Context: an optimization exercise on an open-source flow, tuned for small area. The choices shown serve that exercise and are no tape-out recipe.
Only simulation tests tie the RTL to the original design; equivalence was not proved.
Not every run is shown, and edits may drop behaviour that the tests do not exercise.
In runs 6 to 16 the design's own scripts or RTL, not TritonCTS, make the clock network.
The clock input has no modelled driver; a real chip could not lean on it and would need a root buffer or a full tree.
Power and IR drop assume default switching activity.

Run 1, clock distribution:
Scale bar: 50 um.
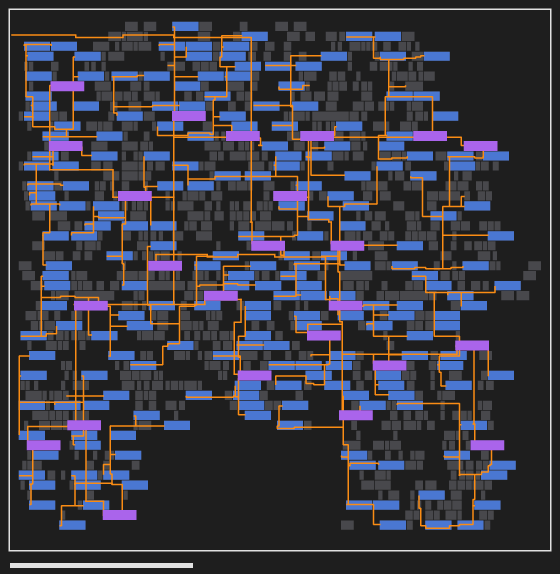
Run 1, wire density map:
The die is cut into 29 by 29 equal tiles; dark purple is low, yellow is high, scaled to the fullest tile. Values are wire area over tile area, all layers added.
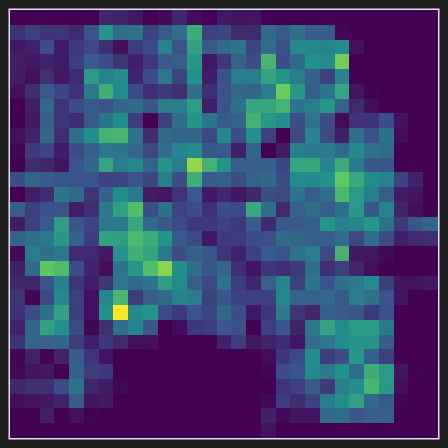
Run 1, metal 2:
Scale bar: 50 um.
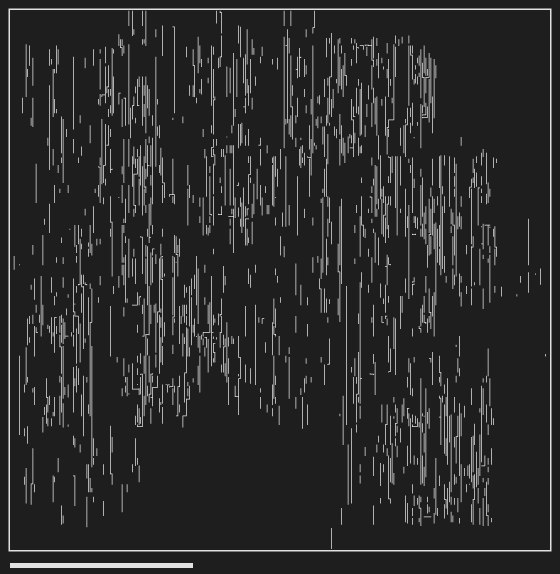
Run 1, static IR drop:
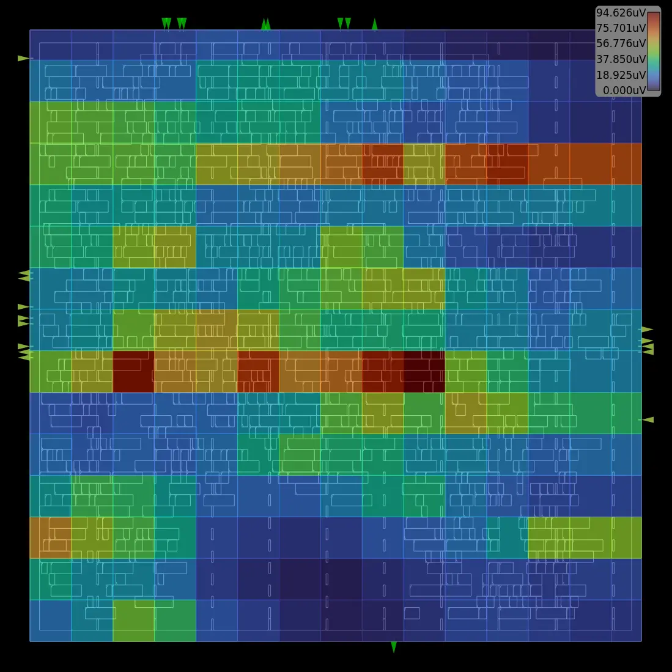
==> flow/design.v <==
module alarma (
    input wire clk,               
    input wire rst,               
    input wire reset,             
    input wire btn_activate,      
    input wire smoke_detected,    
    output wire buzzer,           
    output wire led_alert         
);
    reg alarm_active;
    reg btn_prev;
    reg smoke_prev;
    reg reset_prev;
    reg [25:0] blink_counter;
    reg led_blink;
    always @(posedge clk) begin
        if (rst) begin
            alarm_active <= 0;
            btn_prev     <= 0;
            smoke_prev   <= 0;
            reset_prev   <= 0;
        end else begin
            if (reset && !reset_prev)
                alarm_active <= 0;
            else if ((btn_activate && !btn_prev) || (smoke_detected && !smoke_prev))
                alarm_active <= 1;
            btn_prev   <= btn_activate;
            smoke_prev <= smoke_detected;
            reset_prev <= reset;
        end
    end
    always @(posedge clk) begin
        if (rst) begin
            blink_counter <= 0;
            led_blink <= 0;
        end else if (alarm_active) begin
            if (blink_counter >= 2_500) begin
                blink_counter <= 0;
                led_blink <= ~led_blink;
            end else begin
                blink_counter <= blink_counter + 1;
            end
        end else begin
            blink_counter <= 0;
            led_blink <= 0;
        end
    end
    assign buzzer    = ~alarm_active;          
    assign led_alert = ~(alarm_active && led_blink);  
endmodule
module platform(
    input clk,                    
    input rst,                    
    input [1:0] switch_pos,       
    input stop_Up,                
    input stop_Down,              
    output reg [3:0] step_out     
);
    parameter STEP_DELAY = 100;  
    reg [22:0] step_timer;        
    reg [2:0] step_index;         
    reg [3:0] step_sequence;
    always @(*) begin
        case (step_index)
            3'd0: step_sequence = 4'b1000;  
            3'd1: step_sequence = 4'b1100;  
            3'd2: step_sequence = 4'b0100;  
            3'd3: step_sequence = 4'b0110;  
            3'd4: step_sequence = 4'b0010;  
            3'd5: step_sequence = 4'b0011;  
            3'd6: step_sequence = 4'b0001;  
            default: step_sequence = 4'b1001;  
        endcase
    end
    always @(posedge clk) begin
        if (rst) begin
            step_timer <= 0;
            step_index <= 0;
            step_out   <= 4'b0000;
        end else begin
            if (step_timer >= STEP_DELAY) begin
                step_timer <= 0;
                case (switch_pos)
                    2'b01: begin
                        if (stop_Up != 0) begin
                            if (step_index < 7)
                                step_index <= step_index + 1;
                            else
                                step_index <= 0;
                        end
                    end
                    2'b10: begin
                        if (stop_Down != 0) begin
                            if (step_index > 0)
                                step_index <= step_index - 1;
                            else
                                step_index <= 7;
                        end
                    end
                    default: begin
                        step_index <= step_index;
                    end
                endcase
            end else begin
                step_timer <= step_timer + 1;
            end
            step_out <= step_sequence;
        end
    end
endmodule
module servo_principal(
    input clk,                     
    input rst,                     
    input presence_1,              
    input presence_2,              
    output reg PWM1,               
    output reg PWM2                
);
    parameter PWM_PERIOD = 1_000;        
    parameter MIN_DUTY = 50;             
    parameter MAX_DUTY = 100;            
    parameter CLOSE_DELAY = 125_000;     
    reg [25:0] counter;
    reg [25:0] duty_1;
    reg [31:0] timer_1;
    reg [25:0] duty_2;
    reg [31:0] timer_2;
    always @(posedge clk) begin
        if (rst) begin
            counter <= 0;
            PWM1 <= 0;
            PWM2 <= 0;
        end else begin
            if (counter >= PWM_PERIOD - 1)
                counter <= 0;
            else
                counter <= counter + 1;
            PWM1 <= (counter < duty_1) ? 1 : 0;
            PWM2 <= (counter < duty_2) ? 1 : 0;
        end
    end
    always @(posedge clk) begin
        if (rst) begin
            duty_1 <= MIN_DUTY;
            timer_1 <= 0;
        end else if (!presence_1) begin
            duty_1 <= MAX_DUTY;
            timer_1 <= 0;
        end else begin
            if (timer_1 < CLOSE_DELAY)
                timer_1 <= timer_1 + 1;
            else
                duty_1 <= MIN_DUTY;
        end
    end
    always @(posedge clk) begin
        if (rst) begin
            duty_2 <= MAX_DUTY;
            timer_2 <= 0;
        end else if (!presence_2) begin
            duty_2 <= MIN_DUTY;
            timer_2 <= 0;
        end else begin
            if (timer_2 < CLOSE_DELAY)
                timer_2 <= timer_2 + 1;
            else
                duty_2 <= MAX_DUTY;
        end
    end
endmodule
module SmartLights(
    input  wire clk,             
    input  wire rst,             
    input  wire reset_n,         
    input  wire pir_input_1,     
    input  wire pir_input_2,     
    output reg  led_output_1,    
    output reg  led_output_2     
);
    parameter CLK_FREQ_HZ   = 50_000;
    parameter HOLD_TIME_SEC = 5;
    localparam integer MAX_COUNT = CLK_FREQ_HZ * HOLD_TIME_SEC;
    localparam integer CNT_W     = 28;
    wire pir1 = ~pir_input_1;                    
    wire pir2 = ~pir_input_2;                    
    reg [CNT_W-1:0] hold_cnt1;
    reg [CNT_W-1:0] hold_cnt2;
    always @(posedge clk) begin
        if (rst || !reset_n) begin
            hold_cnt1 <= 0;
            led_output_1      <= 1'b0;
        end else if (pir1) begin
            hold_cnt1 <= 0;
            led_output_1      <= 1'b1;
        end else if (hold_cnt1 < MAX_COUNT) begin
            hold_cnt1 <= hold_cnt1 + 1'b1;
            led_output_1      <= 1'b1;
        end else begin
            led_output_1 <= 1'b0;
        end
    end
    always @(posedge clk) begin
        if (rst || !reset_n) begin
            hold_cnt2 <= 0;
            led_output_2      <= 1'b0;
        end else if (pir2) begin
            hold_cnt2 <= 0;
            led_output_2      <= 1'b1;
        end else if (hold_cnt2 < MAX_COUNT) begin
            hold_cnt2 <= hold_cnt2 + 1'b1;
            led_output_2      <= 1'b1;
        end else begin
            led_output_2 <= 1'b0;
        end
    end
endmodule
module House
(
    input  wire       CLK_50,           
    input  wire       RST,              
    input  wire       RESET_ALARM,      
    input  wire       BTN_ACTIVATE,
    input  wire       SMOKE_SENSOR,
    input  wire [1:0] SWITCH_POS,
    input  wire       LIMIT_UP_N,       
    input  wire       LIMIT_DOWN_N,     
    input  wire       PRESENCE_S1,
    input  wire       PRESENCE_S2,
    input  wire       LIGHTS_RESET_N,   
    input  wire       PIR_INPUT_1,
    input  wire       PIR_INPUT_2,
    output wire       BUZZER_OUT,
    output wire       LED_ALERT_OUT,
    output wire [3:0] STEPPER_OUT,
    output wire       SERVO_PWM1,
    output wire       SERVO_PWM2,
    output wire       LED_LIGHT_1,
    output wire       LED_LIGHT_2
);
    alarma u_alarma (
        .clk            (CLK_50),
        .rst            (RST),
        .reset          (RESET_ALARM),
        .btn_activate   (BTN_ACTIVATE),
        .smoke_detected (SMOKE_SENSOR),
        .buzzer         (BUZZER_OUT),
        .led_alert      (LED_ALERT_OUT)
    );
    platform u_platform (
        .clk        (CLK_50),
        .rst        (RST),
        .switch_pos (SWITCH_POS),
        .stop_Up    (LIMIT_UP_N),
        .stop_Down  (LIMIT_DOWN_N),
        .step_out   (STEPPER_OUT)
    );
    servo_principal u_servos (
        .clk        (CLK_50),
        .rst        (RST),
        .presence_1 (PRESENCE_S1),
        .presence_2 (PRESENCE_S2),
        .PWM1       (SERVO_PWM1),
        .PWM2       (SERVO_PWM2)
    );
    SmartLights u_lights (
        .clk         (CLK_50),
        .rst         (RST),
        .reset_n     (LIGHTS_RESET_N),
        .pir_input_1 (PIR_INPUT_1),
        .pir_input_2 (PIR_INPUT_2),
        .led_output_1(LED_LIGHT_1),
        .led_output_2(LED_LIGHT_2)
    );
endmodule
==> flow/run.sh <==
#!/bin/bash
# synth_recipe.tcl (not shown) runs the flow's synth.tcl, then flattens the netlist and writes it again
# the make line also repeats each setting of config.mk as NAME=value (left out here)
make -C /OpenROAD-flow-scripts/flow DESIGN_CONFIG=/design/flow/config.mk WORK_HOME=/design/flow/orfs CLKGATE_MAP_FILE= SYNTH_SCRIPT=/design/flow/synth_recipe.tcl finish
==> flow/config.mk <==
export PLATFORM = sky130hd
export DESIGN_NAME = House
export DESIGN_NICKNAME = House
export VERILOG_FILES = /design/flow/design.v
export SDC_FILE = /design/flow/constraint.sdc
export NUM_CORES = 4
export LEC_CHECK = 0
export CAP_MARGIN = 20
export CORE_MARGIN = 2
export CORE_UTILIZATION = 40
export SLEW_MARGIN = 20
==> flow/constraint.sdc <==
create_clock -name core_clock -period 10.0 [get_ports {CLK_50}]
set_input_delay 2.0000 -clock core_clock [delete_from_list [all_inputs] [get_ports {CLK_50}]]
set_output_delay 2.0000 -clock core_clock [all_outputs]
set_load 0.01 [all_outputs]
==> results.txt, run 1 <==
status=complete, no violations; crit path kind=primary input to flop; Chip Width=approximately 150 um; Post-Syn Area per Cell=~9.6 um^2; Final Skew=0.0202 ns; global-route wire length before repair=24900 um; Post-Syn Area=8210 um^2; clock network share of area=0.0830; Yosys cell types=58; fmax=267 MHz; root buf cell=clkbuf_16; Initial Util=0.407; fin area=between 9000 and 10000 um^2; Leak=3.80 nW; Final Util=0.480; WL/cell=11.7 um; Fillers=around 2000; HP Class=flop to flop; highest-power group=sequential cells; Max FO, Critical Path=25; vias in the first global route=5563; Placed Area=between 8000 and 9000 um^2; # rows=52; xor and xnor fraction of the mapped netlist area=0.0501; Final period util=0.374; met2 Resource Use GR=0.216; worst slew pin tran=0.965 ns; antenna cells=0; Final Setup Violations=0; Clk network pwr share=0.478; max layer used=met4; Post-synth EDFFs=0; Synth Area in Simple Gates=0.238; top-area cell type share of the netlist area=0.524; crit end category=flop; post-route setup slack=6.26 ns; pre-CTS setup slack=5.75 ns; Largest regs=u_servos.timer_1: 32 flops, u_servos.timer_2: 32 flops; RSZ-0062 raised after global routing=false; synth top area cells=dfxtp_1 52%, nor2_1 4.6%, ha_1 3.5%; TritonCTS buffer count=24; Total GRT Usage=0.132; Post-CTS Setup Bufs=0; FF-to-FF path depth=5; share of post-route cells with drive strength above 1=0.0738; Post-Layout Cell Count=1219; Clk. pwr=0.863 mW; CTS clk-pin slew, worst paths=around 0.06 ns; Ports=24; relative slew slack=0.351; P_seq=0.882 mW; Worst R2R Start=u_servos.timer_1[24]; number of non-clock inverters=38; # placed instances=1176; Comb group=0.0596 mW; # H-tree levels=1; mux share of post-synthesis cell area=0.00975; worst-path cell chain=clkdlybuf4s50_1 > buf_4 > and2b_2 > nand2_1 > or4_1 > nand2_1
## Picture notes: 'clock distribution'
orange -> clock wires  # length 2500 um
blue -> flip-flops  # count 215
purple -> clock-net drivers  # count 24
routed clock nets = 25

## Picture notes: 'wire density map'
emptiest ninth of the die = south
fullest tile = 0.47
nearly empty tiles = 24%
tiles over half the peak = 9.5%
mean over tiles = 0.10

## Picture notes: 'metal 2'
share of all routed wire = 44%
nets with wire on the layer = 735
longest straight run = 37.7 um
wire length on this layer = 6260 um

## Picture notes: 'static IR drop'
Tot Pwr: 1.80 mW
Net Switching: 0.371 mW
internal power: 1.43 mW
Pwr Density: 186 nW/um^2

## Run 2: files that changed since run 1, shown whole
==> flow/design.v <==
module alarma (
    input wire clk,
    input wire rst,
    input wire reset,
    input wire btn_activate,
    input wire smoke_detected,
    output wire buzzer,
    output wire led_alert
);
    reg alarm_active, btn_prev, smoke_prev, reset_prev;
    always @(posedge clk) begin
        if (rst) begin
            alarm_active <= 1'b0;
            btn_prev <= 1'b0;
            smoke_prev <= 1'b0;
            reset_prev <= 1'b0;
        end else begin
            if (reset && !reset_prev) alarm_active <= 1'b0;
            else if ((btn_activate && !btn_prev) || (smoke_detected && !smoke_prev)) alarm_active <= 1'b1;
            btn_prev <= btn_activate;
            smoke_prev <= smoke_detected;
            reset_prev <= reset;
        end
    end
    localparam [11:0] P  = 12'b101010101010;
    localparam [11:0] SH = 12'b110001000100;
    reg  [11:0] h;
    reg  led_blink;
    wire [11:0] s = h ^ P;
    wire isE = (~h[1] & h[2] & h[3] & h[4] & ~h[5] & ~h[6] & ~h[7] & h[8] & h[9]);
    always @(posedge clk) begin
        if (!alarm_active | isE) h <= SH;
        else h <= {s[10:0], s[11] ^ s[10]} ^ P;
        led_blink <= alarm_active & (led_blink ^ isE);
    end
    assign buzzer    = ~alarm_active;
    assign led_alert = ~(alarm_active & led_blink);
endmodule
module platform(
    input clk,
    input rst,
    input [1:0] switch_pos,
    input stop_Up,
    input stop_Down,
    output reg [3:0] step_out
);
    localparam [6:0] P  = 7'b0101010;
    localparam [6:0] SH = 7'b1100010;
    reg  [6:0] h;
    wire [6:0] s = h ^ P;
    wire isE = (h[1] & h[3] & ~h[4] & h[5] & ~h[6]);
    always @(posedge clk) begin
        if (rst | isE) h <= SH;
        else h <= {s[5:0], s[6] ^ s[5]} ^ P;
    end
    reg [2:0] step_index;
    reg [3:0] step_sequence;
    always @(*) begin
        case (step_index)
            3'd0: step_sequence = 4'b1000;
            3'd1: step_sequence = 4'b1100;
            3'd2: step_sequence = 4'b0100;
            3'd3: step_sequence = 4'b0110;
            3'd4: step_sequence = 4'b0010;
            3'd5: step_sequence = 4'b0011;
            3'd6: step_sequence = 4'b0001;
            default: step_sequence = 4'b1001;
        endcase
    end
    always @(posedge clk) begin
        if (rst) begin
            step_index <= 3'd0;
            step_out <= 4'b0000;
        end else begin
            if (isE) begin
                if (switch_pos == 2'b01 && stop_Up) step_index <= step_index + 3'd1;
                else if (switch_pos == 2'b10 && stop_Down) step_index <= step_index - 3'd1;
            end
            step_out <= step_sequence;
        end
    end
endmodule
module servo_principal(
    input clk,
    input rst,
    input presence_1,
    input presence_2,
    output reg PWM1,
    output reg PWM2
);
    reg [9:0] counter;
    wire wrap = &{counter[9],counter[8],counter[7],counter[6],counter[5],counter[2],counter[1],counter[0]};
    wire lt50  = counter < 10'd50;
    wire lt100 = counter < 10'd100;
    always @(posedge clk) begin
        if (rst | wrap) counter <= 10'd0;
        else counter <= counter + 10'd1;
    end
    localparam [16:0] P  = 17'b01010101010101010;
    localparam [16:0] SH = 17'b00010111010011111;
    reg  [16:0] h1;
    wire [16:0] s1 = h1 ^ P;
    wire z1 = ~(s1[0] | s1[1] | s1[2] | s1[3] | s1[4] | s1[5] | s1[6] | s1[7] | s1[8] | s1[9] | s1[10] | s1[12] | s1[13] | s1[14] | s1[15]);
    wire done1 = z1 & ~s1[16];
    wire fb1 = (s1[16] ^ s1[13]) & ~z1;
    always @(posedge clk) begin
        if (rst) h1 <= P;
        else if (!presence_1) h1 <= SH;
        else h1 <= {s1[15:0], fb1} ^ P;
    end
    reg  [16:0] h2;
    wire [16:0] s2 = h2 ^ P;
    wire z2 = ~(s2[0] | s2[1] | s2[2] | s2[3] | s2[4] | s2[5] | s2[6] | s2[7] | s2[8] | s2[9] | s2[10] | s2[12] | s2[13] | s2[14] | s2[15]);
    wire done2 = z2 & ~s2[16];
    wire fb2 = (s2[16] ^ s2[13]) & ~z2;
    always @(posedge clk) begin
        if (rst) h2 <= P;
        else if (!presence_2) h2 <= SH;
        else h2 <= {s2[15:0], fb2} ^ P;
    end
    always @(posedge clk) begin
        PWM1 <= ~rst & (done1 ? lt50 : lt100);
        PWM2 <= ~rst & (done2 ? lt100 : lt50);
    end
endmodule
module SmartLights(
    input  wire clk,
    input  wire rst,
    input  wire reset_n,
    input  wire pir_input_1,
    input  wire pir_input_2,
    output reg  led_output_1,
    output reg  led_output_2
);
    localparam [17:0] P  = 18'b101010101010101010;
    localparam [17:0] SH = 18'b100011000111111110;
    wire clr = rst | ~reset_n;
    reg  [17:0] h1;
    wire [17:0] s1 = h1 ^ P;
    wire z1 = ~(s1[2] | s1[3] | s1[4] | s1[5] | s1[6] | s1[7] | s1[8] | s1[9] | s1[10] | s1[11] | s1[12] | s1[13] | s1[14] | s1[15] | s1[16]);
    wire done1 = z1 & ~s1[17];
    wire fb1 = (s1[17] ^ s1[16]) & ~z1;
    wire ld1 = clr | ~pir_input_1;
    always @(posedge clk) begin
        h1 <= ld1 ? SH : ({s1[16:0], fb1} ^ P);
        led_output_1 <= ~clr & (~pir_input_1 | ~done1);
    end
    reg  [17:0] h2;
    wire [17:0] s2 = h2 ^ P;
    wire z2 = ~(s2[2] | s2[3] | s2[4] | s2[5] | s2[6] | s2[7] | s2[8] | s2[9] | s2[10] | s2[11] | s2[12] | s2[13] | s2[14] | s2[15] | s2[16]);
    wire done2 = z2 & ~s2[17];
    wire fb2 = (s2[17] ^ s2[16]) & ~z2;
    wire ld2 = clr | ~pir_input_2;
    always @(posedge clk) begin
        h2 <= ld2 ? SH : ({s2[16:0], fb2} ^ P);
        led_output_2 <= ~clr & (~pir_input_2 | ~done2);
    end
endmodule
module House
(
    input  wire       CLK_50,           
    input  wire       RST,              
    input  wire       RESET_ALARM,      
    input  wire       BTN_ACTIVATE,
    input  wire       SMOKE_SENSOR,
    input  wire [1:0] SWITCH_POS,
    input  wire       LIMIT_UP_N,       
    input  wire       LIMIT_DOWN_N,     
    input  wire       PRESENCE_S1,
    input  wire       PRESENCE_S2,
    input  wire       LIGHTS_RESET_N,   
    input  wire       PIR_INPUT_1,
    input  wire       PIR_INPUT_2,
    output wire       BUZZER_OUT,
    output wire       LED_ALERT_OUT,
    output wire [3:0] STEPPER_OUT,
    output wire       SERVO_PWM1,
    output wire       SERVO_PWM2,
    output wire       LED_LIGHT_1,
    output wire       LED_LIGHT_2
);
    alarma u_alarma (
        .clk            (CLK_50),
        .rst            (RST),
        .reset          (RESET_ALARM),
        .btn_activate   (BTN_ACTIVATE),
        .smoke_detected (SMOKE_SENSOR),
        .buzzer         (BUZZER_OUT),
        .led_alert      (LED_ALERT_OUT)
    );
    platform u_platform (
        .clk        (CLK_50),
        .rst        (RST),
        .switch_pos (SWITCH_POS),
        .stop_Up    (LIMIT_UP_N),
        .stop_Down  (LIMIT_DOWN_N),
        .step_out   (STEPPER_OUT)
    );
    servo_principal u_servos (
        .clk        (CLK_50),
        .rst        (RST),
        .presence_1 (PRESENCE_S1),
        .presence_2 (PRESENCE_S2),
        .PWM1       (SERVO_PWM1),
        .PWM2       (SERVO_PWM2)
    );
    SmartLights u_lights (
        .clk         (CLK_50),
        .rst         (RST),
        .reset_n     (LIGHTS_RESET_N),
        .pir_input_1 (PIR_INPUT_1),
        .pir_input_2 (PIR_INPUT_2),
        .led_output_1(LED_LIGHT_1),
        .led_output_2(LED_LIGHT_2)
    );
endmodule
Run 2, metal 2:
Scale bar: 20 um.
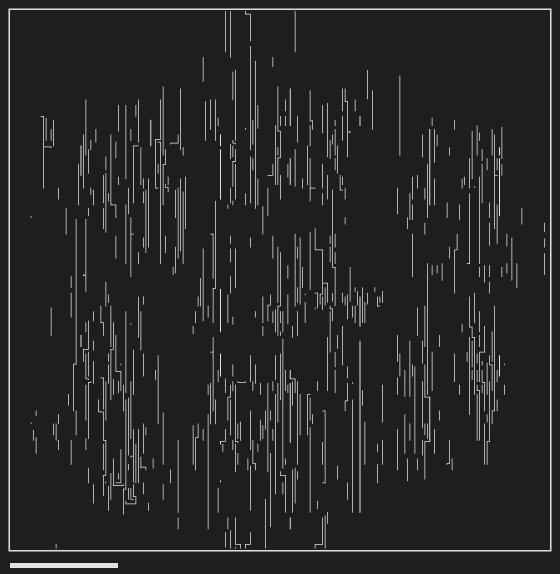
WL final: 6050 um
met2 Resource Use GR: 0.203

==> run 2 against run 1 <==
  * Worst hold slack worse by 0.081 ns
  * Largest power group is now the clock network
  * Utilization rose by 3.8 points
  * Still clean
  * Critical path type is now flop to primary output
  * Clock power shrank 37%
==> results.txt, run 2 <==
antenna cells=0; # placed instances=485; Max FO, Critical Path=7; worst-path cell chain=inv_1 > clkdlybuf4s50_1; worst stage delay on the critical path=0.50 ns; crit path kind=flop to primary output; fmax=279 MHz; xor and xnor fraction of the mapped netlist area=0.0335; Yosys cell types=41; HP Class=flop to flop; root buf cell=clkbuf_8; crit end category=primary output; Synth Area in Simple Gates=0.229; share of post-route cells with drive strength above 1=0.0954; Clk. pwr=0.544 mW; Post-synth EDFFs=0; asr flop ratio synth=0; internal power=a little over 0.8 mW; Leak=1.76 nW; highest-power group=the clock network; Signal buf overhead=0.0521; Net Switching=0.247 mW; Chip Width=about 100 um; Post-CTS Setup Bufs=0; pre-CTS setup slack=6.44 ns; Final Setup Violations=0; worst slew pin tran=around 0.64 ns; Pwr Density=236 nW/um^2; vias in the first global route=2332; post-route setup slack=6.42 ns; flop2flop setup slack=8.54 ns; Final Util=0.518; drt drc=0; Total GRT Usage=0.137; Post-Syn Area per Cell=10.2 um^2; wire length on met2=2730 um; P_seq=0.488 mW; status=complete, no violations; CORE AREA=8810 um^2; # rows=34; Post-Layout Cell Count=517; mux share of post-synthesis cell area=0.0137; Fillers=779; # H-tree levels=4; Initial Util=0.416; WL/cell=11.7 um; CTS clk-pin slew, worst paths=0.06 ns; clock network share of area=0.120; global-route wire length before repair=10500 um; max layer used=met4; Largest regs=u_lights.h1: 18 flops, u_lights.h2: 18 flops; Post-Syn Area=between 3000 and 4000 um^2; Final period util=0.358; TritonCTS buffer count=17; Clk network pwr share=0.505; Comb group=approximately 0.045 mW; Tot Pwr=1.08 mW; Worst R2R Start=u_servos.counter[0]; synth top area cells=dfxtp_1 63%, nor2_1 5.6%, nand2_1 5.3%; RSZ-0062 raised after global routing=false; number of non-clock inverters=12; top-area cell type share of the netlist area=0.628; fin area=4560 um^2; Placed Area=4020 um^2
Run 2, local utilization:
The die is cut into 10 by 10 equal tiles; dark purple is low, yellow is high, 0 to 100% covered.
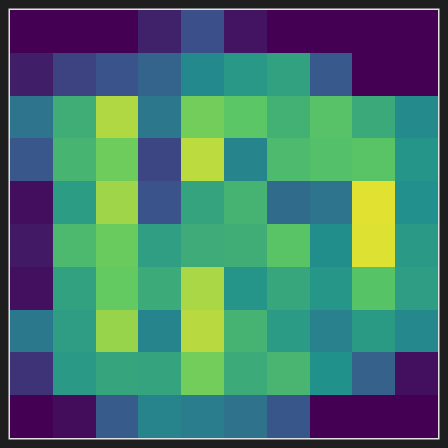
tiles over 75% full = 13%
nearly empty tiles = 13%
mean over tiles = 45%
fullest tile = 95%

==> run 3, diff against run 2 <==
--- a/flow/config.mk
+++ b/flow/config.mk
@@ -8,4 +8,7 @@
 export CAP_MARGIN = 20
 export CORE_MARGIN = 2
 export CORE_UTILIZATION = 40
+export CTS_BUF_LIST = sky130_fd_sc_hd__clkbuf_8
+export CTS_CLUSTER_DIAMETER = 200
+export CTS_CLUSTER_SIZE = 40
 export SLEW_MARGIN = 20
Run 3, clock distribution:
Scale bar: 20 um.
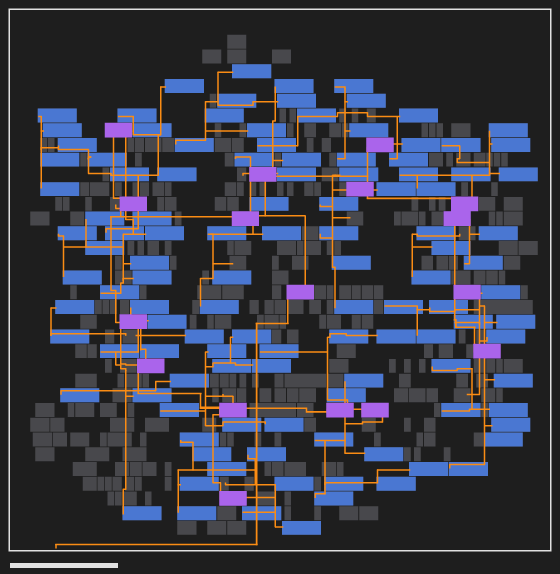
purple -> clock-net drivers  # count 17
blue -> flip-flops  # count 115
orange -> clock wires  # length 1290 um
flops lie = spread over the die

==> run 3 against run 2 <==
  * Critical path depth is the same
  * Via count shrank 0.28%
  * Worst hold slack gained 0.0043 ns
  * Fmax grew 3.2%
  * Sequential cell count is the same
  * First-iteration DRC count shrank 7.0%
  * Non-clock buffer count is the same
  * Combinational power is essentially flat
  * Largest cell class unchanged
==> results.txt, run 3 <==
status=complete, no violations; Clk. pwr=0.388 mW; initial antenna violation count=0; WL/cell=11.6 um; RSZ-0062 raised after global routing=false; highest-power group=sequential cells; # rows=34; top-area cell type share of the netlist area=0.628; pre-CTS setup slack=6.44 ns; CORE AREA=a little under 9000 um^2; Critical Path Start Type=flop; Max FO, Critical Path=7; xor and xnor fraction of the mapped netlist area=0.0335; Comb pwr share=0.048; max layer used=met4; fraction of area in multi-input gates=0.295; vias in the first global route=2322; fin area=4380 um^2; Post-CTS Setup Bufs=0; synth warn=4; Post-synth EDFFs=0; synth cell count leaders=115 x dfxtp_1, 55 x nor2_1, 52 x nand2_1; CTS clk-pin slew, worst paths=roughly 0.07 ns; share of post-route cells with drive strength above 1=0.0954; crit path kind=flop to primary output; Pre-antenna DRT Iters=4; Min-Delay Endpoint=u_platform.h[1]; Pwr Density=210 nW/um^2; final worst hold slack=0.368 ns; Chip Width=about 100 um; HP Class=flop to flop; Final Skew=0.00791 ns; Sink Count=~120; antenna cells=0; critical path launch point=u_alarma.alarm_active; mux share of post-synthesis cell area=0.0137; multi-input gates=226; worst slew pin tran=0.653 ns; Leak=1.68 nW; flop2flop setup slack=8.52 ns; Max VDD drop=just over 0.00009 V; internal power=0.696 mW; main combinational cell family by area after synthesis=simple AND/OR/NAND/NOR gates; Fillers=a little over 800; # H-tree levels=4; most frequent cells in the layout=115 x dfxtp_1, 55 x nor2_1, 52 x nand2_1; Synth Area in Simple Gates=0.229; Initial Util=0.416; asr flop ratio synth=0; largest net degree at the start of global routing=41; Final Setup Violations=0; met1 Use GR=0.162; Post-Syn Area per Cell=10.2 um^2; leading cell type in the layout, fill and taps excluded=dfxtp_1; Synth Area in Compound Gates=0.0536; Largest regs=u_lights.h1: 18 flops, u_lights.h2: 18 flops; clock network share of area=0.0839; Tot Pwr=0.920 mW; switch share=0.243; global-route wire length before repair=just over 10000 um; most common cell in the netlist=dfxtp_1; Post-Syn Area=3660 um^2; Clk network pwr share=0.422; P_seq=0.487 mW; synth top area cells=dfxtp_1 63%, nor2_1 5.6%, nand2_1 5.3%; setup TNS=0 ns; worst stage delay on the critical path=0.55 ns; number of non-clock inverters=12; Post-Layout Cell Count=517; Worst-Skew Late Latency=just over 0.4 ns; area grow syn2layout=19.6%; Post-Synth Adder-Cell Area=0.0239; TritonCTS buffer count=17; post-route setup slack=approximately 6.5 ns; Yosys cell types=41; # placed instances=between 400 and 500; Seq cells post-synth=115; Placed Area=4020 um^2; maximum root-to-sink buffer count=2; synthesized instance count=359; Worst R2R Start=u_servos.counter[1]; Final period util=0.347; FF-to-FF path depth=4; worst-path cell chain=inv_1 > clkdlybuf4s50_1; DIE AREA=between 9000 and 10000 um^2; Seq area share=0.525; Tap Count=108; relative slew slack=0.563; area of the multi-input gates=1290 um^2; Final Util=0.498; crit end category=primary output; Net Switching=0.224 mW; drt drc=0; largest delay contributor family on the critical path=buffers and inverters; root buf cell=clkbuf_8; fmax=between 200 and 300 MHz; Signal buf overhead=0.0542; Total GRT Usage=0.132; wire length on met2=between 2000 and 3000 um; cts hold-fix bufs=0; Seq Cell Count=115; Ports=24; initial DRC count=between 100 and 150; # port buffers=23; Comb group=0.0445 mW; Slowest cell on crit path=clkdlybuf4s50_1; M3 GR Usage=0.0520
Run 3, metal 2:
Scale bar: 20 um.
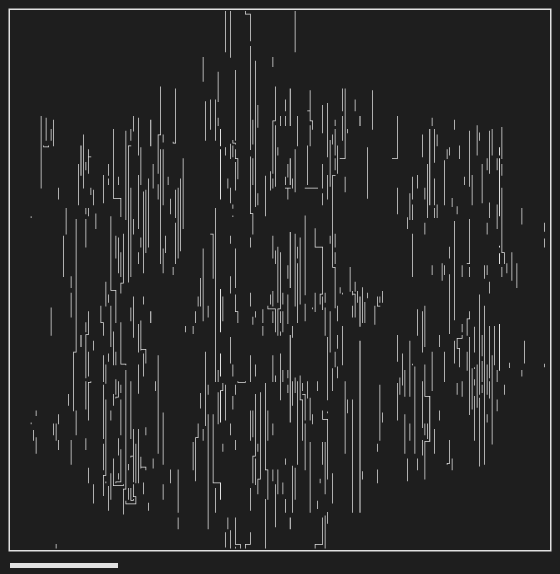
met2 Resource Use GR: 0.196
vias: 2473
WL final: 5980 um

==> run 4, diff against run 3 <==
--- a/flow/config.mk
+++ b/flow/config.mk
@@ -8,7 +8,7 @@
 export CAP_MARGIN = 20
 export CORE_MARGIN = 2
 export CORE_UTILIZATION = 40
-export CTS_BUF_LIST = sky130_fd_sc_hd__clkbuf_8
+export CTS_BUF_LIST = sky130_fd_sc_hd__clkbuf_4
 export CTS_CLUSTER_DIAMETER = 200
 export CTS_CLUSTER_SIZE = 40
 export SLEW_MARGIN = 20
Run 4, clock distribution:
Scale bar: 20 um.
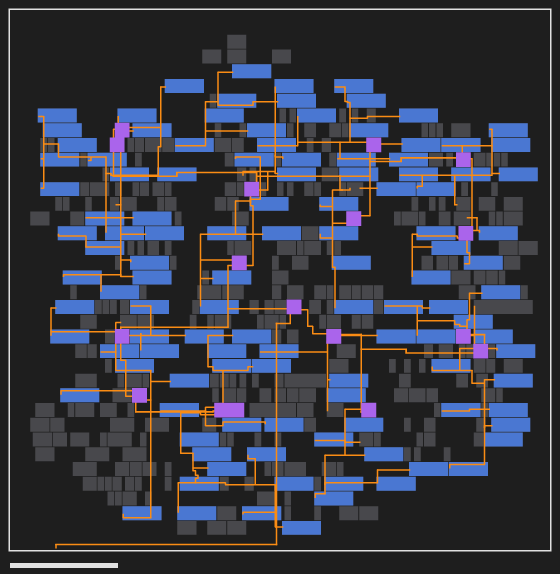
blue -> flip-flops  # count 115
orange -> clock wires  # length 1280 um
purple -> clock-net drivers  # count 17
routed clock nets = 18
flops lie = spread over the die

==> run 4 against run 3 <==
  * Non-clock buffer count stayed put
  * Largest cell class unchanged
  * First-iteration DRC count decreased by 6.0%
  * Count of clock-buffer cells in the layout unchanged
  * Via count shrank 0.81%
  * Still clean on timing, DRC and antenna
  * Utilization down 1.2 points
  * Worst hold slack better by 0.0074 ns
  * Power down 9.0%
  * Combinational power hardly changed
  * Critical path depth is the same
  * Area after synthesis stayed put
==> results.txt, run 4 <==
status=complete, no violations; global-route wire length before repair=10100 um; mux share of post-synthesis cell area=0.0137; Final Skew=0.0194 ns; Placed Area=between 4000 and 5000 um^2; Initial Util=0.416; Post-CTS Setup Bufs=0; Chip Width=99.7 um; met1 Use GR=0.162; Post-Syn Area=3660 um^2; TritonCTS buffer count=17; largest delay contributor family on the critical path=buffers and inverters; Comb pwr share=0.053; # placed instances=485; Post-Synth Adder-Cell Area=0.0239; most common cell in the netlist=dfxtp_1; Synth Area in Compound Gates=0.0536; Final Util=0.486; final worst hold slack=0.375 ns; Clk network pwr share=0.365; most frequent cells in the layout=115 x dfxtp_1, 55 x nor2_1, 52 x nand2_1; antenna cells=0; crit end category=primary output; share of post-route cells with drive strength above 1=0.0954; Comb group=0.0444 mW; fraction of area in multi-input gates=0.303; xor and xnor fraction of the mapped netlist area=0.0335; area grow syn2layout=16.7%; clock network share of area=0.0611; Total GRT Usage=0.131; critical path launch point=u_alarma.alarm_active; Slowest cell on crit path=clkdlybuf4s50_1; # port buffers=23; main combinational cell family by area after synthesis=simple AND/OR/NAND/NOR gates; Yosys cell types=41; synth warn=4; fin area=4280 um^2; Max FO, Critical Path=7; relative slew slack=0.571; root buf cell=clkbuf_4; Net Switching=0.214 mW; fmax=281 MHz; P_seq=0.487 mW; met2 Resource Use GR=0.191; Ports=24; HP Class=flop to flop; Post-synth EDFFs=0; M3 GR Usage=0.0625; WL final=5890 um; worst slew pin tran=roughly 0.64 ns; CTS clk-pin slew, worst paths=0.11 ns
Run 4, wire density map:
The die is cut into 20 by 20 equal tiles; dark purple is low, yellow is high, scaled to the fullest tile. Values are wire area over tile area, all layers added.
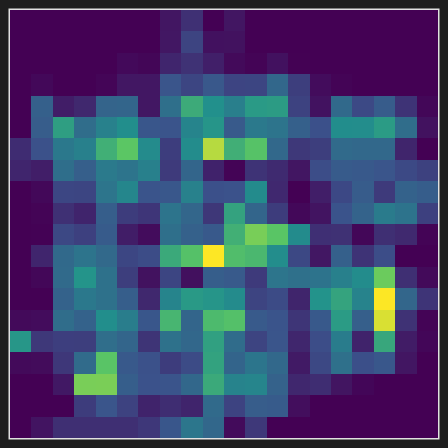
densest ninth of the die = centre
emptiest ninth of the die = north-east
mean over tiles = 0.093
fullest tile = 0.42

==> run 5, diff against run 4 <==
==> flow/flow/run.sh (new file) <==
#!/bin/bash
# Own layout flow: the standard flow (standard.sh) with two changes:
#  - the port buffers are sky130_fd_sc_hd__buf_1 (every port still gets one);
#  - the clock tree is built by flow/cts_pre.tcl (the clock port drives a few clock
#    buffers, each driving one cluster of flip-flops) in place of TritonCTS, or, when
#    flow/cts_args exists, TritonCTS runs with the arguments in that file.
# All tool output goes to standard.log here (ORFS also keeps its per-step logs in orfs/logs).
set -euo pipefail
W=$(pwd)
export BUFFER_PORTS_ARGS="-buffer_cell sky130_fd_sc_hd__buf_1"
if [[ -f $W/flow/cts_args ]]; then
  export CTS_ARGS="$(cat $W/flow/cts_args)"
else
  [[ -f $W/flow/cts_env ]] && source $W/flow/cts_env
  export PRE_CTS_TCL=$W/flow/cts_pre.tcl
fi
bash standard.sh > $W/standard.log 2>&1
==> flow/flow/cts_args (new file) <==
-sink_clustering_enable -repair_clock_nets -buf_list sky130_fd_sc_hd__clkbuf_4 -dont_use_dummy_load
==> flow/flow/cts_pre.tcl (new file) <==
# Clock tree built by hand: the clock port drives a few clock buffers directly, each
# driving one cluster of flip-flops (clusters by k-means on placed positions).
# CTS itself is then skipped; the rest of ORFS's CTS step (legalisation, timing repair) runs.
set cts_buf  [expr {[info exists ::env(MY_CTS_BUF)] ? $::env(MY_CTS_BUF) : "sky130_fd_sc_hd__clkbuf_8"}]
set cts_k    [expr {[info exists ::env(MY_CTS_K)] ? $::env(MY_CTS_K) : 4}]
set block [ord::get_db_block]
set clk_net [$block findNet CLK_50]
set sinks {}
foreach it [$clk_net getITerms] {
  set inst [$it getInst]
  lassign [$inst getLocation] x y
  set m [$inst getMaster]
  lappend sinks [list $it [expr {$x + [$m getWidth]/2}] [expr {$y + [$m getHeight]/2}]]
}
set n [llength $sinks]
puts "hand CTS: $n sinks, $cts_k buffers of $cts_buf"
# k-means, seeded along the sorted x coordinate
set sorted [lsort -real -index 1 $sinks]
set cx {}; set cy {}
for {set k 0} {$k < $cts_k} {incr k} {
  set s [lindex $sorted [expr {int(($k + 0.5) * $n / $cts_k)}]]
  lappend cx [lindex $s 1]; lappend cy [lindex $s 2]
}
for {set iter 0} {$iter < 50} {incr iter} {
  set sx [lrepeat $cts_k 0.0]; set sy [lrepeat $cts_k 0.0]; set sc [lrepeat $cts_k 0]
  set assign {}
  foreach s $sinks {
    set best 0; set bd 1e30
    for {set k 0} {$k < $cts_k} {incr k} {
      set d [expr {abs([lindex $s 1]-[lindex $cx $k]) + abs([lindex $s 2]-[lindex $cy $k])}]
      if {$d < $bd} { set bd $d; set best $k }
    }
    lappend assign $best
    lset sx $best [expr {[lindex $sx $best] + [lindex $s 1]}]
    lset sy $best [expr {[lindex $sy $best] + [lindex $s 2]}]
    lset sc $best [expr {[lindex $sc $best] + 1}]
  }
  for {set k 0} {$k < $cts_k} {incr k} {
    if {[lindex $sc $k] > 0} {
      lset cx $k [expr {[lindex $sx $k] / [lindex $sc $k]}]
      lset cy $k [expr {[lindex $sy $k] / [lindex $sc $k]}]
    }
  }
}
set master [[ord::get_db] findMaster $cts_buf]
for {set k 0} {$k < $cts_k} {incr k} {
  set inst [odb::dbInst_create $block $master "clkbuf_hand_$k"]
  set net [odb::dbNet_create $block "clknet_hand_$k"]
  $net setSigType CLOCK
  [$inst findITerm A] connect $clk_net
  [$inst findITerm X] connect $net
  $inst setLocation [expr {int([lindex $cx $k])}] [expr {int([lindex $cy $k])}]
  $inst setPlacementStatus PLACED
  lappend nets $net
  puts "cluster $k: [lindex $sc $k] sinks"
}
foreach s $sinks a $assign {
  set it [lindex $s 0]
  $it disconnect
  $it connect [lindex $nets $a]
}
$clk_net setSigType CLOCK
set_propagated_clock [all_clocks]
rename clock_tree_synthesis orig_clock_tree_synthesis
proc clock_tree_synthesis {args} { puts "clock_tree_synthesis skipped: hand-built tree" }
==> flow/standard.sh (new file) <==
#!/bin/bash
# synth_recipe.tcl (not shown) runs the flow's synth.tcl, then flattens the netlist and writes it again
# the make line also repeats each setting of config.mk as NAME=value (left out here)
make -C /OpenROAD-flow-scripts/flow DESIGN_CONFIG=/design/flow/config.mk WORK_HOME=/design/flow/orfs CLKGATE_MAP_FILE= SYNTH_SCRIPT=/design/flow/synth_recipe.tcl "${@:-finish}"
--- a/flow/config.mk
+++ b/flow/config.mk
@@ -8,7 +8,4 @@
 export CAP_MARGIN = 20
 export CORE_MARGIN = 2
 export CORE_UTILIZATION = 40
-export CTS_BUF_LIST = sky130_fd_sc_hd__clkbuf_4
-export CTS_CLUSTER_DIAMETER = 200
-export CTS_CLUSTER_SIZE = 40
 export SLEW_MARGIN = 20
removed: flow/run.sh
Run 5, clock distribution:
Scale bar: 20 um.
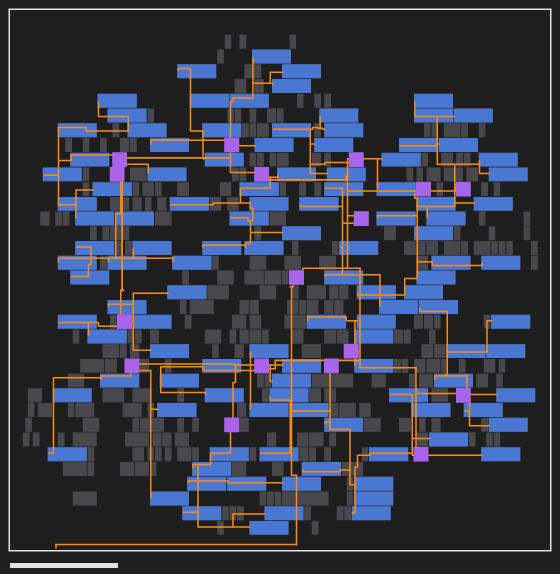
Clk. pwr: 0.210 mW
Clk network pwr share: 0.286

==> run 5 against run 4 <==
  * Via count shrank 0.94%
  * Register-to-register slack lost 0.06 ns
  * Synthesized cell count is the same
  * Critical path depth is the same
==> results.txt, run 5 <==
status=complete, no violations; Min-Delay Endpoint=u_platform.h[1]; synth top area cells=dfxtp_1 63%, nor2_1 5.6%, nand2_1 5.3%; main combinational cell family by area after synthesis=simple AND/OR/NAND/NOR gates; wire length on met2=2630 um; Synth Area in Simple Gates=0.229; Ports=24; asr flop ratio synth=0; Synth Area in Compound Gates=0.0536; Worst-Skew Late Latency=approximately 0.47 ns; Sink Count=around 120; Leak=approximately 1.5 nW; antenna cells=0; Comb pwr share=0.052; Pre-antenna DRT Iters=4; worst slew pin tran=0.745 ns; final worst hold slack=0.365 ns; vias=2430; post-route setup slack=6.83 ns; critical path launch point=u_alarma.alarm_active; HP Class=flop to flop; pre-CTS setup slack=approximately 6.5 ns; most common cell in the netlist=dfxtp_1; Final Setup Violations=0; Comb group=0.0384 mW; worst stage delay on the critical path=0.43 ns; Yosys cell types=41; Tot Pwr=0.735 mW; Critical Path Start Type=flop; met1 Use GR=0.159; Slowest cell on crit path=dfxtp_1; switch share=0.225; number of non-clock inverters=12; Seq Cell Count=between 100 and 150; Pwr Density=184 nW/um^2; Initial Util=0.416; Worst R2R Start=u_servos.h1[6]; flop2flop setup slack=8.48 ns; WL final=between 5000 and 6000 um; Post-CTS Setup Bufs=0; Placed Area=around 3900 um^2; Tap Count=108; top-area cell type share of the netlist area=0.628; Post-Layout Cell Count=501; initial DRC count=101; relative slew slack=0.503; DIE AREA=9940 um^2; P_seq=0.486 mW; highest-power group=sequential cells; area grow syn2layout=8.95%; Max VDD drop=between 0.0001 and 0.00015 V; synth cell count leaders=115 x dfxtp_1, 55 x nor2_1, 52 x nand2_1; leading cell type in the layout, fill and taps excluded=dfxtp_1; Final Util=0.453; most frequent cells in the layout=115 x dfxtp_1, 55 x nor2_1, 52 x nand2_1; fmax=about 320 MHz; internal power=about 0.57 mW; largest net degree at the start of global routing=41
Run 5, local utilization:
The die is cut into 10 by 10 equal tiles; dark purple is low, yellow is high, 0 to 100% covered.
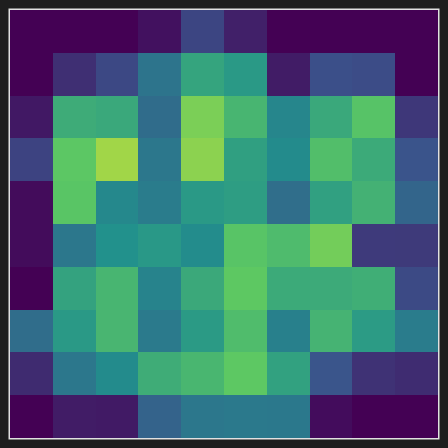
fullest tile = 86%
tiles over 75% full = 4.0%
nearly empty tiles = 13%
mean over tiles = 39%

==> run 6, diff against run 5 <==
==> flow/flow/cts_env (new file) <==
export MY_CTS_BUF=sky130_fd_sc_hd__clkbuf_16
export MY_CTS_K=4
--- a/flow/config.mk
+++ b/flow/config.mk
@@ -7,5 +7,5 @@
 export LEC_CHECK = 0
 export CAP_MARGIN = 20
 export CORE_MARGIN = 2
-export CORE_UTILIZATION = 40
+export CORE_UTILIZATION = 70
 export SLEW_MARGIN = 20
removed: flow/flow/cts_args
Run 6, clock distribution:
Scale bar: 20 um.
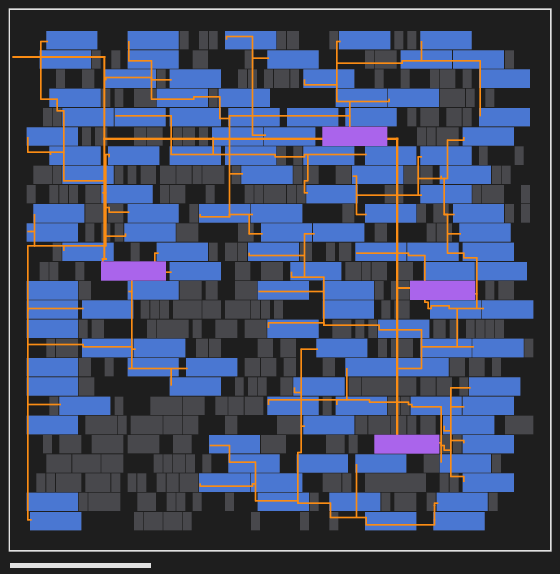
orange -> clock wires  # length 844 um
purple -> clock-net drivers  # count 4
blue -> flip-flops  # count 115
routed clock nets = 5
flops lie = spread over the die

==> run 6 against run 5 <==
  * Largest power group unchanged
  * Critical endpoint is now u_lights.h1[12]
  * Power shrank 4.5%
  * Register-to-register slack gained 0.02 ns
  * Critical path depth grew 3
  * Clock skew shrank 0.012 ns
  * First-iteration DRC count shrank 21%
  * Combinational power grew 2%
==> results.txt, run 6 <==
worst stage delay on the critical path=0.38 ns; Tap Count=70; met1 Use GR=0.274; CORE AREA=5070 um^2; # placed instances=447; vias in the first global route=2410; max layer used=met4; fraction of area in multi-input gates=0.330; Largest regs=u_lights.h1: 18 flops, u_lights.h2: 18 flops; worst-path cell chain=buf_1 > buf_4 > nor2b_1 > and2_1 > nand2_1; Worst-Skew Late Latency=0.17 ns; synth cell count leaders=115 x dfxtp_1, 55 x nor2_1, 52 x nand2_1; Leak=1.48 nW; RSZ-0062 raised after global routing=false; Clk network pwr share=0.251; initial antenna violation count=0; DIE AREA=5830 um^2; switch share=0.194; Seq Cell Count=roughly 120; FF-to-FF path depth=4; M3 GR Usage=0.0166; leading cell type in the layout, fill and taps excluded=dfxtp_1; Synth Area in Simple Gates=0.229; # rows=26; Chip Width=around 76 um; vias=2416; asr flop ratio synth=0; synth warn=4; Fillers=378; antenna cells=0; Synth Area in Compound Gates=0.0536; post-route setup slack=7.01 ns; most common cell in the netlist=dfxtp_1; pre-CTS setup slack=6.80 ns; setup TNS=0 ns; status=complete, no violations; area of the multi-input gates=between 1000 and 1500 um^2; # port buffers=23; synth top area cells=dfxtp_1 63%, nor2_1 5.6%, nand2_1 5.3%; Initial Util=0.722; wire length on met2=2820 um; crit end category=flop; area grow syn2layout=7.07%; met2 Resource Use GR=0.367; number of non-clock inverters=12; mux share of post-synthesis cell area=0.0137; main combinational cell family by area after synthesis=simple AND/OR/NAND/NOR gates; top-area cell type share of the netlist area=0.628; Post-Layout Cell Count=451; Post-CTS Setup Bufs=0; share of post-route cells with drive strength above 1=0.0289; Comb pwr share=0.056; multi-input gates=226; cts hold-fix bufs=0; largest net degree at the start of global routing=41; highest-power group=sequential cells; Max VDD drop=approximately 0.00018 V; fin area=3920 um^2; crit path kind=primary input to flop; Slowest cell on crit path=and2_1; P_seq=0.487 mW; Placed Area=roughly 3800 um^2; flop2flop setup slack=8.50 ns; Worst R2R Start=u_servos.h1[2]; Total GRT Usage=0.205; xor and xnor fraction of the mapped netlist area=0.0335; Post-Synth Adder-Cell Area=0.0239; HP Class=flop to flop; Final period util=0.299; most frequent cells in the layout=115 x dfxtp_1, 55 x nor2_1, 52 x nand2_1; Clk. pwr=0.176 mW; largest delay contributor family on the critical path=simple AND/OR/NAND/NOR gates; Max FO, Critical Path=40; critical path launch point=RST; worst slew pin tran=between 0.5 and 0.6 ns; initial DRC count=80; WL/cell=~13 um; Ports=24; Final Util=0.773; synthesized instance count=359; Comb group=0.0390 mW; internal power=0.566 mW; WL final=5780 um; Min-Delay Endpoint=u_lights.h1[1]; fmax=334 MHz; Seq area share=0.587; global-route wire length before repair=10300 um; Post-Syn Area=3660 um^2; Critical Path Start Type=primary input; final worst hold slack=0.381 ns; Post-synth EDFFs=0
Run 6, static IR drop:
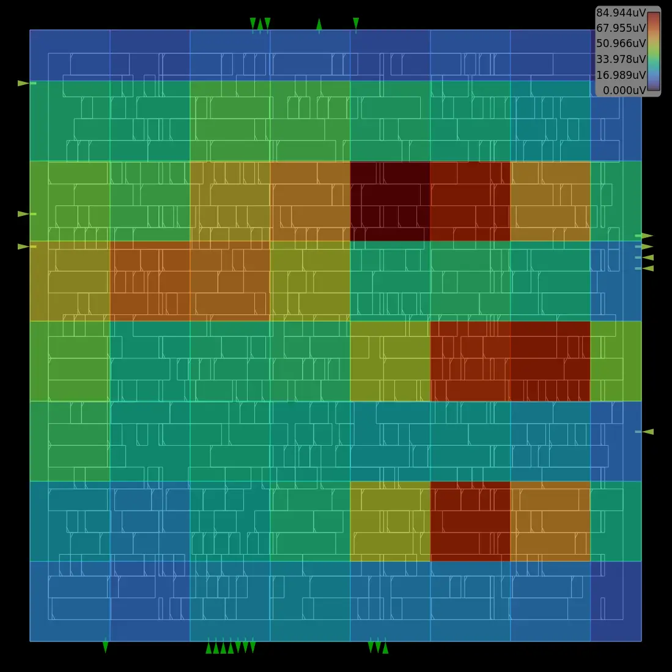
Net Switching: 0.136 mW
Tot Pwr: 0.702 mW

==> run 7, diff against run 6 <==
--- a/flow/design.v
+++ b/flow/design.v
@@ -67,15 +67,16 @@
             default: step_sequence = 4'b1001;
         endcase
     end
+    wire en = isE & (switch_pos[0] ? (~switch_pos[1] & stop_Up) : (switch_pos[1] & stop_Down));
+    wire dn = switch_pos[1];
+    wire c1 = en & (step_index[0] ^ dn);
+    wire c2 = c1 & (step_index[1] ^ dn);
     always @(posedge clk) begin
         if (rst) begin
             step_index <= 3'd0;
             step_out <= 4'b0000;
         end else begin
-            if (isE) begin
-                if (switch_pos == 2'b01 && stop_Up) step_index <= step_index + 3'd1;
-                else if (switch_pos == 2'b10 && stop_Down) step_index <= step_index - 3'd1;
-            end
+            step_index <= step_index ^ {c2, c1, en};
             step_out <= step_sequence;
         end
     end
@@ -88,13 +89,19 @@
     output reg PWM1,
     output reg PWM2
 );
-    reg [9:0] counter;
-    wire wrap = &{counter[9],counter[8],counter[7],counter[6],counter[5],counter[2],counter[1],counter[0]};
-    wire lt50  = counter < 10'd50;
-    wire lt100 = counter < 10'd100;
-    always @(posedge clk) begin
-        if (rst | wrap) counter <= 10'd0;
-        else counter <= counter + 10'd1;
+    localparam [9:0] CP  = 10'b1010101010;
+    localparam [9:0] CSH = 10'b0101110110;
+    reg  [9:0] ch;
+    wire [9:0] cs = ch ^ CP;
+    wire wrap = (~ch[0] & ch[1] & ~ch[3] & ch[4] & ~ch[5] & ch[6] & ~ch[7] & ch[8] & ~ch[9]);
+    wire at49 = (~ch[0] & ch[1] & ~ch[2] & ch[3] & ~ch[4] & ch[5] & ~ch[6] & ch[7] & ch[9]);
+    wire at99 = (ch[0] & ~ch[1] & ~ch[2] & ch[3] & ~ch[4] & ch[5] & ch[6] & ch[8] & ch[9]);
+    reg lt50, lt100;
+    always @(posedge clk) begin
+        if (rst | wrap) ch <= CSH;
+        else ch <= {cs[8:0], cs[9] ^ cs[6]} ^ CP;
+        lt50  <= rst | wrap | (lt50 & ~at49);
+        lt100 <= rst | wrap | (lt100 & ~at99);
     end
     localparam [16:0] P  = 17'b01010101010101010;
     localparam [16:0] SH = 17'b00010111010011111;
Run 7, static IR drop:
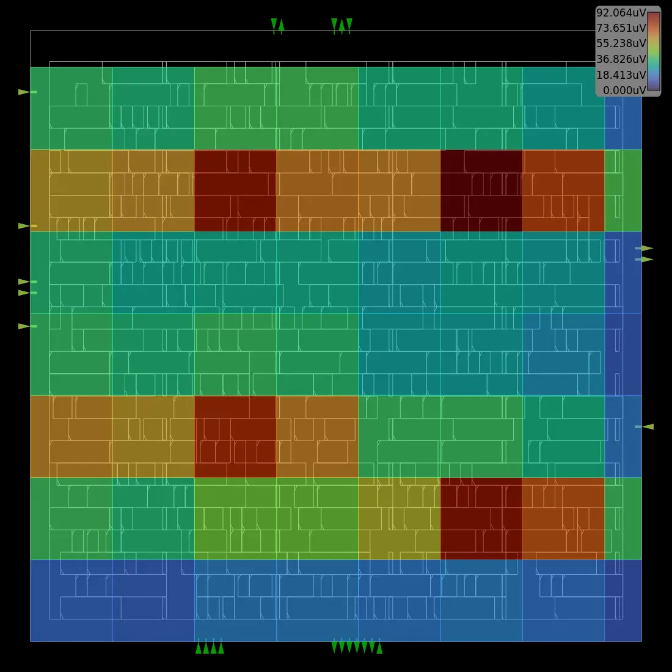
Pwr Density: 190 nW/um^2
Net Switching: 0.137 mW

==> run 7 against run 6 <==
  * Combinational power is 11% lower
  * Sequential share of layout area up 4.1 points
  * Worst setup slack worse by 0.041 ns
  * Utilization rose by 1.2 points
  * Largest cell class unchanged
  * Highest routed layer unchanged
==> results.txt, run 7 <==
pre-CTS setup slack=6.80 ns; Clk network pwr share=0.253; antenna cells=0; # placed instances=roughly 410; synth warn=4; area grow syn2layout=7.34%; synth top area cells=dfxtp_1 67%, nand2_1 5.9%, nor2_1 4.6%; Seq cells post-synth=117; status=complete, no violations; worst stage delay on the critical path=0.38 ns; share of post-route cells with drive strength above 1=0.0228; internal power=~0.57 mW; switch share=0.192; Leak=~1.4 nW; area of the multi-input gates=1090 um^2; met1 Use GR=0.278; number of non-clock inverters=7; WL/cell=13.5 um; Tot Pwr=0.710 mW; # rows=25; Largest regs=u_lights.h1: 18 flops, u_lights.h2: 18 flops; most frequent cells in the layout=117 x dfxtp_1, 55 x nand2_1, 43 x nor2_1; P_seq=0.496 mW; Seq area share=0.628; Max FO, Critical Path=43; Min-Delay Endpoint=u_lights.h1[5]; Chip Width=between 70 and 80 um; CTS clk-pin slew, worst paths=0.11 ns; fmax=329 MHz; Initial Util=0.731; Comb group=0.0346 mW; Total GRT Usage=0.206; relative slew slack=0.560; met2 Resource Use GR=0.368; Post-CTS Setup Bufs=0; # port buffers=23; Synth Area in Simple Gates=0.232; synth cell count leaders=117 x dfxtp_1, 55 x nand2_1, 43 x nor2_1; Final Setup Violations=0; cts hold-fix bufs=0; Yosys cell types=35; DIE AREA=5550 um^2; Fillers=331; leading cell type in the layout, fill and taps excluded=dfxtp_1; Final Util=0.785; Synth Area in Compound Gates=0.0425; CORE AREA=4750 um^2; Post-Syn Area=3480 um^2; flop2flop setup slack=between 8 and 9 ns; wire length on met2=2790 um; synthesized instance count=approximately 330; M3 GR Usage=0.0149; mux share of post-synthesis cell area=0.0122; worst-path cell chain=buf_1 > buf_4 > nor2b_1 > and2_1 > nand2_1; Pre-antenna DRT Iters=4; global-route wire length before repair=about 9000 um; fin area=3730 um^2; top-area cell type share of the netlist area=0.674; largest net degree at the start of global routing=44; Post-synth EDFFs=0; Post-Layout Cell Count=418; Ports=24; crit path kind=primary input to flop; Post-Synth Adder-Cell Area=0; Final period util=0.304; Worst R2R Start=u_platform.step_index[1]
Run 7, wire density map:
The die is cut into 15 by 15 equal tiles; dark purple is low, yellow is high, scaled to the fullest tile. Values are wire area over tile area, all layers added.
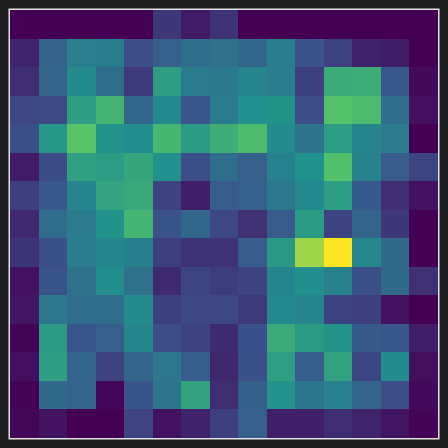
tiles over half the peak = 17%
mean over tiles = 0.16
nearly empty tiles = 11%
fullest tile = 0.53

==> run 8, diff against run 7 <==
--- a/flow/design.v
+++ b/flow/design.v
@@ -105,13 +105,14 @@
     end
     localparam [16:0] P  = 17'b01010101010101010;
     localparam [16:0] SH = 17'b00010111010011111;
+    localparam [16:0] RH = 17'b00010101010101010;
     reg  [16:0] h1;
     wire [16:0] s1 = h1 ^ P;
     wire z1 = ~(s1[0] | s1[1] | s1[2] | s1[3] | s1[4] | s1[5] | s1[6] | s1[7] | s1[8] | s1[9] | s1[10] | s1[12] | s1[13] | s1[14] | s1[15]);
     wire done1 = z1 & ~s1[16];
     wire fb1 = (s1[16] ^ s1[13]) & ~z1;
     always @(posedge clk) begin
-        if (rst) h1 <= P;
+        if (rst) h1 <= RH;
         else if (!presence_1) h1 <= SH;
         else h1 <= {s1[15:0], fb1} ^ P;
     end
@@ -121,7 +122,7 @@
     wire done2 = z2 & ~s2[16];
     wire fb2 = (s2[16] ^ s2[13]) & ~z2;
     always @(posedge clk) begin
-        if (rst) h2 <= P;
+        if (rst) h2 <= RH;
         else if (!presence_2) h2 <= SH;
         else h2 <= {s2[15:0], fb2} ^ P;
     end
==> flow/flow/run.sh (replaced) <==
#!/bin/bash
set -euo pipefail
W=$(pwd)
rm -rf "$W/scripts_abc"
cp -r "$FLOW_HOME/scripts" "$W/scripts_abc"
cp "$W/flow/abc_area_map.script" "$W/scripts_abc/abc_speed.script"
SCRIPTS_DIR="$W/scripts_abc" bash standard.sh synth > "$W/synth.log" 2>&1
export BUFFER_PORTS_ARGS="-buffer_cell sky130_fd_sc_hd__buf_1"
export PRE_CTS_TCL=$W/flow/cts_pre.tcl
bash standard.sh > "$W/layout.log" 2>&1
==> flow/flow/abc_area_map.script (new file) <==
strash
dch
map -a
topo
--- a/flow/flow/cts_pre.tcl
+++ b/flow/flow/cts_pre.tcl
@@ -1,7 +1,11 @@
 # Clock tree built by hand: the clock port drives a few clock buffers directly, each
 # driving one cluster of flip-flops (clusters by k-means on placed positions).
 # CTS itself is then skipped; the rest of ORFS's CTS step (legalisation, timing repair) runs.
-set cts_buf  [expr {[info exists ::env(MY_CTS_BUF)] ? $::env(MY_CTS_BUF) : "sky130_fd_sc_hd__clkbuf_8"}]
+set cts_buf  [expr {[info exists ::env(MY_CTS_BUF)] ? $::env(MY_CTS_BUF) : "sky130_fd_sc_hd__clkbuf_16"}]
+# smaller buffers tried per cluster, largest first, kept while the estimated clock-pin
+# slew stays under cts_slew_target (ns)
+set cts_smaller {sky130_fd_sc_hd__buf_12 sky130_fd_sc_hd__buf_8 sky130_fd_sc_hd__clkbuf_8}
+set cts_slew_target 0.110
 set cts_k    [expr {[info exists ::env(MY_CTS_K)] ? $::env(MY_CTS_K) : 4}]
 set block [ord::get_db_block]
 set clk_net [$block findNet CLK_50]
@@ -61,5 +65,32 @@
 }
 $clk_net setSigType CLOCK
 set_propagated_clock [all_clocks]
+proc hand_cluster_slew {net} {
+  set mx 0.0
+  foreach it [$net getITerms] {
+    if {[$it isInputSignal]} {
+      set pin [get_pins [[$it getInst] getName]/[[$it getMTerm] getName]]
+      set s [get_property $pin slew_max]
+      if {$s > $mx} { set mx $s }
+    }
+  }
+  return $mx
+}
+for {set k 0} {$k < $cts_k} {incr k} {
+  set inst [$block findInst "clkbuf_hand_$k"]
+  set net [lindex $nets $k]
+  foreach cand $cts_smaller {
+    set prev [[$inst getMaster] getName]
+    replace_cell [$inst getName] $cand
+    estimate_parasitics -placement
+    set s [hand_cluster_slew $net]
+    if {$s > $cts_slew_target} {
+      replace_cell [$inst getName] $prev
+      estimate_parasitics -placement
+      break
+    }
+  }
+  puts "cluster $k: [[$inst getMaster] getName], slew [hand_cluster_slew $net]"
+}
 rename clock_tree_synthesis orig_clock_tree_synthesis
 proc clock_tree_synthesis {args} { puts "clock_tree_synthesis skipped: hand-built tree" }
removed: flow/flow/cts_env
Run 8, metal 2:
Scale bar: 20 um.
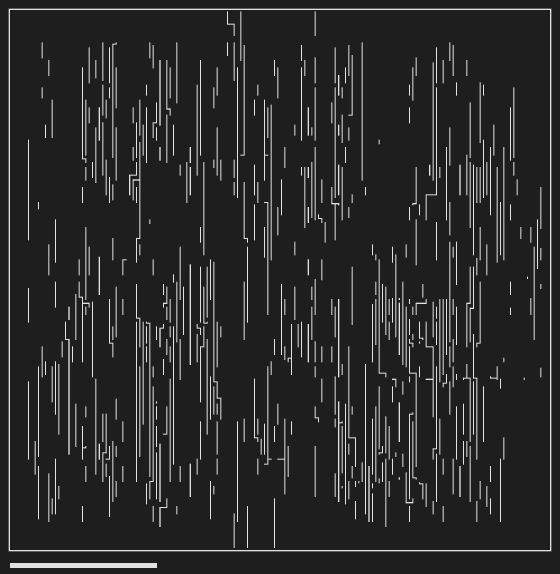
share of all routed wire = 44%
wire length on this layer = 2350 um
nets with wire on the layer = 335

==> run 8 against run 7 <==
  * Still clean on timing, DRC and antenna
  * Sequential share of layout area grew 1.7 points
  * Synthesized cell count grew 7.0%
  * Sequential cell count is the same
  * Worst hold slack is essentially flat
  * First-iteration DRC count shrank 29%
  * Combinational power is essentially flat
  * Die area shrank 2.1%
  * Critical path type unchanged
  * Critical endpoint is now u_lights.h1[5]
  * Largest power group unchanged
  * Highest routed layer unchanged
==> results.txt, run 8 <==
Tot Pwr=about 0.70 mW; setup TNS=0 ns; vias in the first global route=2045; Seq area share=0.645; post-route setup slack=slightly below 6 ns; Max FO, Critical Path=17; status=complete, no violations; switch share=0.198; most frequent cells in the layout=117 x dfxtp_1, 74 x nand2_1, 55 x nor2_1; Worst-Skew Late Latency=0.14 ns; Post-CTS Setup Bufs=0; Final Util=0.774; Max VDD drop=around 0.00016 V; multi-input gates=205; Post-synth EDFFs=0; Post-Syn Area=3400 um^2; worst stage delay on the critical path=slightly below 0.6 ns; Comb group=approximately 0.035 mW; antenna cells=0; Comb pwr share=0.049; worst slew pin tran=between 0.8 and 0.9 ns; highest-power group=sequential cells; area of the multi-input gates=945 um^2; initial antenna violation count=0; Largest regs=u_lights.h1: 18 flops, u_lights.h2: 18 flops; WL/cell=12.4 um; Total GRT Usage=0.199; pre-CTS setup slack=5.81 ns; P_seq=0.498 mW; M3 GR Usage=0.0219; share of post-route cells with drive strength above 1=0.0317; synth cell count leaders=117 x dfxtp_1, 74 x nand2_1, 55 x nor2_1; synthesized instance count=352; Placed Area=~3600 um^2; Final Skew=0.00758 ns; asr flop ratio synth=0; Final Setup Violations=0; critical path launch point=RST; flop2flop setup slack=about 8.3 ns; vias=~2300; Min-Delay Endpoint=u_lights.h2[2]; Clk network pwr share=0.242
Run 8, local utilization:
The die is cut into 7 by 7 equal tiles; dark purple is low, yellow is high, 0 to 100% covered.
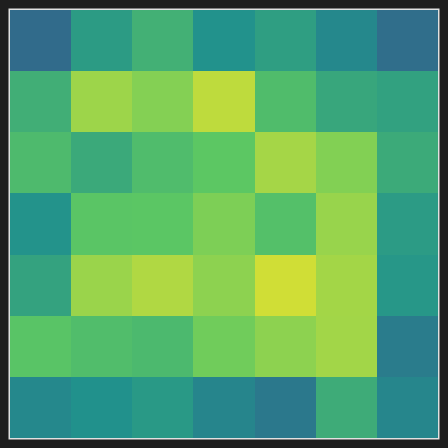
mean over tiles = 66%
fullest tile = 93%
densest ninth of the die = centre
tiles over 75% full = 31%

==> run 9, diff against run 8 <==
==> flow/flow/abc_area_map.script (replaced) <==
strash
&get -n
&st
&dch -f
&nf -a -R 1000 -F 10 -A 10
&put
Run 9, clock distribution:
Scale bar: 20 um.
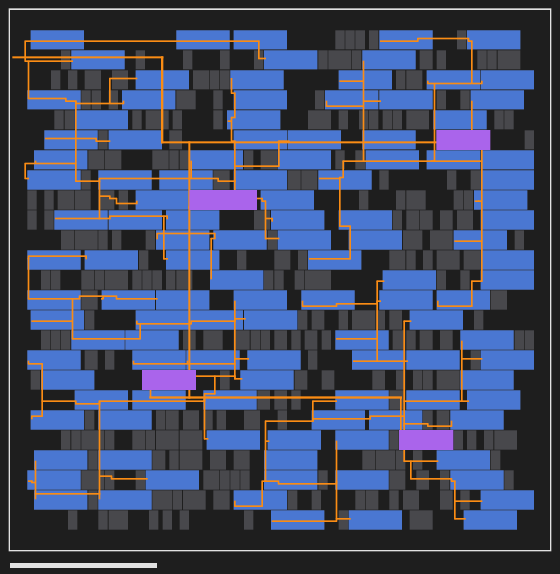
orange -> clock wires  # length 871 um
purple -> clock-net drivers  # count 4
blue -> flip-flops  # count 117
routed clock nets = 5

==> run 9 against run 8 <==
  * Still clean
  * Synthesized cell count decreased by 6.8%
  * Global-route usage decreased by 0.35 points
  * First-iteration DRC count decreased by 32%
  * Sequential share of layout area increased by 0.25 points
  * Combinational power decreased by 4%
  * Largest power group unchanged
==> results.txt, run 9 <==
status=complete, no violations; most common cell in the netlist=dfxtp_1; relative slew slack=0.589; Critical Path Start Type=primary input; synthesized instance count=328; RSZ-0062 raised after global routing=false; Max FO, Critical Path=35; Worst-Skew Late Latency=about 0.17 ns; Min-Delay Endpoint=u_lights.h2[5]; mux share of post-synthesis cell area=0; Tap Count=54; share of post-route cells with drive strength above 1=0.0140; Post-Synth Adder-Cell Area=0; multi-input gates=205; internal power=0.567 mW; top-area cell type share of the netlist area=0.694; Clk network pwr share=0.244; Placed Area=3530 um^2; asr flop ratio synth=0; Post-synth EDFFs=0; Synth Area in Compound Gates=0.0382; crit path kind=primary input to flop; critical path launch point=RST; WL/cell=approximately 12 um; initial antenna violation count=0; Leak=1.38 nW; CTS clk-pin slew, worst paths=0.11 ns; Post-CTS Setup Bufs=0; Final period util=0.314; wire length on met2=approximately 2500 um; global-route wire length before repair=~8700 um; Initial Util=0.719; worst-path cell chain=buf_1 > buf_4 > nor2b_1 > and2_0 > nand2_1; Chip Width=73.4 um; synth cell count leaders=117 x dfxtp_1, 65 x nand2_1, 53 x nor2_1; Synth Area in Simple Gates=0.232; Comb pwr share=0.047; largest delay contributor family on the critical path=simple AND/OR/NAND/NOR gates; Largest regs=u_lights.h1: 18 flops, u_lights.h2: 18 flops; area grow syn2layout=7.31%; M3 GR Usage=0.0206; met1 Use GR=0.265; pre-CTS setup slack=6.69 ns; Total GRT Usage=0.196; # placed instances=406; vias=2156; Slowest cell on crit path=and2_0; vias in the first global route=2046; worst slew pin tran=~0.6 ns; # rows=25; fmax=318 MHz; met2 Resource Use GR=0.348; xor and xnor fraction of the mapped netlist area=0.0286; switch share=0.192; final worst hold slack=between 0.3 and 0.4 ns; HP Class=flop to flop; Pre-antenna DRT Iters=4; Ports=24; most frequent cells in the layout=117 x dfxtp_1, 65 x nand2_1, 53 x nor2_1; Comb group=0.0331 mW; synth top area cells=dfxtp_1 69%, nand2_1 7.2%, nor2_1 5.9%; Seq Cell Count=between 100 and 150; fraction of area in multi-input gates=0.279; drt drc=0; highest-power group=sequential cells; Clk. pwr=roughly 0.17 mW; P_seq=between 0.4 and 0.5 mW; max layer used=met4; Final Skew=0.0479 ns; Post-Layout Cell Count=410; setup TNS=0 ns; antenna cells=0; synth warn=4; Fillers=around 320; cts hold-fix bufs=0; fin area=3620 um^2; initial DRC count=81; flop2flop setup slack=8.63 ns; Tot Pwr=0.702 mW; Seq/Total Area, Yosys=0.694; crit end category=flop; FF-to-FF path depth=4; Max VDD drop=0.000157 V; DIE AREA=5390 um^2; number of non-clock inverters=6; WL final=5060 um; Final Setup Violations=0; leading cell type in the layout, fill and taps excluded=dfxtp_1; Yosys cell types=29; post-synth top area cell=dfxtp_1; area of the multi-input gates=1010 um^2; Pwr Density=194 nW/um^2; # port buffers=23; main combinational cell family by area after synthesis=simple AND/OR/NAND/NOR gates; worst stage delay on the critical path=0.48 ns; Final Util=0.771; Post-Syn Area per Cell=10.3 um^2; largest net degree at the start of global routing=36; Post-Syn Area=roughly 3400 um^2; CORE AREA=4690 um^2
Run 9, metal 2:
Scale bar: 20 um.
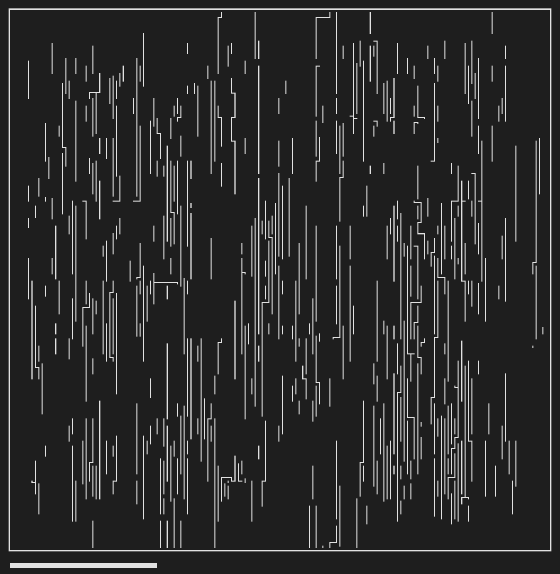
nets with wire on the layer = 311
wire length on this layer = 2460 um
longest straight run = 25.5 um

==> run 10, diff against run 9 <==
--- a/flow/design.v
+++ b/flow/design.v
@@ -53,10 +53,26 @@
         if (rst | isE) h <= SH;
         else h <= {s[5:0], s[6] ^ s[5]} ^ P;
     end
-    reg [2:0] step_index;
+    reg [2:0] prev_index;
+    reg mv_up, mv_dn;
+    wire after_rst = mv_up & mv_dn;
+    wire mv = mv_up ^ mv_dn;
+    wire c1 = mv & (prev_index[0] ^ mv_dn);
+    wire c2 = c1 & (prev_index[1] ^ mv_dn);
+    always @(posedge clk) begin
+        if (rst) begin
+            prev_index <= 3'd0;
+            mv_up <= 1'b1;
+            mv_dn <= 1'b1;
+        end else begin
+            prev_index <= prev_index ^ {c2, c1, mv};
+            mv_up <= isE & switch_pos[0] & ~switch_pos[1] & stop_Up;
+            mv_dn <= isE & switch_pos[1] & ~switch_pos[0] & stop_Down;
+        end
+    end
     reg [3:0] step_sequence;
     always @(*) begin
-        case (step_index)
+        case (prev_index)
             3'd0: step_sequence = 4'b1000;
             3'd1: step_sequence = 4'b1100;
             3'd2: step_sequence = 4'b0100;
@@ -67,19 +83,7 @@
             default: step_sequence = 4'b1001;
         endcase
     end
-    wire en = isE & (switch_pos[0] ? (~switch_pos[1] & stop_Up) : (switch_pos[1] & stop_Down));
-    wire dn = switch_pos[1];
-    wire c1 = en & (step_index[0] ^ dn);
-    wire c2 = c1 & (step_index[1] ^ dn);
-    always @(posedge clk) begin
-        if (rst) begin
-            step_index <= 3'd0;
-            step_out <= 4'b0000;
-        end else begin
-            step_index <= step_index ^ {c2, c1, en};
-            step_out <= step_sequence;
-        end
-    end
+    always @(*) step_out = after_rst ? 4'b0000 : step_sequence;
 endmodule
 module servo_principal(
     input clk,
==> flow/flow/abc_area_map.script (replaced) <==
strash
&get -n
&st
&dch -f
&nf -a -R 1000 -F 10 -A 10
&put
strash
&get -n
&st
&dch -f
&nf -a -R 1000 -F 10 -A 10
&put
--- a/flow/flow/cts_pre.tcl
+++ b/flow/flow/cts_pre.tcl
@@ -5,7 +5,7 @@
 # smaller buffers tried per cluster, largest first, kept while the estimated clock-pin
 # slew stays under cts_slew_target (ns)
 set cts_smaller {sky130_fd_sc_hd__buf_12 sky130_fd_sc_hd__buf_8 sky130_fd_sc_hd__clkbuf_8}
-set cts_slew_target 0.110
+set cts_slew_target 0.118
 set cts_k    [expr {[info exists ::env(MY_CTS_K)] ? $::env(MY_CTS_K) : 4}]
 set block [ord::get_db_block]
 set clk_net [$block findNet CLK_50]
--- a/flow/config.mk
+++ b/flow/config.mk
@@ -5,7 +5,7 @@
 export SDC_FILE = /design/flow/constraint.sdc
 export NUM_CORES = 4
 export LEC_CHECK = 0
-export CAP_MARGIN = 20
+export CAP_MARGIN = 0
 export CORE_MARGIN = 2
 export CORE_UTILIZATION = 70
-export SLEW_MARGIN = 20
+export SLEW_MARGIN = 0
Run 10, local utilization:
The die is cut into 7 by 7 equal tiles; dark purple is low, yellow is high, 0 to 100% covered.
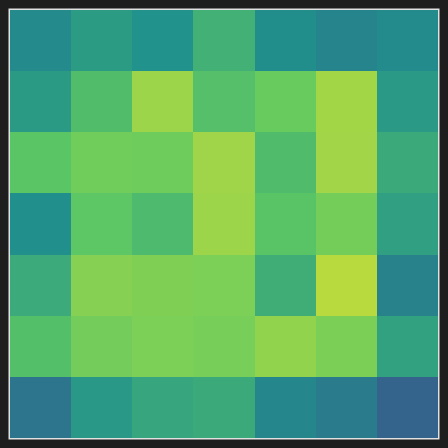
densest ninth of the die = centre
mean over tiles = 66%
tiles over 75% full = 37%
fullest tile = 89%

==> run 10 against run 9 <==
  * Clock power about the same
  * Routed wire length increased by 0.53%
  * Final area decreased by 0.69%
  * Largest power group unchanged
==> results.txt, run 10 <==
vias in the first global route=2098; max layer used=met4; fraction of area in multi-input gates=0.284; fmax=304 MHz; status=complete, no violations; Post-Layout Cell Count=408; DIE AREA=5360 um^2; worst-path cell chain=ha_1 > or2_0 > o22ai_1 > buf_1; Net Switching=0.145 mW; mux share of post-synthesis cell area=0; xor and xnor fraction of the mapped netlist area=0.0287; post-route setup slack=6.71 ns; Pwr Density=about 200 nW/um^2; switch share=0.204; Leak=1.38 nW; most frequent cells in the layout=115 x dfxtp_1, 60 x nand2_1, 55 x nor2_1; Synth Area in Simple Gates=0.226; worst slew pin tran=a little over 0.7 ns; antenna cells=0; CTS clk-pin slew, worst paths=0.10 ns; met2 Resource Use GR=0.362; initial DRC count=66; asr flop ratio synth=0; setup TNS=0 ns; Final Setup Violations=0; # rows=25; critical path launch point=u_platform.mv_dn; most common cell in the netlist=dfxtp_1; Critical Path Start Type=flop; final worst hold slack=0.375 ns; # port buffers=23; synth warn=4; Synth Area in Compound Gates=0.0455; P_seq=approximately 0.50 mW; Pre-antenna DRT Iters=4; crit path kind=flop to primary output; Post-Syn Area=between 3000 and 4000 um^2; Min-Delay Endpoint=u_platform.h[1]; Comb pwr share=0.063; Tap Count=54; global-route wire length before repair=8920 um; Largest regs=u_lights.h1: 18 flops, u_lights.h2: 18 flops; area grow syn2layout=7.20%; largest net degree at the start of global routing=36; Tot Pwr=0.709 mW; Worst-Skew Late Latency=0.14 ns; vias=roughly 2200; Max VDD drop=0.000156 V; drt drc=0; Final Skew=0.00754 ns; Chip Width=73.2 um; cts hold-fix bufs=0; Placed Area=3510 um^2; Post-CTS Setup Bufs=0; Worst R2R Start=u_servos.h2[10]; Post-Synth Adder-Cell Area=0.00373; synth cell count leaders=115 x dfxtp_1, 60 x nand2_1, 55 x nor2_1; M3 GR Usage=0.0138; RSZ-0062 raised after global routing=false; synthesized instance count=326; met1 Use GR=0.272; FF-to-FF path depth=6; Crit path required time=8.00 ns; Clk network pwr share=0.238; Final period util=0.329; multi-input gates=203; area of the multi-input gates=1020 um^2; crit end category=primary output; largest delay contributor family on the critical path=flip-flops; Clk. pwr=0.169 mW; post-synth top area cell=dfxtp_1; flop2flop setup slack=8.51 ns; Fillers=311; Ports=24; pre-CTS setup slack=6.69 ns; # placed instances=404; Flop pwr share=0.698; WL final=5090 um; Initial Util=0.719; Max FO, Critical Path=3; Post-Syn Area per Cell=~10 um^2; relative slew slack=0.515; number of non-clock inverters=8; initial antenna violation count=0; fin area=3590 um^2; wire length on met2=approximately 2400 um; total gr overflow=0; Post-synth EDFFs=0; CORE AREA=4660 um^2; Seq cells post-synth=roughly 120; Seq Cell Count=approximately 120; HP Class=flop to flop; synth top area cells=dfxtp_1 69%, nand2_1 6.7%, nor2_1 6.2%; highest-power group=sequential cells; Final Util=0.771; main combinational cell family by area after synthesis=simple AND/OR/NAND/NOR gates; Slowest cell on crit path=dfxtp_1
Run 10, clock distribution:
Scale bar: 20 um.
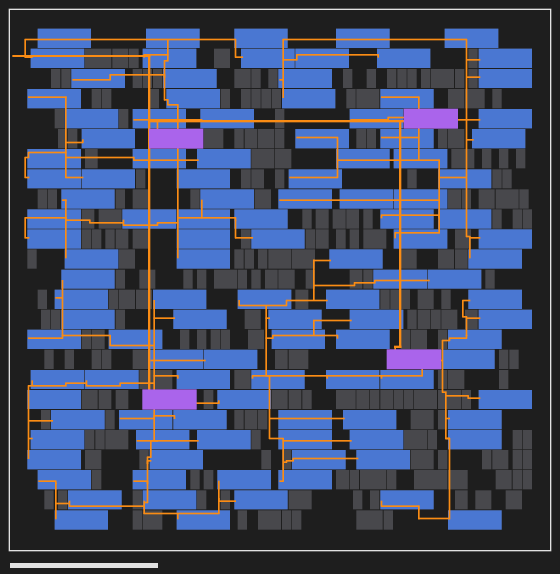
blue -> flip-flops  # count 115
orange -> clock wires  # length 887 um
purple -> clock-net drivers  # count 4
routed clock nets = 5
flops lie = spread over the die

==> run 11, diff against run 10 <==
==> flow/flow/abc_area_map.script (replaced) <==
strash
&get -n
&st
&dch -f
&nf -a -R 1000 -F 10 -A 10
&put
--- a/flow/flow/cts_pre.tcl
+++ b/flow/flow/cts_pre.tcl
@@ -5,7 +5,7 @@
 # smaller buffers tried per cluster, largest first, kept while the estimated clock-pin
 # slew stays under cts_slew_target (ns)
 set cts_smaller {sky130_fd_sc_hd__buf_12 sky130_fd_sc_hd__buf_8 sky130_fd_sc_hd__clkbuf_8}
-set cts_slew_target 0.118
+set cts_slew_target 0.110
 set cts_k    [expr {[info exists ::env(MY_CTS_K)] ? $::env(MY_CTS_K) : 4}]
 set block [ord::get_db_block]
 set clk_net [$block findNet CLK_50]
--- a/flow/config.mk
+++ b/flow/config.mk
@@ -5,7 +5,7 @@
 export SDC_FILE = /design/flow/constraint.sdc
 export NUM_CORES = 4
 export LEC_CHECK = 0
-export CAP_MARGIN = 0
+export CAP_MARGIN = 20
 export CORE_MARGIN = 2
 export CORE_UTILIZATION = 70
-export SLEW_MARGIN = 0
+export SLEW_MARGIN = 20
Run 11, metal 2:
Scale bar: 20 um.
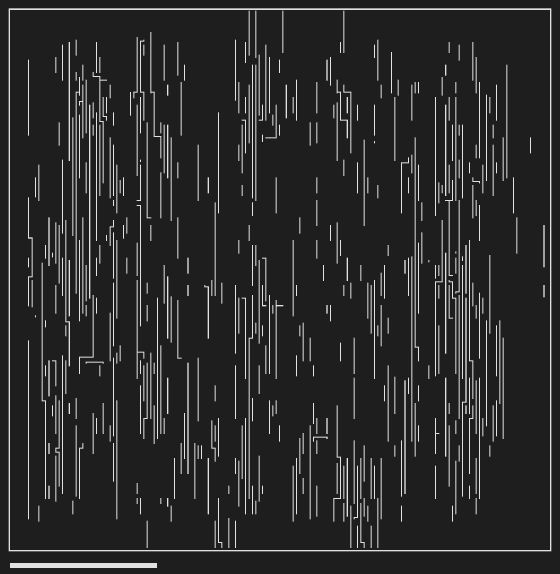
main direction = vertical
longest straight run = 28.4 um
wire length on this layer = 2470 um
nets with wire on the layer = 321
share of all routed wire = 49%

==> run 11 against run 10 <==
  * Final cell count did not move
  * Sequential cell count unchanged
  * Clock power barely moved
  * Combinational power is essentially flat
  * Still clean
  * Register-to-register slack better by 0.16 ns
  * Largest power group unchanged
  * Synthesized cell count is the same
  * Utilization grew 0.11 points
  * Critical path depth unchanged
  * Sequential power about the same
  * Clock skew hardly changed
  * Worst hold slack worse by 0.0024 ns
  * Global-route usage down 0.85 points
==> results.txt, run 11 <==
synth top area cells=dfxtp_1 69%, nand2_1 6.8%, nor2_1 5.9%; Crit path required time=8.00 ns; Final Skew=0.00789 ns; worst stage delay on the critical path=0.36 ns; share of post-route cells with drive strength above 1=0.0141; Largest regs=u_lights.h1: 18 flops, u_lights.h2: 18 flops; Critical Path Start Type=flop; WL final=5070 um; FF-to-FF path depth=4; Fillers=318; M3 GR Usage=0.0233; Seq area share=0.640; area of the multi-input gates=roughly 1000 um^2; crit end category=primary output; WL/cell=~12 um; Max VDD drop=0.000145 V; Clk network pwr share=0.238; post-route setup slack=6.70 ns; Final period util=0.330; relative slew slack=0.586; synthesized instance count=326; asr flop ratio synth=0; initial antenna violation count=0; fmax=303 MHz; post-synth top area cell=dfxtp_1; Worst R2R Start=u_servos.ch[0]; Tot Pwr=0.708 mW; Post-synth EDFFs=0; worst-path cell chain=ha_1 > or2_0 > o22ai_1 > buf_1; critical path launch point=u_platform.mv_dn; Seq cells post-synth=about 120; Post-Layout Cell Count=408; wire length on met2=2470 um; Slowest cell on crit path=dfxtp_1; Post-Synth Adder-Cell Area=0.00373; largest delay contributor family on the critical path=flip-flops; Min-Delay Endpoint=u_platform.h[1]; most frequent cells in the layout=115 x dfxtp_1, 61 x nand2_1, 53 x nor2_1; fraction of area in multi-input gates=0.285; # placed instances=between 400 and 500; antenna cells=0; top-area cell type share of the netlist area=0.686; leading cell type in the layout, fill and taps excluded=dfxtp_1; Seq Cell Count=115; Chip Width=73.3 um; # port buffers=23; status=complete, no violations; HP Class=flop to flop; final worst hold slack=roughly 0.37 ns; fin area=3600 um^2; Tap Count=54; Final Setup Violations=0; worst slew pin tran=0.621 ns; met2 Resource Use GR=0.342; total gr overflow=0; Worst-Skew Late Latency=around 0.14 ns; Placed Area=3520 um^2; initial DRC count=roughly 110; Pwr Density=197 nW/um^2; main combinational cell family by area after synthesis=simple AND/OR/NAND/NOR gates; most common cell in the netlist=dfxtp_1; Comb group=0.0450 mW; synth cell count leaders=115 x dfxtp_1, 61 x nand2_1, 53 x nor2_1; synth warn=4; Flop pwr share=0.698; largest net degree at the start of global routing=36; Final Util=0.772; internal power=0.565 mW; drt drc=0; # rows=25; Total GRT Usage=0.193; Initial Util=0.721; RSZ-0062 raised after global routing=false; setup TNS=0 ns
Run 11, wire density map:
The die is cut into 15 by 15 equal tiles; dark purple is low, yellow is high, scaled to the fullest tile. Values are wire area over tile area, all layers added.
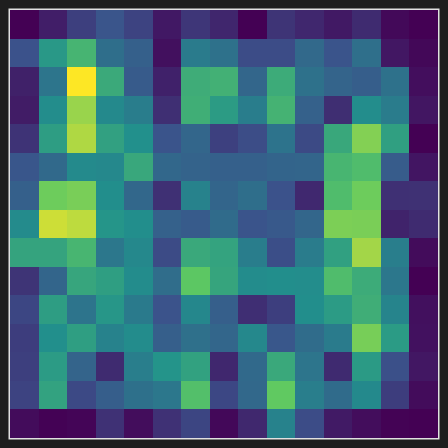
fullest tile = 0.40
tiles over half the peak = 25%
mean over tiles = 0.15

==> run 12, diff against run 11 <==
--- a/flow/design.v
+++ b/flow/design.v
@@ -7,19 +7,19 @@
     output wire buzzer,
     output wire led_alert
 );
-    reg alarm_active, btn_prev, smoke_prev, reset_prev;
+    reg alarm_active, nbtn_prev, nsmoke_prev, nreset_prev;
     always @(posedge clk) begin
         if (rst) begin
             alarm_active <= 1'b0;
-            btn_prev <= 1'b0;
-            smoke_prev <= 1'b0;
-            reset_prev <= 1'b0;
+            nbtn_prev <= 1'b1;
+            nsmoke_prev <= 1'b1;
+            nreset_prev <= 1'b1;
         end else begin
-            if (reset && !reset_prev) alarm_active <= 1'b0;
-            else if ((btn_activate && !btn_prev) || (smoke_detected && !smoke_prev)) alarm_active <= 1'b1;
-            btn_prev <= btn_activate;
-            smoke_prev <= smoke_detected;
-            reset_prev <= reset;
+            if (reset && nreset_prev) alarm_active <= 1'b0;
+            else if ((btn_activate && nbtn_prev) || (smoke_detected && nsmoke_prev)) alarm_active <= 1'b1;
+            nbtn_prev <= ~btn_activate;
+            nsmoke_prev <= ~smoke_detected;
+            nreset_prev <= ~reset;
         end
     end
     localparam [11:0] P  = 12'b101010101010;
@@ -94,12 +94,12 @@
     output reg PWM2
 );
     localparam [9:0] CP  = 10'b1010101010;
-    localparam [9:0] CSH = 10'b0101110110;
+    localparam [9:0] CSH = 10'b1010101000;
     reg  [9:0] ch;
     wire [9:0] cs = ch ^ CP;
-    wire wrap = (~ch[0] & ch[1] & ~ch[3] & ch[4] & ~ch[5] & ch[6] & ~ch[7] & ch[8] & ~ch[9]);
-    wire at49 = (~ch[0] & ch[1] & ~ch[2] & ch[3] & ~ch[4] & ch[5] & ~ch[6] & ch[7] & ch[9]);
-    wire at99 = (ch[0] & ~ch[1] & ~ch[2] & ch[3] & ~ch[4] & ch[5] & ch[6] & ch[8] & ch[9]);
+    wire wrap = (~ch[0] & ch[1] & ch[2] & ~ch[3] & ~ch[4] & ~ch[5] & ~ch[6] & ch[8] & ~ch[9]);
+    wire at49 = (ch[2] & ~ch[3] & ch[8]);
+    wire at99 = (ch[0] & ch[4] & ~ch[6] & ~ch[9]);
     reg lt50, lt100;
     always @(posedge clk) begin
         if (rst | wrap) ch <= CSH;
==> flow/flow/abc_area_map.script (replaced) <==
strash
&get -n
&st
&dch -f
&nf -a -R 1000 -F 10 -A 10
&put
strash
&get -n
&st
&dch -f
&nf -a -R 1000 -F 10 -A 10
&put
--- a/flow/flow/cts_pre.tcl
+++ b/flow/flow/cts_pre.tcl
@@ -5,7 +5,7 @@
 # smaller buffers tried per cluster, largest first, kept while the estimated clock-pin
 # slew stays under cts_slew_target (ns)
 set cts_smaller {sky130_fd_sc_hd__buf_12 sky130_fd_sc_hd__buf_8 sky130_fd_sc_hd__clkbuf_8}
-set cts_slew_target 0.110
+set cts_slew_target 0.118
 set cts_k    [expr {[info exists ::env(MY_CTS_K)] ? $::env(MY_CTS_K) : 4}]
 set block [ord::get_db_block]
 set clk_net [$block findNet CLK_50]
--- a/flow/config.mk
+++ b/flow/config.mk
@@ -5,7 +5,7 @@
 export SDC_FILE = /design/flow/constraint.sdc
 export NUM_CORES = 4
 export LEC_CHECK = 0
-export CAP_MARGIN = 20
+export CAP_MARGIN = 0
 export CORE_MARGIN = 2
 export CORE_UTILIZATION = 70
-export SLEW_MARGIN = 20
+export SLEW_MARGIN = 0
Run 12, wire density map:
The die is cut into 15 by 15 equal tiles; dark purple is low, yellow is high, scaled to the fullest tile. Values are wire area over tile area, all layers added.
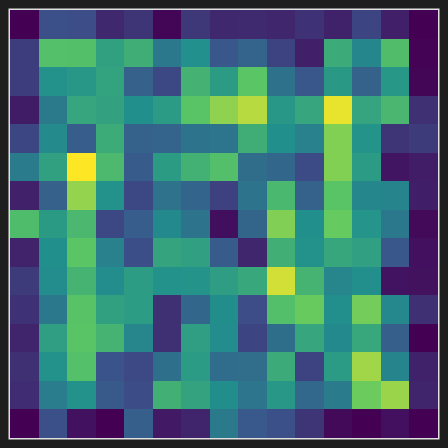
nearly empty tiles = 4.4%
tiles over half the peak = 38%
fullest tile = 0.35
mean over tiles = 0.14

==> run 12 against run 11 <==
  * Final area shrank 1.1%
  * Still clean on timing, DRC and antenna
  * Utilization shrank 0.83 points
  * Fmax grew 0.84%
  * Largest cell class unchanged
  * Sequential cell count is the same
  * Critical endpoint unchanged
==> results.txt, run 12 <==
Max VDD drop=approximately 0.00014 V; worst-path cell chain=ha_1 > or2_0 > o22ai_1 > buf_1; Tap Count=54; Worst R2R Start=u_servos.h2[8]; synthesized instance count=319; largest net degree at the start of global routing=36; Total GRT Usage=0.184; Synth Area in Compound Gates=0.0482; synth warn=4; Ports=24; CTS clk-pin slew, worst paths=0.10 ns; flop2flop setup slack=8.43 ns; xor and xnor fraction of the mapped netlist area=0.0317; Final Skew=approximately 0.018 ns; status=complete, no violations; Crit path required time=8.00 ns; pre-CTS setup slack=6.73 ns; Pre-antenna DRT Iters=4; Comb group=0.0392 mW; mux share of post-synthesis cell area=0; # placed instances=around 400; total gr overflow=0; Clk network pwr share=0.241; max layer used=met4; Fillers=325; Clk. pwr=0.167 mW; Final period util=0.328; number of non-clock inverters=7; global-route wire length before repair=8160 um; Placed Area=between 3000 and 4000 um^2; Max FO, Critical Path=3; synth cell count leaders=115 x dfxtp_1, 59 x nor2_1, 56 x nand2_1; WL/cell=12.1 um; Post-Syn Area=around 3300 um^2; Yosys cell types=30; Pwr Density=between 150 and 200 nW/um^2; crit end category=primary output; Largest regs=u_lights.h1: 18 flops, u_lights.h2: 18 flops; Post-Syn Area per Cell=10.4 um^2; Initial Util=0.712; wire length on met2=~2300 um; Slowest cell on crit path=dfxtp_1; highest-power group=sequential cells; fraction of area in multi-input gates=0.278; initial DRC count=91; worst stage delay on the critical path=0.35 ns; Net Switching=around 0.14 mW; Min-Delay Endpoint=u_servos.h2[1]; met2 Resource Use GR=0.339; RSZ-0062 raised after global routing=false; main combinational cell family by area after synthesis=simple AND/OR/NAND/NOR gates; relative slew slack=0.658; asr flop ratio synth=0; crit path kind=flop to primary output; internal power=0.559 mW; area of the multi-input gates=between 900 and 1000 um^2; met1 Use GR=0.246; leading cell type in the layout, fill and taps excluded=dfxtp_1; WL final=4870 um; fin area=between 3000 and 4000 um^2; initial antenna violation count=0; largest delay contributor family on the critical path=flip-flops; setup TNS=0 ns; area grow syn2layout=7.27%; Seq cells post-synth=around 120; most frequent cells in the layout=115 x dfxtp_1, 59 x nor2_1, 56 x nand2_1; Post-synth EDFFs=0; critical path launch point=u_platform.mv_dn; Worst-Skew Late Latency=0.14 ns; FF-to-FF path depth=6; HP Class=flop to flop; antenna cells=0; M3 GR Usage=0.0110; Leak=1.37 nW; top-area cell type share of the netlist area=0.694; Seq Cell Count=around 120; post-synth top area cell=dfxtp_1; share of post-route cells with drive strength above 1=0.0144
Run 12, clock distribution:
Scale bar: 20 um.
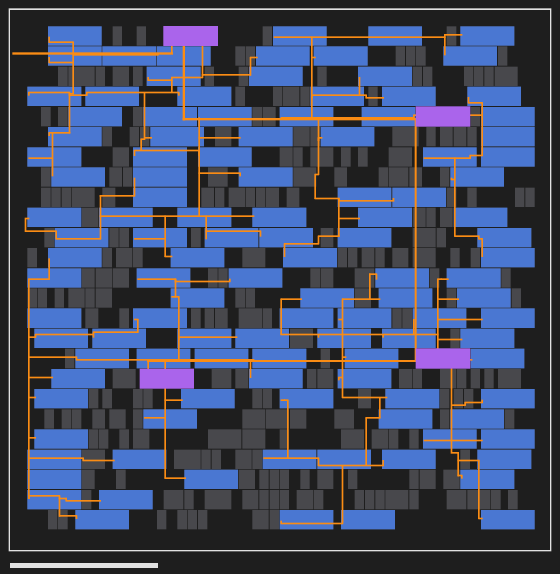
orange -> clock wires  # length 852 um
purple -> clock-net drivers  # count 4
blue -> flip-flops  # count 115
routed clock nets = 5

==> run 13, diff against run 12 <==
--- a/flow/config.mk
+++ b/flow/config.mk
@@ -8,4 +8,5 @@
 export CAP_MARGIN = 0
 export CORE_MARGIN = 2
 export CORE_UTILIZATION = 70
+export GPL_TIMING_DRIVEN = 0
 export SLEW_MARGIN = 0
Run 13, wire density map:
The die is cut into 15 by 15 equal tiles; dark purple is low, yellow is high, scaled to the fullest tile. Values are wire area over tile area, all layers added.
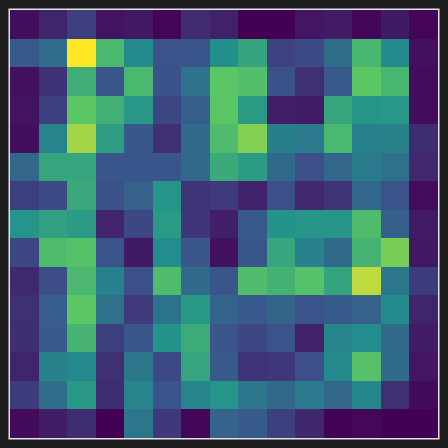
nearly empty tiles = 4.4%
mean over tiles = 0.14
fullest tile = 0.41
tiles over half the peak = 26%
emptiest ninth of the die = south-east

==> run 13 against run 12 <==
  * Worst hold slack got worse by 0.027 ns
  * Combinational power about the same
  * Fmax decreased by 1.9%
  * Worst setup slack got worse by 0.064 ns
  * First-iteration DRC count decreased by 41%
  * Largest cell class unchanged
  * Via count increased by 0.71%
==> results.txt, run 13 <==
status=complete, no violations; internal power=around 0.55 mW; main combinational cell family by area after synthesis=simple AND/OR/NAND/NOR gates; highest-power group=sequential cells; Initial Util=0.712; number of non-clock inverters=7; drt drc=0; Tap Count=between 50 and 60; met2 Resource Use GR=0.335; antenna cells=0; Post-Syn Area=3320 um^2; FF-to-FF path depth=7; Synth Area in Simple Gates=0.215; Seq Cell Count=115; vias=around 2100; initial DRC count=54; Comb group=0.0389 mW; area grow syn2layout=6.94%; Synth Area in Compound Gates=0.0482; Clk. pwr=0.162 mW; final worst hold slack=0.347 ns; post-synth top area cell=dfxtp_1; Critical Path Start Type=primary input; initial antenna violation count=0; switch share=0.197; M3 GR Usage=0.0138; synth cell count leaders=115 x dfxtp_1, 59 x nor2_1, 56 x nand2_1; Largest regs=u_lights.h1: 18 flops, u_lights.h2: 18 flops; Slowest cell on crit path=and2_0; vias in the first global route=1974; # placed instances=396; Worst-Skew Late Latency=around 0.14 ns; crit path kind=primary input to flop; synth warn=4; mux share of post-synthesis cell area=0; Chip Width=72.9 um; Crit path required time=10.00 ns; post-route setup slack=6.66 ns; Seq/Total Area, Yosys=0.694; Pre-antenna DRT Iters=4; Seq cells post-synth=115; max layer used=met4; CTS clk-pin slew, worst paths=0.12 ns; top-area cell type share of the netlist area=0.694; asr flop ratio synth=0; Yosys cell types=30; # rows=25; Post-CTS Setup Bufs=0; flop2flop setup slack=8.49 ns; fraction of area in multi-input gates=0.279; P_seq=~0.49 mW; Total GRT Usage=0.178; Comb pwr share=0.056; synthesized instance count=around 320; fin area=3550 um^2; pre-CTS setup slack=6.08 ns; DIE AREA=5310 um^2; Final Setup Violations=0; crit end category=flop; wire length on met2=2370 um; WL/cell=11.9 um; Seq area share=0.649; Leak=~1.4 nW; Post-synth EDFFs=0; worst slew pin tran=around 0.67 ns; Tot Pwr=0.690 mW; Max VDD drop=0.000182 V; global-route wire length before repair=7910 um; CORE AREA=about 4700 um^2; Pwr Density=194 nW/um^2; area of the multi-input gates=991 um^2; HP Class=flop to flop; Clk network pwr share=0.235; fmax=299 MHz; RSZ-0062 raised after global routing=false; Net Switching=between 0.1 and 0.15 mW
Run 13, local utilization:
The die is cut into 7 by 7 equal tiles; dark purple is low, yellow is high, 0 to 100% covered.
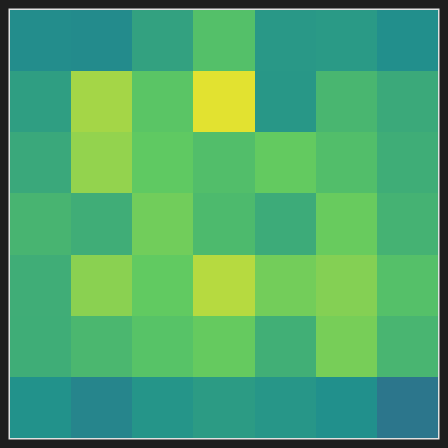
fullest tile = 96%
tiles over 75% full = 29%
mean over tiles = 66%

==> run 14, diff against run 13 <==
--- a/flow/design.v
+++ b/flow/design.v
@@ -54,20 +54,20 @@
         else h <= {s[5:0], s[6] ^ s[5]} ^ P;
     end
     reg [2:0] prev_index;
-    reg mv_up, mv_dn;
-    wire after_rst = mv_up & mv_dn;
-    wire mv = mv_up ^ mv_dn;
+    reg mv, mv_dn;
+    wire after_rst = ~mv & mv_dn;
     wire c1 = mv & (prev_index[0] ^ mv_dn);
     wire c2 = c1 & (prev_index[1] ^ mv_dn);
+    wire go = isE & (switch_pos[0] ? (~switch_pos[1] & stop_Up) : (switch_pos[1] & stop_Down));
     always @(posedge clk) begin
         if (rst) begin
             prev_index <= 3'd0;
-            mv_up <= 1'b1;
+            mv <= 1'b0;
             mv_dn <= 1'b1;
         end else begin
             prev_index <= prev_index ^ {c2, c1, mv};
-            mv_up <= isE & switch_pos[0] & ~switch_pos[1] & stop_Up;
-            mv_dn <= isE & switch_pos[1] & ~switch_pos[0] & stop_Down;
+            mv <= go;
+            mv_dn <= go & switch_pos[1];
         end
     end
     reg [3:0] step_sequence;
Run 14, clock distribution:
Scale bar: 20 um.
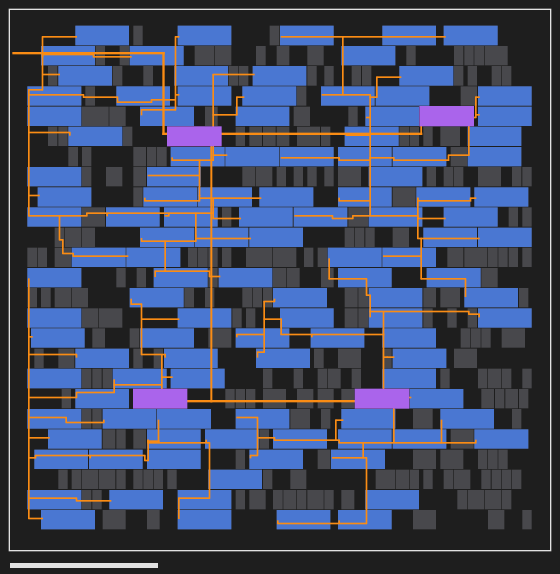
orange -> clock wires  # length 846 um
blue -> flip-flops  # count 115
purple -> clock-net drivers  # count 4
flops lie = spread over the die

==> run 14 against run 13 <==
  * Final area about the same
  * Highest routed layer unchanged
  * Worst hold slack better by 0.017 ns
  * Still clean on timing, DRC and antenna
  * Sequential share of layout area barely moved
  * Largest power group unchanged
  * Synthesized cell count grew 0.63%
  * Clock power grew 3%
  * Fmax up 0.45%
  * Sequential cell count stayed put
  * Clock skew fell by 0.0037 ns
==> results.txt, run 14 <==
Worst-Skew Late Latency=0.15 ns; Seq area share=0.649; Ports=24; P_seq=~0.49 mW; Worst R2R Start=u_servos.h2[10]; Post-CTS Setup Bufs=0; RSZ-0062 raised after global routing=false; global-route wire length before repair=7980 um; Fillers=323; Clk network pwr share=0.246; Seq Cell Count=115; post-synth top area cell=dfxtp_1; switch share=0.188; critical path launch point=RST; Post-Layout Cell Count=402; xor and xnor fraction of the mapped netlist area=0.0317; setup TNS=0 ns; # rows=25; Chip Width=~73 um; Comb group=0.0277 mW; largest delay contributor family on the critical path=simple AND/OR/NAND/NOR gates; max layer used=met4; Flop pwr share=0.713; met2 Resource Use GR=0.318; asr flop ratio synth=0; Placed Area=3470 um^2; area of the multi-input gates=988 um^2; Pre-antenna DRT Iters=4; synth cell count leaders=115 x dfxtp_1, 59 x nor2_1, 58 x nand2_1; area grow syn2layout=7.10%; met1 Use GR=0.243; crit path kind=primary input to flop; internal power=0.551 mW; # port buffers=23; most common cell in the netlist=dfxtp_1; largest net degree at the start of global routing=36; total gr overflow=0; Total GRT Usage=0.181; worst-path cell chain=clkbuf_2 > nor2b_1 > and2_0 > nand2_1; Leak=1.35 nW; Final Util=0.766; status=complete, no violations; fmax=301 MHz; WL final=4800 um; initial DRC count=54; Largest regs=u_lights.h1: 18 flops, u_lights.h2: 18 flops; CTS clk-pin slew, worst paths=0.12 ns; crit end category=flop; Crit path required time=10.03 ns; Seq/Total Area, Yosys=0.695; mux share of post-synthesis cell area=0; initial antenna violation count=0; Synth Area in Compound Gates=0.0476; vias in the first global route=~1900; fin area=around 3500 um^2; highest-power group=sequential cells; Tot Pwr=0.679 mW; multi-input gates=200; cts hold-fix bufs=0; worst slew pin tran=0.670 ns; Seq cells post-synth=115
Run 14, local utilization:
The die is cut into 7 by 7 equal tiles; dark purple is low, yellow is high, 0 to 100% covered.
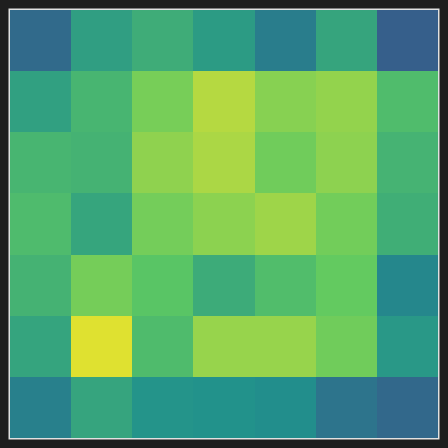
densest ninth of the die = centre
mean over tiles = 66%
tiles over 75% full = 37%
fullest tile = 95%

==> run 15, diff against run 14 <==
--- a/flow/design.v
+++ b/flow/design.v
@@ -23,11 +23,11 @@
         end
     end
     localparam [11:0] P  = 12'b101010101010;
-    localparam [11:0] SH = 12'b110001000100;
+    localparam [11:0] SH = 12'b010011110011;
     reg  [11:0] h;
     reg  led_blink;
     wire [11:0] s = h ^ P;
-    wire isE = (~h[1] & h[2] & h[3] & h[4] & ~h[5] & ~h[6] & ~h[7] & h[8] & h[9]);
+    wire isE = (~h[0] & h[1] & ~h[4] & h[5] & h[7] & ~h[8] & h[9] & h[10]);
     always @(posedge clk) begin
         if (!alarm_active | isE) h <= SH;
         else h <= {s[10:0], s[11] ^ s[10]} ^ P;
--- a/flow/config.mk
+++ b/flow/config.mk
@@ -7,6 +7,6 @@
 export LEC_CHECK = 0
 export CAP_MARGIN = 0
 export CORE_MARGIN = 2
-export CORE_UTILIZATION = 70
+export CORE_UTILIZATION = 60
 export GPL_TIMING_DRIVEN = 0
 export SLEW_MARGIN = 0
Run 15, metal 2:
Scale bar: 20 um.
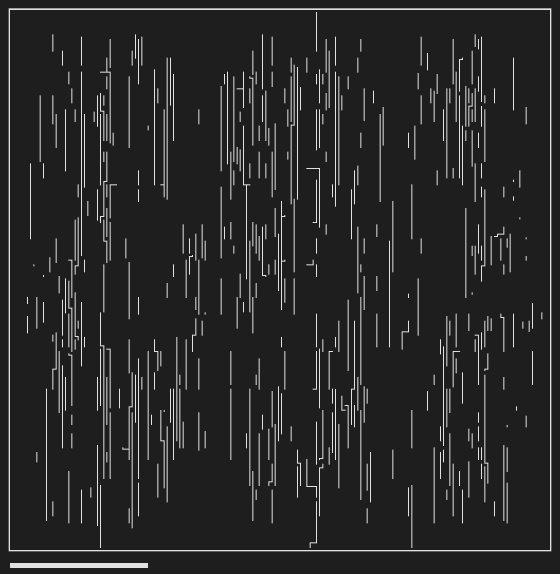
wire length on this layer = 2120 um
share of all routed wire = 45%
main direction = vertical
longest straight run = 26.5 um

==> run 15 against run 14 <==
  * Worst setup slack improved by 0.12 ns
  * Via count fell by 0.47%
  * Clock power barely moved
  * Final cell count rose by 5.2%
  * Critical endpoint is now u_lights.h1[6]
  * Largest cell class unchanged
  * Highest routed layer unchanged
==> results.txt, run 15 <==
Pwr Density=190 nW/um^2; Worst-Skew Late Latency=0.14 ns; RSZ-0062 raised after global routing=false; Ports=24; Final Util=0.664; Leak=1.36 nW; main combinational cell family by area after synthesis=simple AND/OR/NAND/NOR gates; critical path launch point=RST; status=complete, no violations; Clk. pwr=between 0.15 and 0.2 mW; pre-CTS setup slack=6.58 ns; Pre-antenna DRT Iters=4; initial antenna violation count=0; Final Setup Violations=0; drt drc=0; M3 GR Usage=0.0103; mux share of post-synthesis cell area=0; Comb pwr share=0.043; top-area cell type share of the netlist area=0.697; vias in the first global route=between 1500 and 2000; Seq cells post-synth=115; setup TNS=0 ns; Clk network pwr share=0.248; Tot Pwr=0.683 mW; antenna cells=0; Chip Width=78.2 um; worst slew pin tran=0.719 ns; Post-Syn Area=about 3300 um^2; Synth Area in Simple Gates=0.218; Min-Delay Endpoint=u_servos.ch[8]; Seq area share=0.642; Seq Cell Count=115; Post-Synth Adder-Cell Area=0; Post-Syn Area per Cell=10.2 um^2; Post-Layout Cell Count=423; synth warn=4; Seq/Total Area, Yosys=0.697; area grow syn2layout=8.60%; Fillers=450; Initial Util=0.611; Critical Path Start Type=primary input; Crit path required time=approximately 10 ns; # placed instances=between 400 and 500; Final Skew=between 0.02 and 0.025 ns; Final period util=0.320; most common cell in the netlist=dfxtp_1; post-synth top area cell=dfxtp_1; CORE AREA=between 5000 and 6000 um^2; max layer used=met4; final worst hold slack=0.368 ns; relative slew slack=0.521; most frequent cells in the layout=115 x dfxtp_1, 63 x nand2_1, 55 x nor2_1; fin area=3590 um^2
Run 15, wire density map:
The die is cut into 16 by 16 equal tiles; dark purple is low, yellow is high, scaled to the fullest tile. Values are wire area over tile area, all layers added.
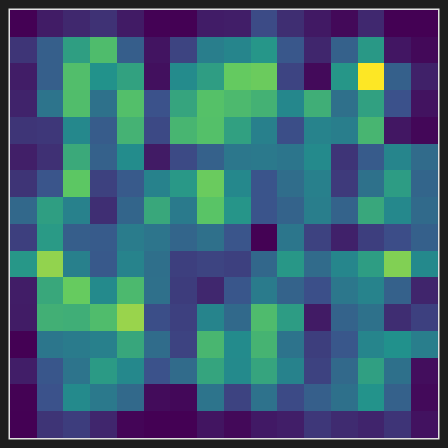
WL/cell: 11.2 um
WL final: 4760 um

==> run 16, diff against run 15 <==
--- a/flow/config.mk
+++ b/flow/config.mk
@@ -7,6 +7,6 @@
 export LEC_CHECK = 0
 export CAP_MARGIN = 0
 export CORE_MARGIN = 2
-export CORE_UTILIZATION = 60
+export CORE_UTILIZATION = 70
 export GPL_TIMING_DRIVEN = 0
 export SLEW_MARGIN = 0
Run 16, static IR drop:
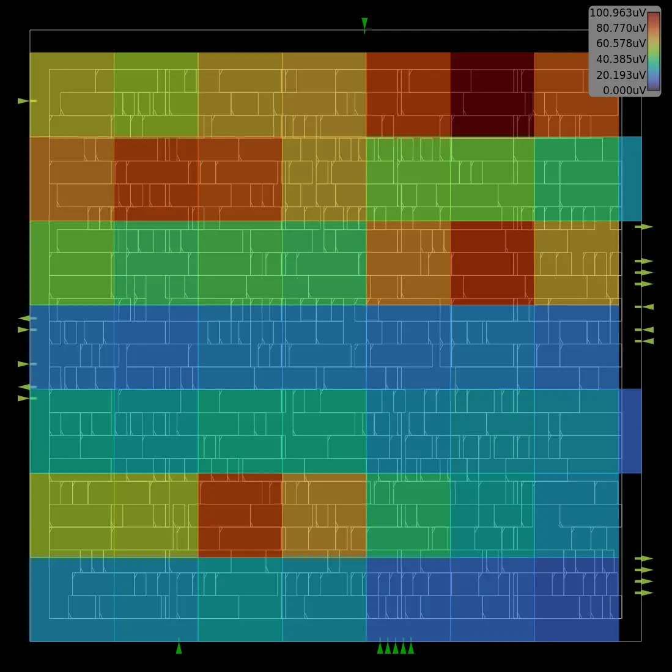
internal power: 0.552 mW
Tot Pwr: 0.681 mW
Net Switching: 0.130 mW
Pwr Density: 193 nW/um^2

==> run 16 against run 15 <==
  * Still clean
  * Clock power about the same
  * Routed wire length is 0.53% lower
  * Worst setup slack worse by 0.19 ns
  * Critical endpoint unchanged
  * Largest cell class unchanged
  * Highest routed layer unchanged
==> results.txt, run 16 <==
status=complete, no violations; Leak=1.35 nW; met2 Resource Use GR=0.342; Post-synth EDFFs=0; Final period util=0.339; synth warn=4; largest net degree at the start of global routing=36; Synth Area in Compound Gates=0.0507; Synth Area in Simple Gates=0.218; Max FO, Critical Path=35; mux share of post-synthesis cell area=0; Flop pwr share=0.710; multi-input gates=203; Seq cells post-synth=115; asr flop ratio synth=0; Total GRT Usage=0.188; initial antenna violation count=0; fraction of area in multi-input gates=0.278; Seq/Total Area, Yosys=0.697; Post-Layout Cell Count=~400; P_seq=0.484 mW; relative slew slack=0.562; Post-Syn Area per Cell=10.2 um^2; Worst R2R Start=u_servos.h1[6]; antenna cells=0; Seq Cell Count=115; Clk. pwr=0.169 mW; Post-Synth Adder-Cell Area=0; crit path kind=primary input to flop; RSZ-0062 raised after global routing=false; crit end category=flop; Ports=24; Yosys cell types=25; synth top area cells=dfxtp_1 70%, nand2_1 7.2%, nor2_1 6.2%; # rows=24; Chip Width=roughly 73 um; Max VDD drop=0.000164 V; Largest regs=u_lights.h1: 18 flops, u_lights.h2: 18 flops; leading cell type in the layout, fill and taps excluded=dfxtp_1; post-synth top area cell=dfxtp_1; Post-Syn Area=approximately 3300 um^2; Min-Delay Endpoint=u_lights.h1[2]; initial DRC count=61; cts hold-fix bufs=0
Run 16, metal 2:
Scale bar: 20 um.
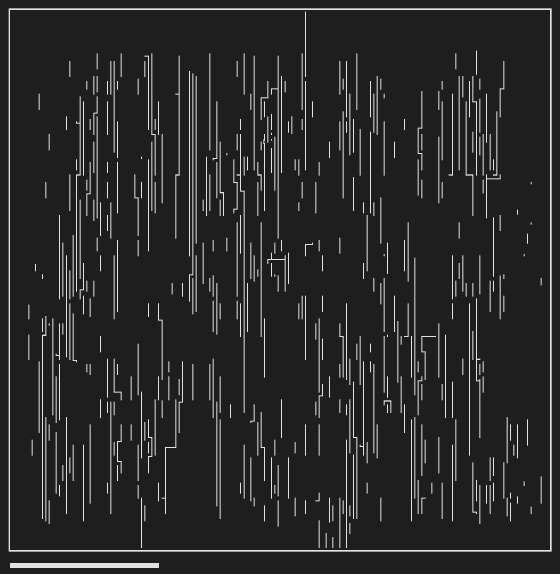
WL final: 4730 um
vias: 2122

==> run 17, diff against run 16 <==
==> flow/flow/cts_pre.tcl (replaced) <==
# Clock tree built by hand: the clock port drives four clock buffers directly, each
# driving one cluster of flip-flops (k-means on placed positions, then several cluster
# size splits are tried). Each buffer is the smallest from cts_bufs whose estimated
# clock-pin slew stays under cts_slew_target (ns); the split with the least buffer area
# is kept. CTS itself is then skipped; the rest of ORFS's CTS step (legalisation,
# timing repair) runs.
set cts_bufs {sky130_fd_sc_hd__clkbuf_8 sky130_fd_sc_hd__buf_8 sky130_fd_sc_hd__buf_12 sky130_fd_sc_hd__clkbuf_16}
set cts_slew_target 0.115
set cts_k 4
set block [ord::get_db_block]
set db [ord::get_db]
set clk_net [$block findNet CLK_50]
set sinks {}
foreach it [$clk_net getITerms] {
  set inst [$it getInst]
  lassign [$inst getLocation] x y
  set m [$inst getMaster]
  lappend sinks [list $it [expr {$x + [$m getWidth]/2}] [expr {$y + [$m getHeight]/2}]]
}
set n [llength $sinks]
puts "hand CTS: $n sinks"
proc dist {s cx cy k} { expr {abs([lindex $s 1]-[lindex $cx $k]) + abs([lindex $s 2]-[lindex $cy $k])} }
# k-means, seeded along the sorted x coordinate
set sorted [lsort -real -index 1 $sinks]
set cx {}; set cy {}
for {set k 0} {$k < $cts_k} {incr k} {
  set s [lindex $sorted [expr {int(($k + 0.5) * $n / $cts_k)}]]
  lappend cx [lindex $s 1]; lappend cy [lindex $s 2]
}
for {set iter 0} {$iter < 50} {incr iter} {
  set sx [lrepeat $cts_k 0.0]; set sy [lrepeat $cts_k 0.0]; set sc [lrepeat $cts_k 0]
  set kassign {}
  foreach s $sinks {
    set best 0; set bd 1e30
    for {set k 0} {$k < $cts_k} {incr k} {
      set d [dist $s $cx $cy $k]
      if {$d < $bd} { set bd $d; set best $k }
    }
    lappend kassign $best
    lset sx $best [expr {[lindex $sx $best] + [lindex $s 1]}]
    lset sy $best [expr {[lindex $sy $best] + [lindex $s 2]}]
    lset sc $best [expr {[lindex $sc $best] + 1}]
  }
  for {set k 0} {$k < $cts_k} {incr k} {
    if {[lindex $sc $k] > 0} {
      lset cx $k [expr {[lindex $sx $k] / [lindex $sc $k]}]
      lset cy $k [expr {[lindex $sy $k] / [lindex $sc $k]}]
    }
  }
}
# move sinks until no cluster holds more than its cap
proc rebalance {assign caps cx cy} {
  global sinks cts_k
  set sc [lrepeat $cts_k 0]
  foreach a $assign { lset sc $a [expr {[lindex $sc $a] + 1}] }
  for {set guard 0} {$guard < 2000} {incr guard} {
    set big -1
    for {set k 0} {$k < $cts_k} {incr k} { if {[lindex $sc $k] > [lindex $caps $k]} { set big $k; break } }
    if {$big < 0} break
    set bestd 1e30; set besti -1; set bestk -1; set i 0
    foreach s $sinks a $assign {
      if {$a == $big} {
        for {set k 0} {$k < $cts_k} {incr k} {
          if {$k == $big || [lindex $sc $k] >= [lindex $caps $k]} continue
          set d [expr {[dist $s $cx $cy $k] - [dist $s $cx $cy $big]}]
          if {$d < $bestd} { set bestd $d; set besti $i; set bestk $k }
        }
      }
      incr i
    }
    lset assign $besti $bestk
    lset sc $big [expr {[lindex $sc $big] - 1}]
    lset sc $bestk [expr {[lindex $sc $bestk] + 1}]
  }
  return $assign
}
proc hand_cluster_slew {net} {
  set mx 0.0
  foreach it [$net getITerms] {
    if {[$it isInputSignal]} {
      set pin [get_pins [[$it getInst] getName]/[[$it getMTerm] getName]]
      set s [get_property $pin slew_max]
      if {$s > $mx} { set mx $s }
    }
  }
  return $mx
}
# build the tree for an assignment, size its buffers; returns {area masters}, area 1e30
# when some cluster misses the slew target even with the largest buffer
proc build {assign} {
  global sinks cts_k cts_bufs cts_slew_target block db clk_net
  set sx [lrepeat $cts_k 0.0]; set sy [lrepeat $cts_k 0.0]; set sc [lrepeat $cts_k 0]
  foreach s $sinks a $assign {
    lset sx $a [expr {[lindex $sx $a] + [lindex $s 1]}]
    lset sy $a [expr {[lindex $sy $a] + [lindex $s 2]}]
    lset sc $a [expr {[lindex $sc $a] + 1}]
  }
  set big [$db findMaster [lindex $cts_bufs end]]
  set nets {}
  for {set k 0} {$k < $cts_k} {incr k} {
    set inst [odb::dbInst_create $block $big "clkbuf_hand_$k"]
    set net [odb::dbNet_create $block "clknet_hand_$k"]
    $net setSigType CLOCK
    [$inst findITerm A] connect $clk_net
    [$inst findITerm X] connect $net
    set c [expr {max(1, [lindex $sc $k])}]
    $inst setLocation [expr {int([lindex $sx $k] / $c)}] [expr {int([lindex $sy $k] / $c)}]
    $inst setPlacementStatus PLACED
    lappend nets $net
  }
  foreach s $sinks a $assign {
    set it [lindex $s 0]
    $it disconnect
    $it connect [lindex $nets $a]
  }
  set area 0.0; set masters {}
  for {set k 0} {$k < $cts_k} {incr k} {
    set inst [$block findInst "clkbuf_hand_$k"]
    set net [lindex $nets $k]
    set ok 0
    foreach cand $cts_bufs {
      replace_cell [$inst getName] $cand
      estimate_parasitics -placement
      if {[hand_cluster_slew $net] <= $cts_slew_target} { set ok 1; break }
    }
    set m [$inst getMaster]
    if {!$ok} { set area 1e30 }
    set area [expr {$area + [$m getWidth] * [$m getHeight] / 1e6}]
    lappend masters "[lindex $sc $k]:[$m getName]:[hand_cluster_slew $net]"
  }
  return [list $area $masters]
}
proc teardown {} {
  global sinks cts_k block clk_net
  foreach s $sinks { set it [lindex $s 0]; $it disconnect; $it connect $clk_net }
  for {set k 0} {$k < $cts_k} {incr k} {
    odb::dbInst_destroy [$block findInst "clkbuf_hand_$k"]
    odb::dbNet_destroy [$block findNet "clknet_hand_$k"]
  }
}
set_propagated_clock [all_clocks]
# candidate splits: caps per cluster, the smallest caps going to the clusters k-means
# made smallest
set order {}
set kc [lrepeat $cts_k 0]
foreach a $kassign { lset kc $a [expr {[lindex $kc $a] + 1}] }
for {set k 0} {$k < $cts_k} {incr k} { lappend order [list $k [lindex $kc $k]] }
set order [lsort -integer -index 1 $order]
set configs [list $kc]
for {set s 18} {$s <= 28} {incr s} {
  lappend configs [list $s [expr {($n - $s + 2) / 3}] [expr {($n - $s + 2) / 3}] [expr {($n - $s + 2) / 3}]]
  lappend configs [list $s $s [expr {($n - 2*$s + 1) / 2}] [expr {($n - 2*$s + 1) / 2}]]
  lappend configs [list $s $s $s [expr {$n - 3*$s}]]
}
set best_area 1e30; set best_assign {}
foreach cfg $configs {
  set caps [lrepeat $cts_k 0]
  set scfg [lsort -integer $cfg]
  for {set j 0} {$j < $cts_k} {incr j} { lset caps [lindex [lindex $order $j] 0] [lindex $scfg $j] }
  set assign [rebalance $kassign $caps $cx $cy]
  lassign [build $assign] area masters
  puts "split $cfg: area $area $masters"
  if {$area < $best_area - 1e-6} { set best_area $area; set best_assign $assign }
  teardown
}
lassign [build $best_assign] area masters
puts "hand CTS chosen: area $area $masters"
$clk_net setSigType CLOCK
rename clock_tree_synthesis orig_clock_tree_synthesis
proc clock_tree_synthesis {args} { puts "clock_tree_synthesis skipped: hand-built tree" }
==> run 17 against run 16 <==
  * The run now fails in 4_1_cts
  * Area after synthesis unchanged
  * Synthesized cell count unchanged
==> results.txt, run 17 <==
asr flop ratio synth=0; main combinational cell family by area after synthesis=simple AND/OR/NAND/NOR gates; top-area cell type share of the netlist area=0.697; synth top area cells=dfxtp_1 70%, nand2_1 7.2%, nor2_1 6.2%; # placed instances=between 300 and 400; Post-Synth Adder-Cell Area=0; Seq/Total Area, Yosys=0.697; synthesized instance count=between 300 and 400; chip height=72.7 um; most common cell in the netlist=dfxtp_1; synth cell count leaders=115 x dfxtp_1, 63 x nand2_1, 55 x nor2_1; Placed Area=3460 um^2; Post-Syn Area per Cell=about 10 um^2; Ports=24; Log Error=Error: cts.tcl, 6 can't read "cts_k": no such variable; ys flop type=dfxtp_1; post-synth top area cell=dfxtp_1; Synth Area in Simple Gates=0.218; gpl congestion=0.775; Exit stage=4_1_cts; Yosys cell types=25; Initial Util=0.744; Post-Syn Area=3300 um^2; Synth Area in Compound Gates=0.0507; Seq cells post-synth=115; mux share of post-synthesis cell area=0; synth warn=4; xor and xnor fraction of the mapped netlist area=0.0292; Chip Width=72.7 um; status=stopped before the end; # port buffers=23; HPWL Detailed=3340 um; pre-CTS setup slack=between 6 and 7 ns; # rows=24; Post-synth EDFFs=0

==> screenshots <==
Local utilization.
picture 1
The die is cut into 7 by 7 equal tiles; dark purple is low, yellow is high, 0 to 100% covered.
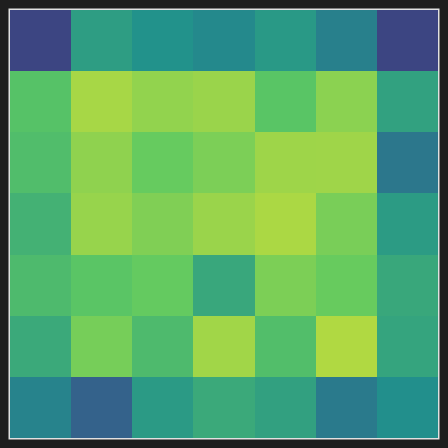
picture 2
The die is cut into 7 by 7 equal tiles; dark purple is low, yellow is high, 0 to 100% covered.
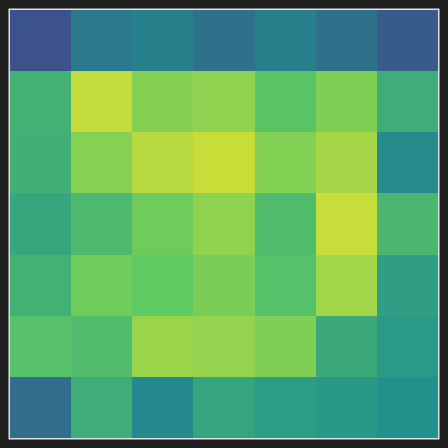
picture 3
The die is cut into 7 by 7 equal tiles; dark purple is low, yellow is high, 0 to 100% covered.
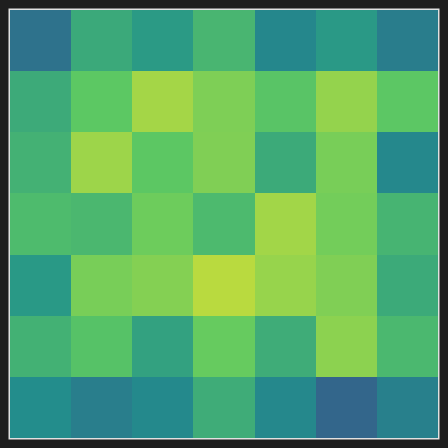
picture 4
The die is cut into 10 by 10 equal tiles; dark purple is low, yellow is high, 0 to 100% covered.
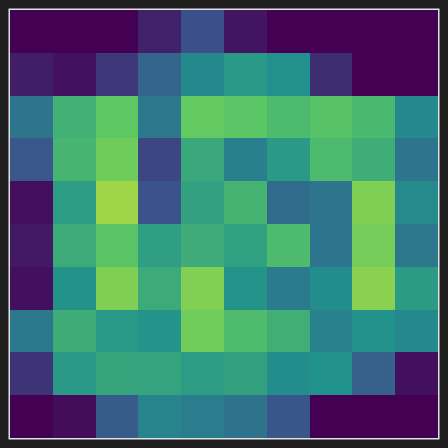
picture 5
The die is cut into 7 by 7 equal tiles; dark purple is low, yellow is high, 0 to 100% covered.
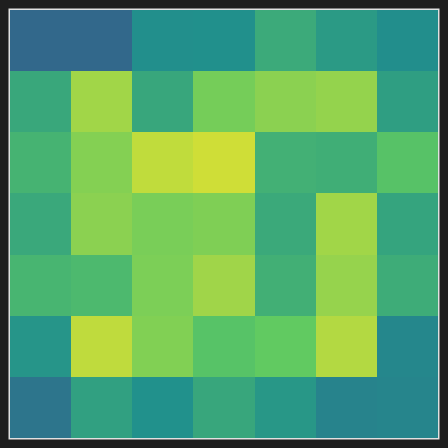
picture 6
The die is cut into 15 by 15 equal tiles; dark purple is low, yellow is high, 0 to 100% covered.
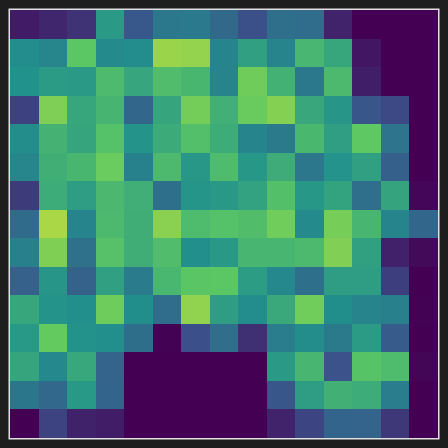
run 9: picture 5
run 4: picture 4
run 16: picture 2
run 7: picture 1
run 12: picture 3
run 1: picture 6

Key to picture 3:
mean over tiles = 66%
densest ninth of the die = centre
fullest tile = 89%
tiles over 75% full = 33%


==> layout pictures side by side <==
Wire density map.
panel A
The die is cut into 15 by 15 equal tiles; dark purple is low, yellow is high, scaled to the fullest tile. Values are wire area over tile area, all layers added.
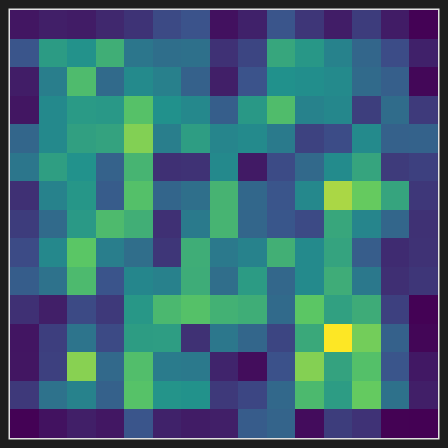
panel B
The die is cut into 20 by 20 equal tiles; dark purple is low, yellow is high, scaled to the fullest tile. Values are wire area over tile area, all layers added.
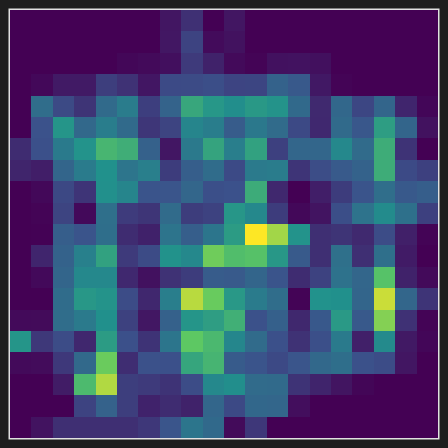
panel C
The die is cut into 15 by 15 equal tiles; dark purple is low, yellow is high, scaled to the fullest tile. Values are wire area over tile area, all layers added.
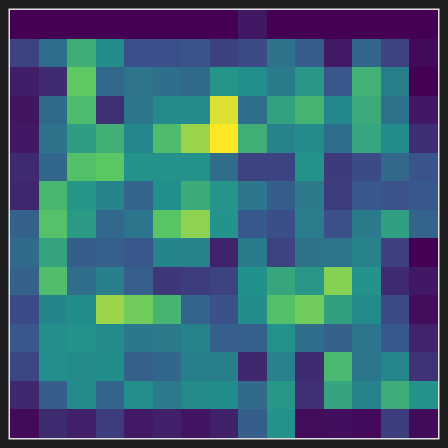
panel D
The die is cut into 15 by 15 equal tiles; dark purple is low, yellow is high, scaled to the fullest tile. Values are wire area over tile area, all layers added.
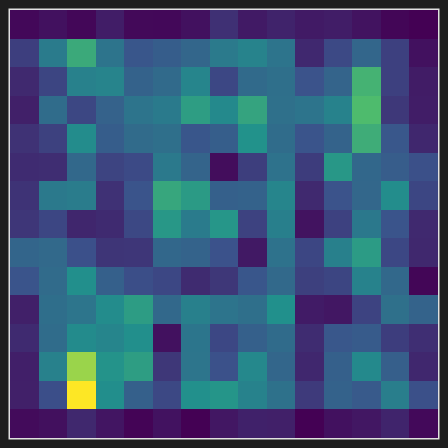
panel E
The die is cut into 20 by 20 equal tiles; dark purple is low, yellow is high, scaled to the fullest tile. Values are wire area over tile area, all layers added.
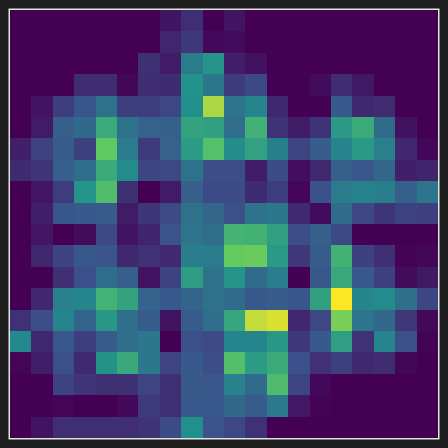
panel F
The die is cut into 15 by 15 equal tiles; dark purple is low, yellow is high, scaled to the fullest tile. Values are wire area over tile area, all layers added.
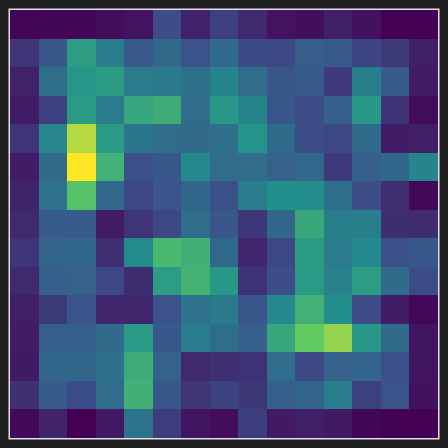
run 2: panel B
run 6: panel F
run 14: panel D
run 9: panel A
run 16: panel C
run 5: panel E

## what the ideal ports hide
Ports are ideal in the flow. The routed layouts listed here were re-timed in OpenROAD.
Step 1 assumes that a clkbuf_16 drives the clock port and a buf_2 every other input.
Step 2, shift: input delay + t, output delay - t, t = (earliest + latest rising clock arrival at the registers) / 2. This alone moves slack from input paths to output paths.
a / b / c = ideal / step 1 / step 2; a / b = the first two.
run	t, ns	setup slack, ns	worst hold slack (ns)
run 1	0.536	6.256 / 6.277 / 5.741	0.444 / 0.444 / 0.444
run 2	0.540	6.422 / 6.391 / 6.470	0.364 / 0.364 / 0.364
run 3	0.441	6.532 / 6.501 / 6.468	0.368 / 0.368 / 0.368
run 4	0.518	6.441 / 6.412 / 6.476	0.375 / 0.375 / 0.375
run 5	0.492	6.834 / 6.805 / 6.555	0.365 / 0.365 / 0.365
run 6	0.230	7.006 / 7.060 / 6.829	0.381 / 0.381 / 0.381
run 7	0.232	6.965 / 7.012 / 6.786	0.377 / 0.377 / 0.377
run 8	0.211	5.968 / 6.017 / 5.806	0.377 / 0.377 / 0.377
run 9	0.223	6.858 / 6.916 / 6.693	0.357 / 0.356 / 0.356
run 10	0.210	6.710 / 6.630 / 6.690	0.375 / 0.375 / 0.375
run 11	0.212	6.696 / 6.618 / 6.677	0.372 / 0.372 / 0.372
run 12	0.211	6.724 / 6.645 / 6.728	0.373 / 0.373 / 0.373
run 13	0.208	6.659 / 6.641 / 6.505	0.347 / 0.347 / 0.347
run 14	0.214	6.674 / 6.733 / 6.519	0.364 / 0.364 / 0.364
run 15	0.213	6.797 / 6.853 / 6.640	0.368 / 0.368 / 0.368
run 16	0.210	6.609 / 6.664 / 6.453	0.376 / 0.376 / 0.376
After both steps setup and hold are still met in every run listed. The setup slack of run 1, which loses most, moves by +0.021 ns with the drivers and by -0.515 ns with both steps.
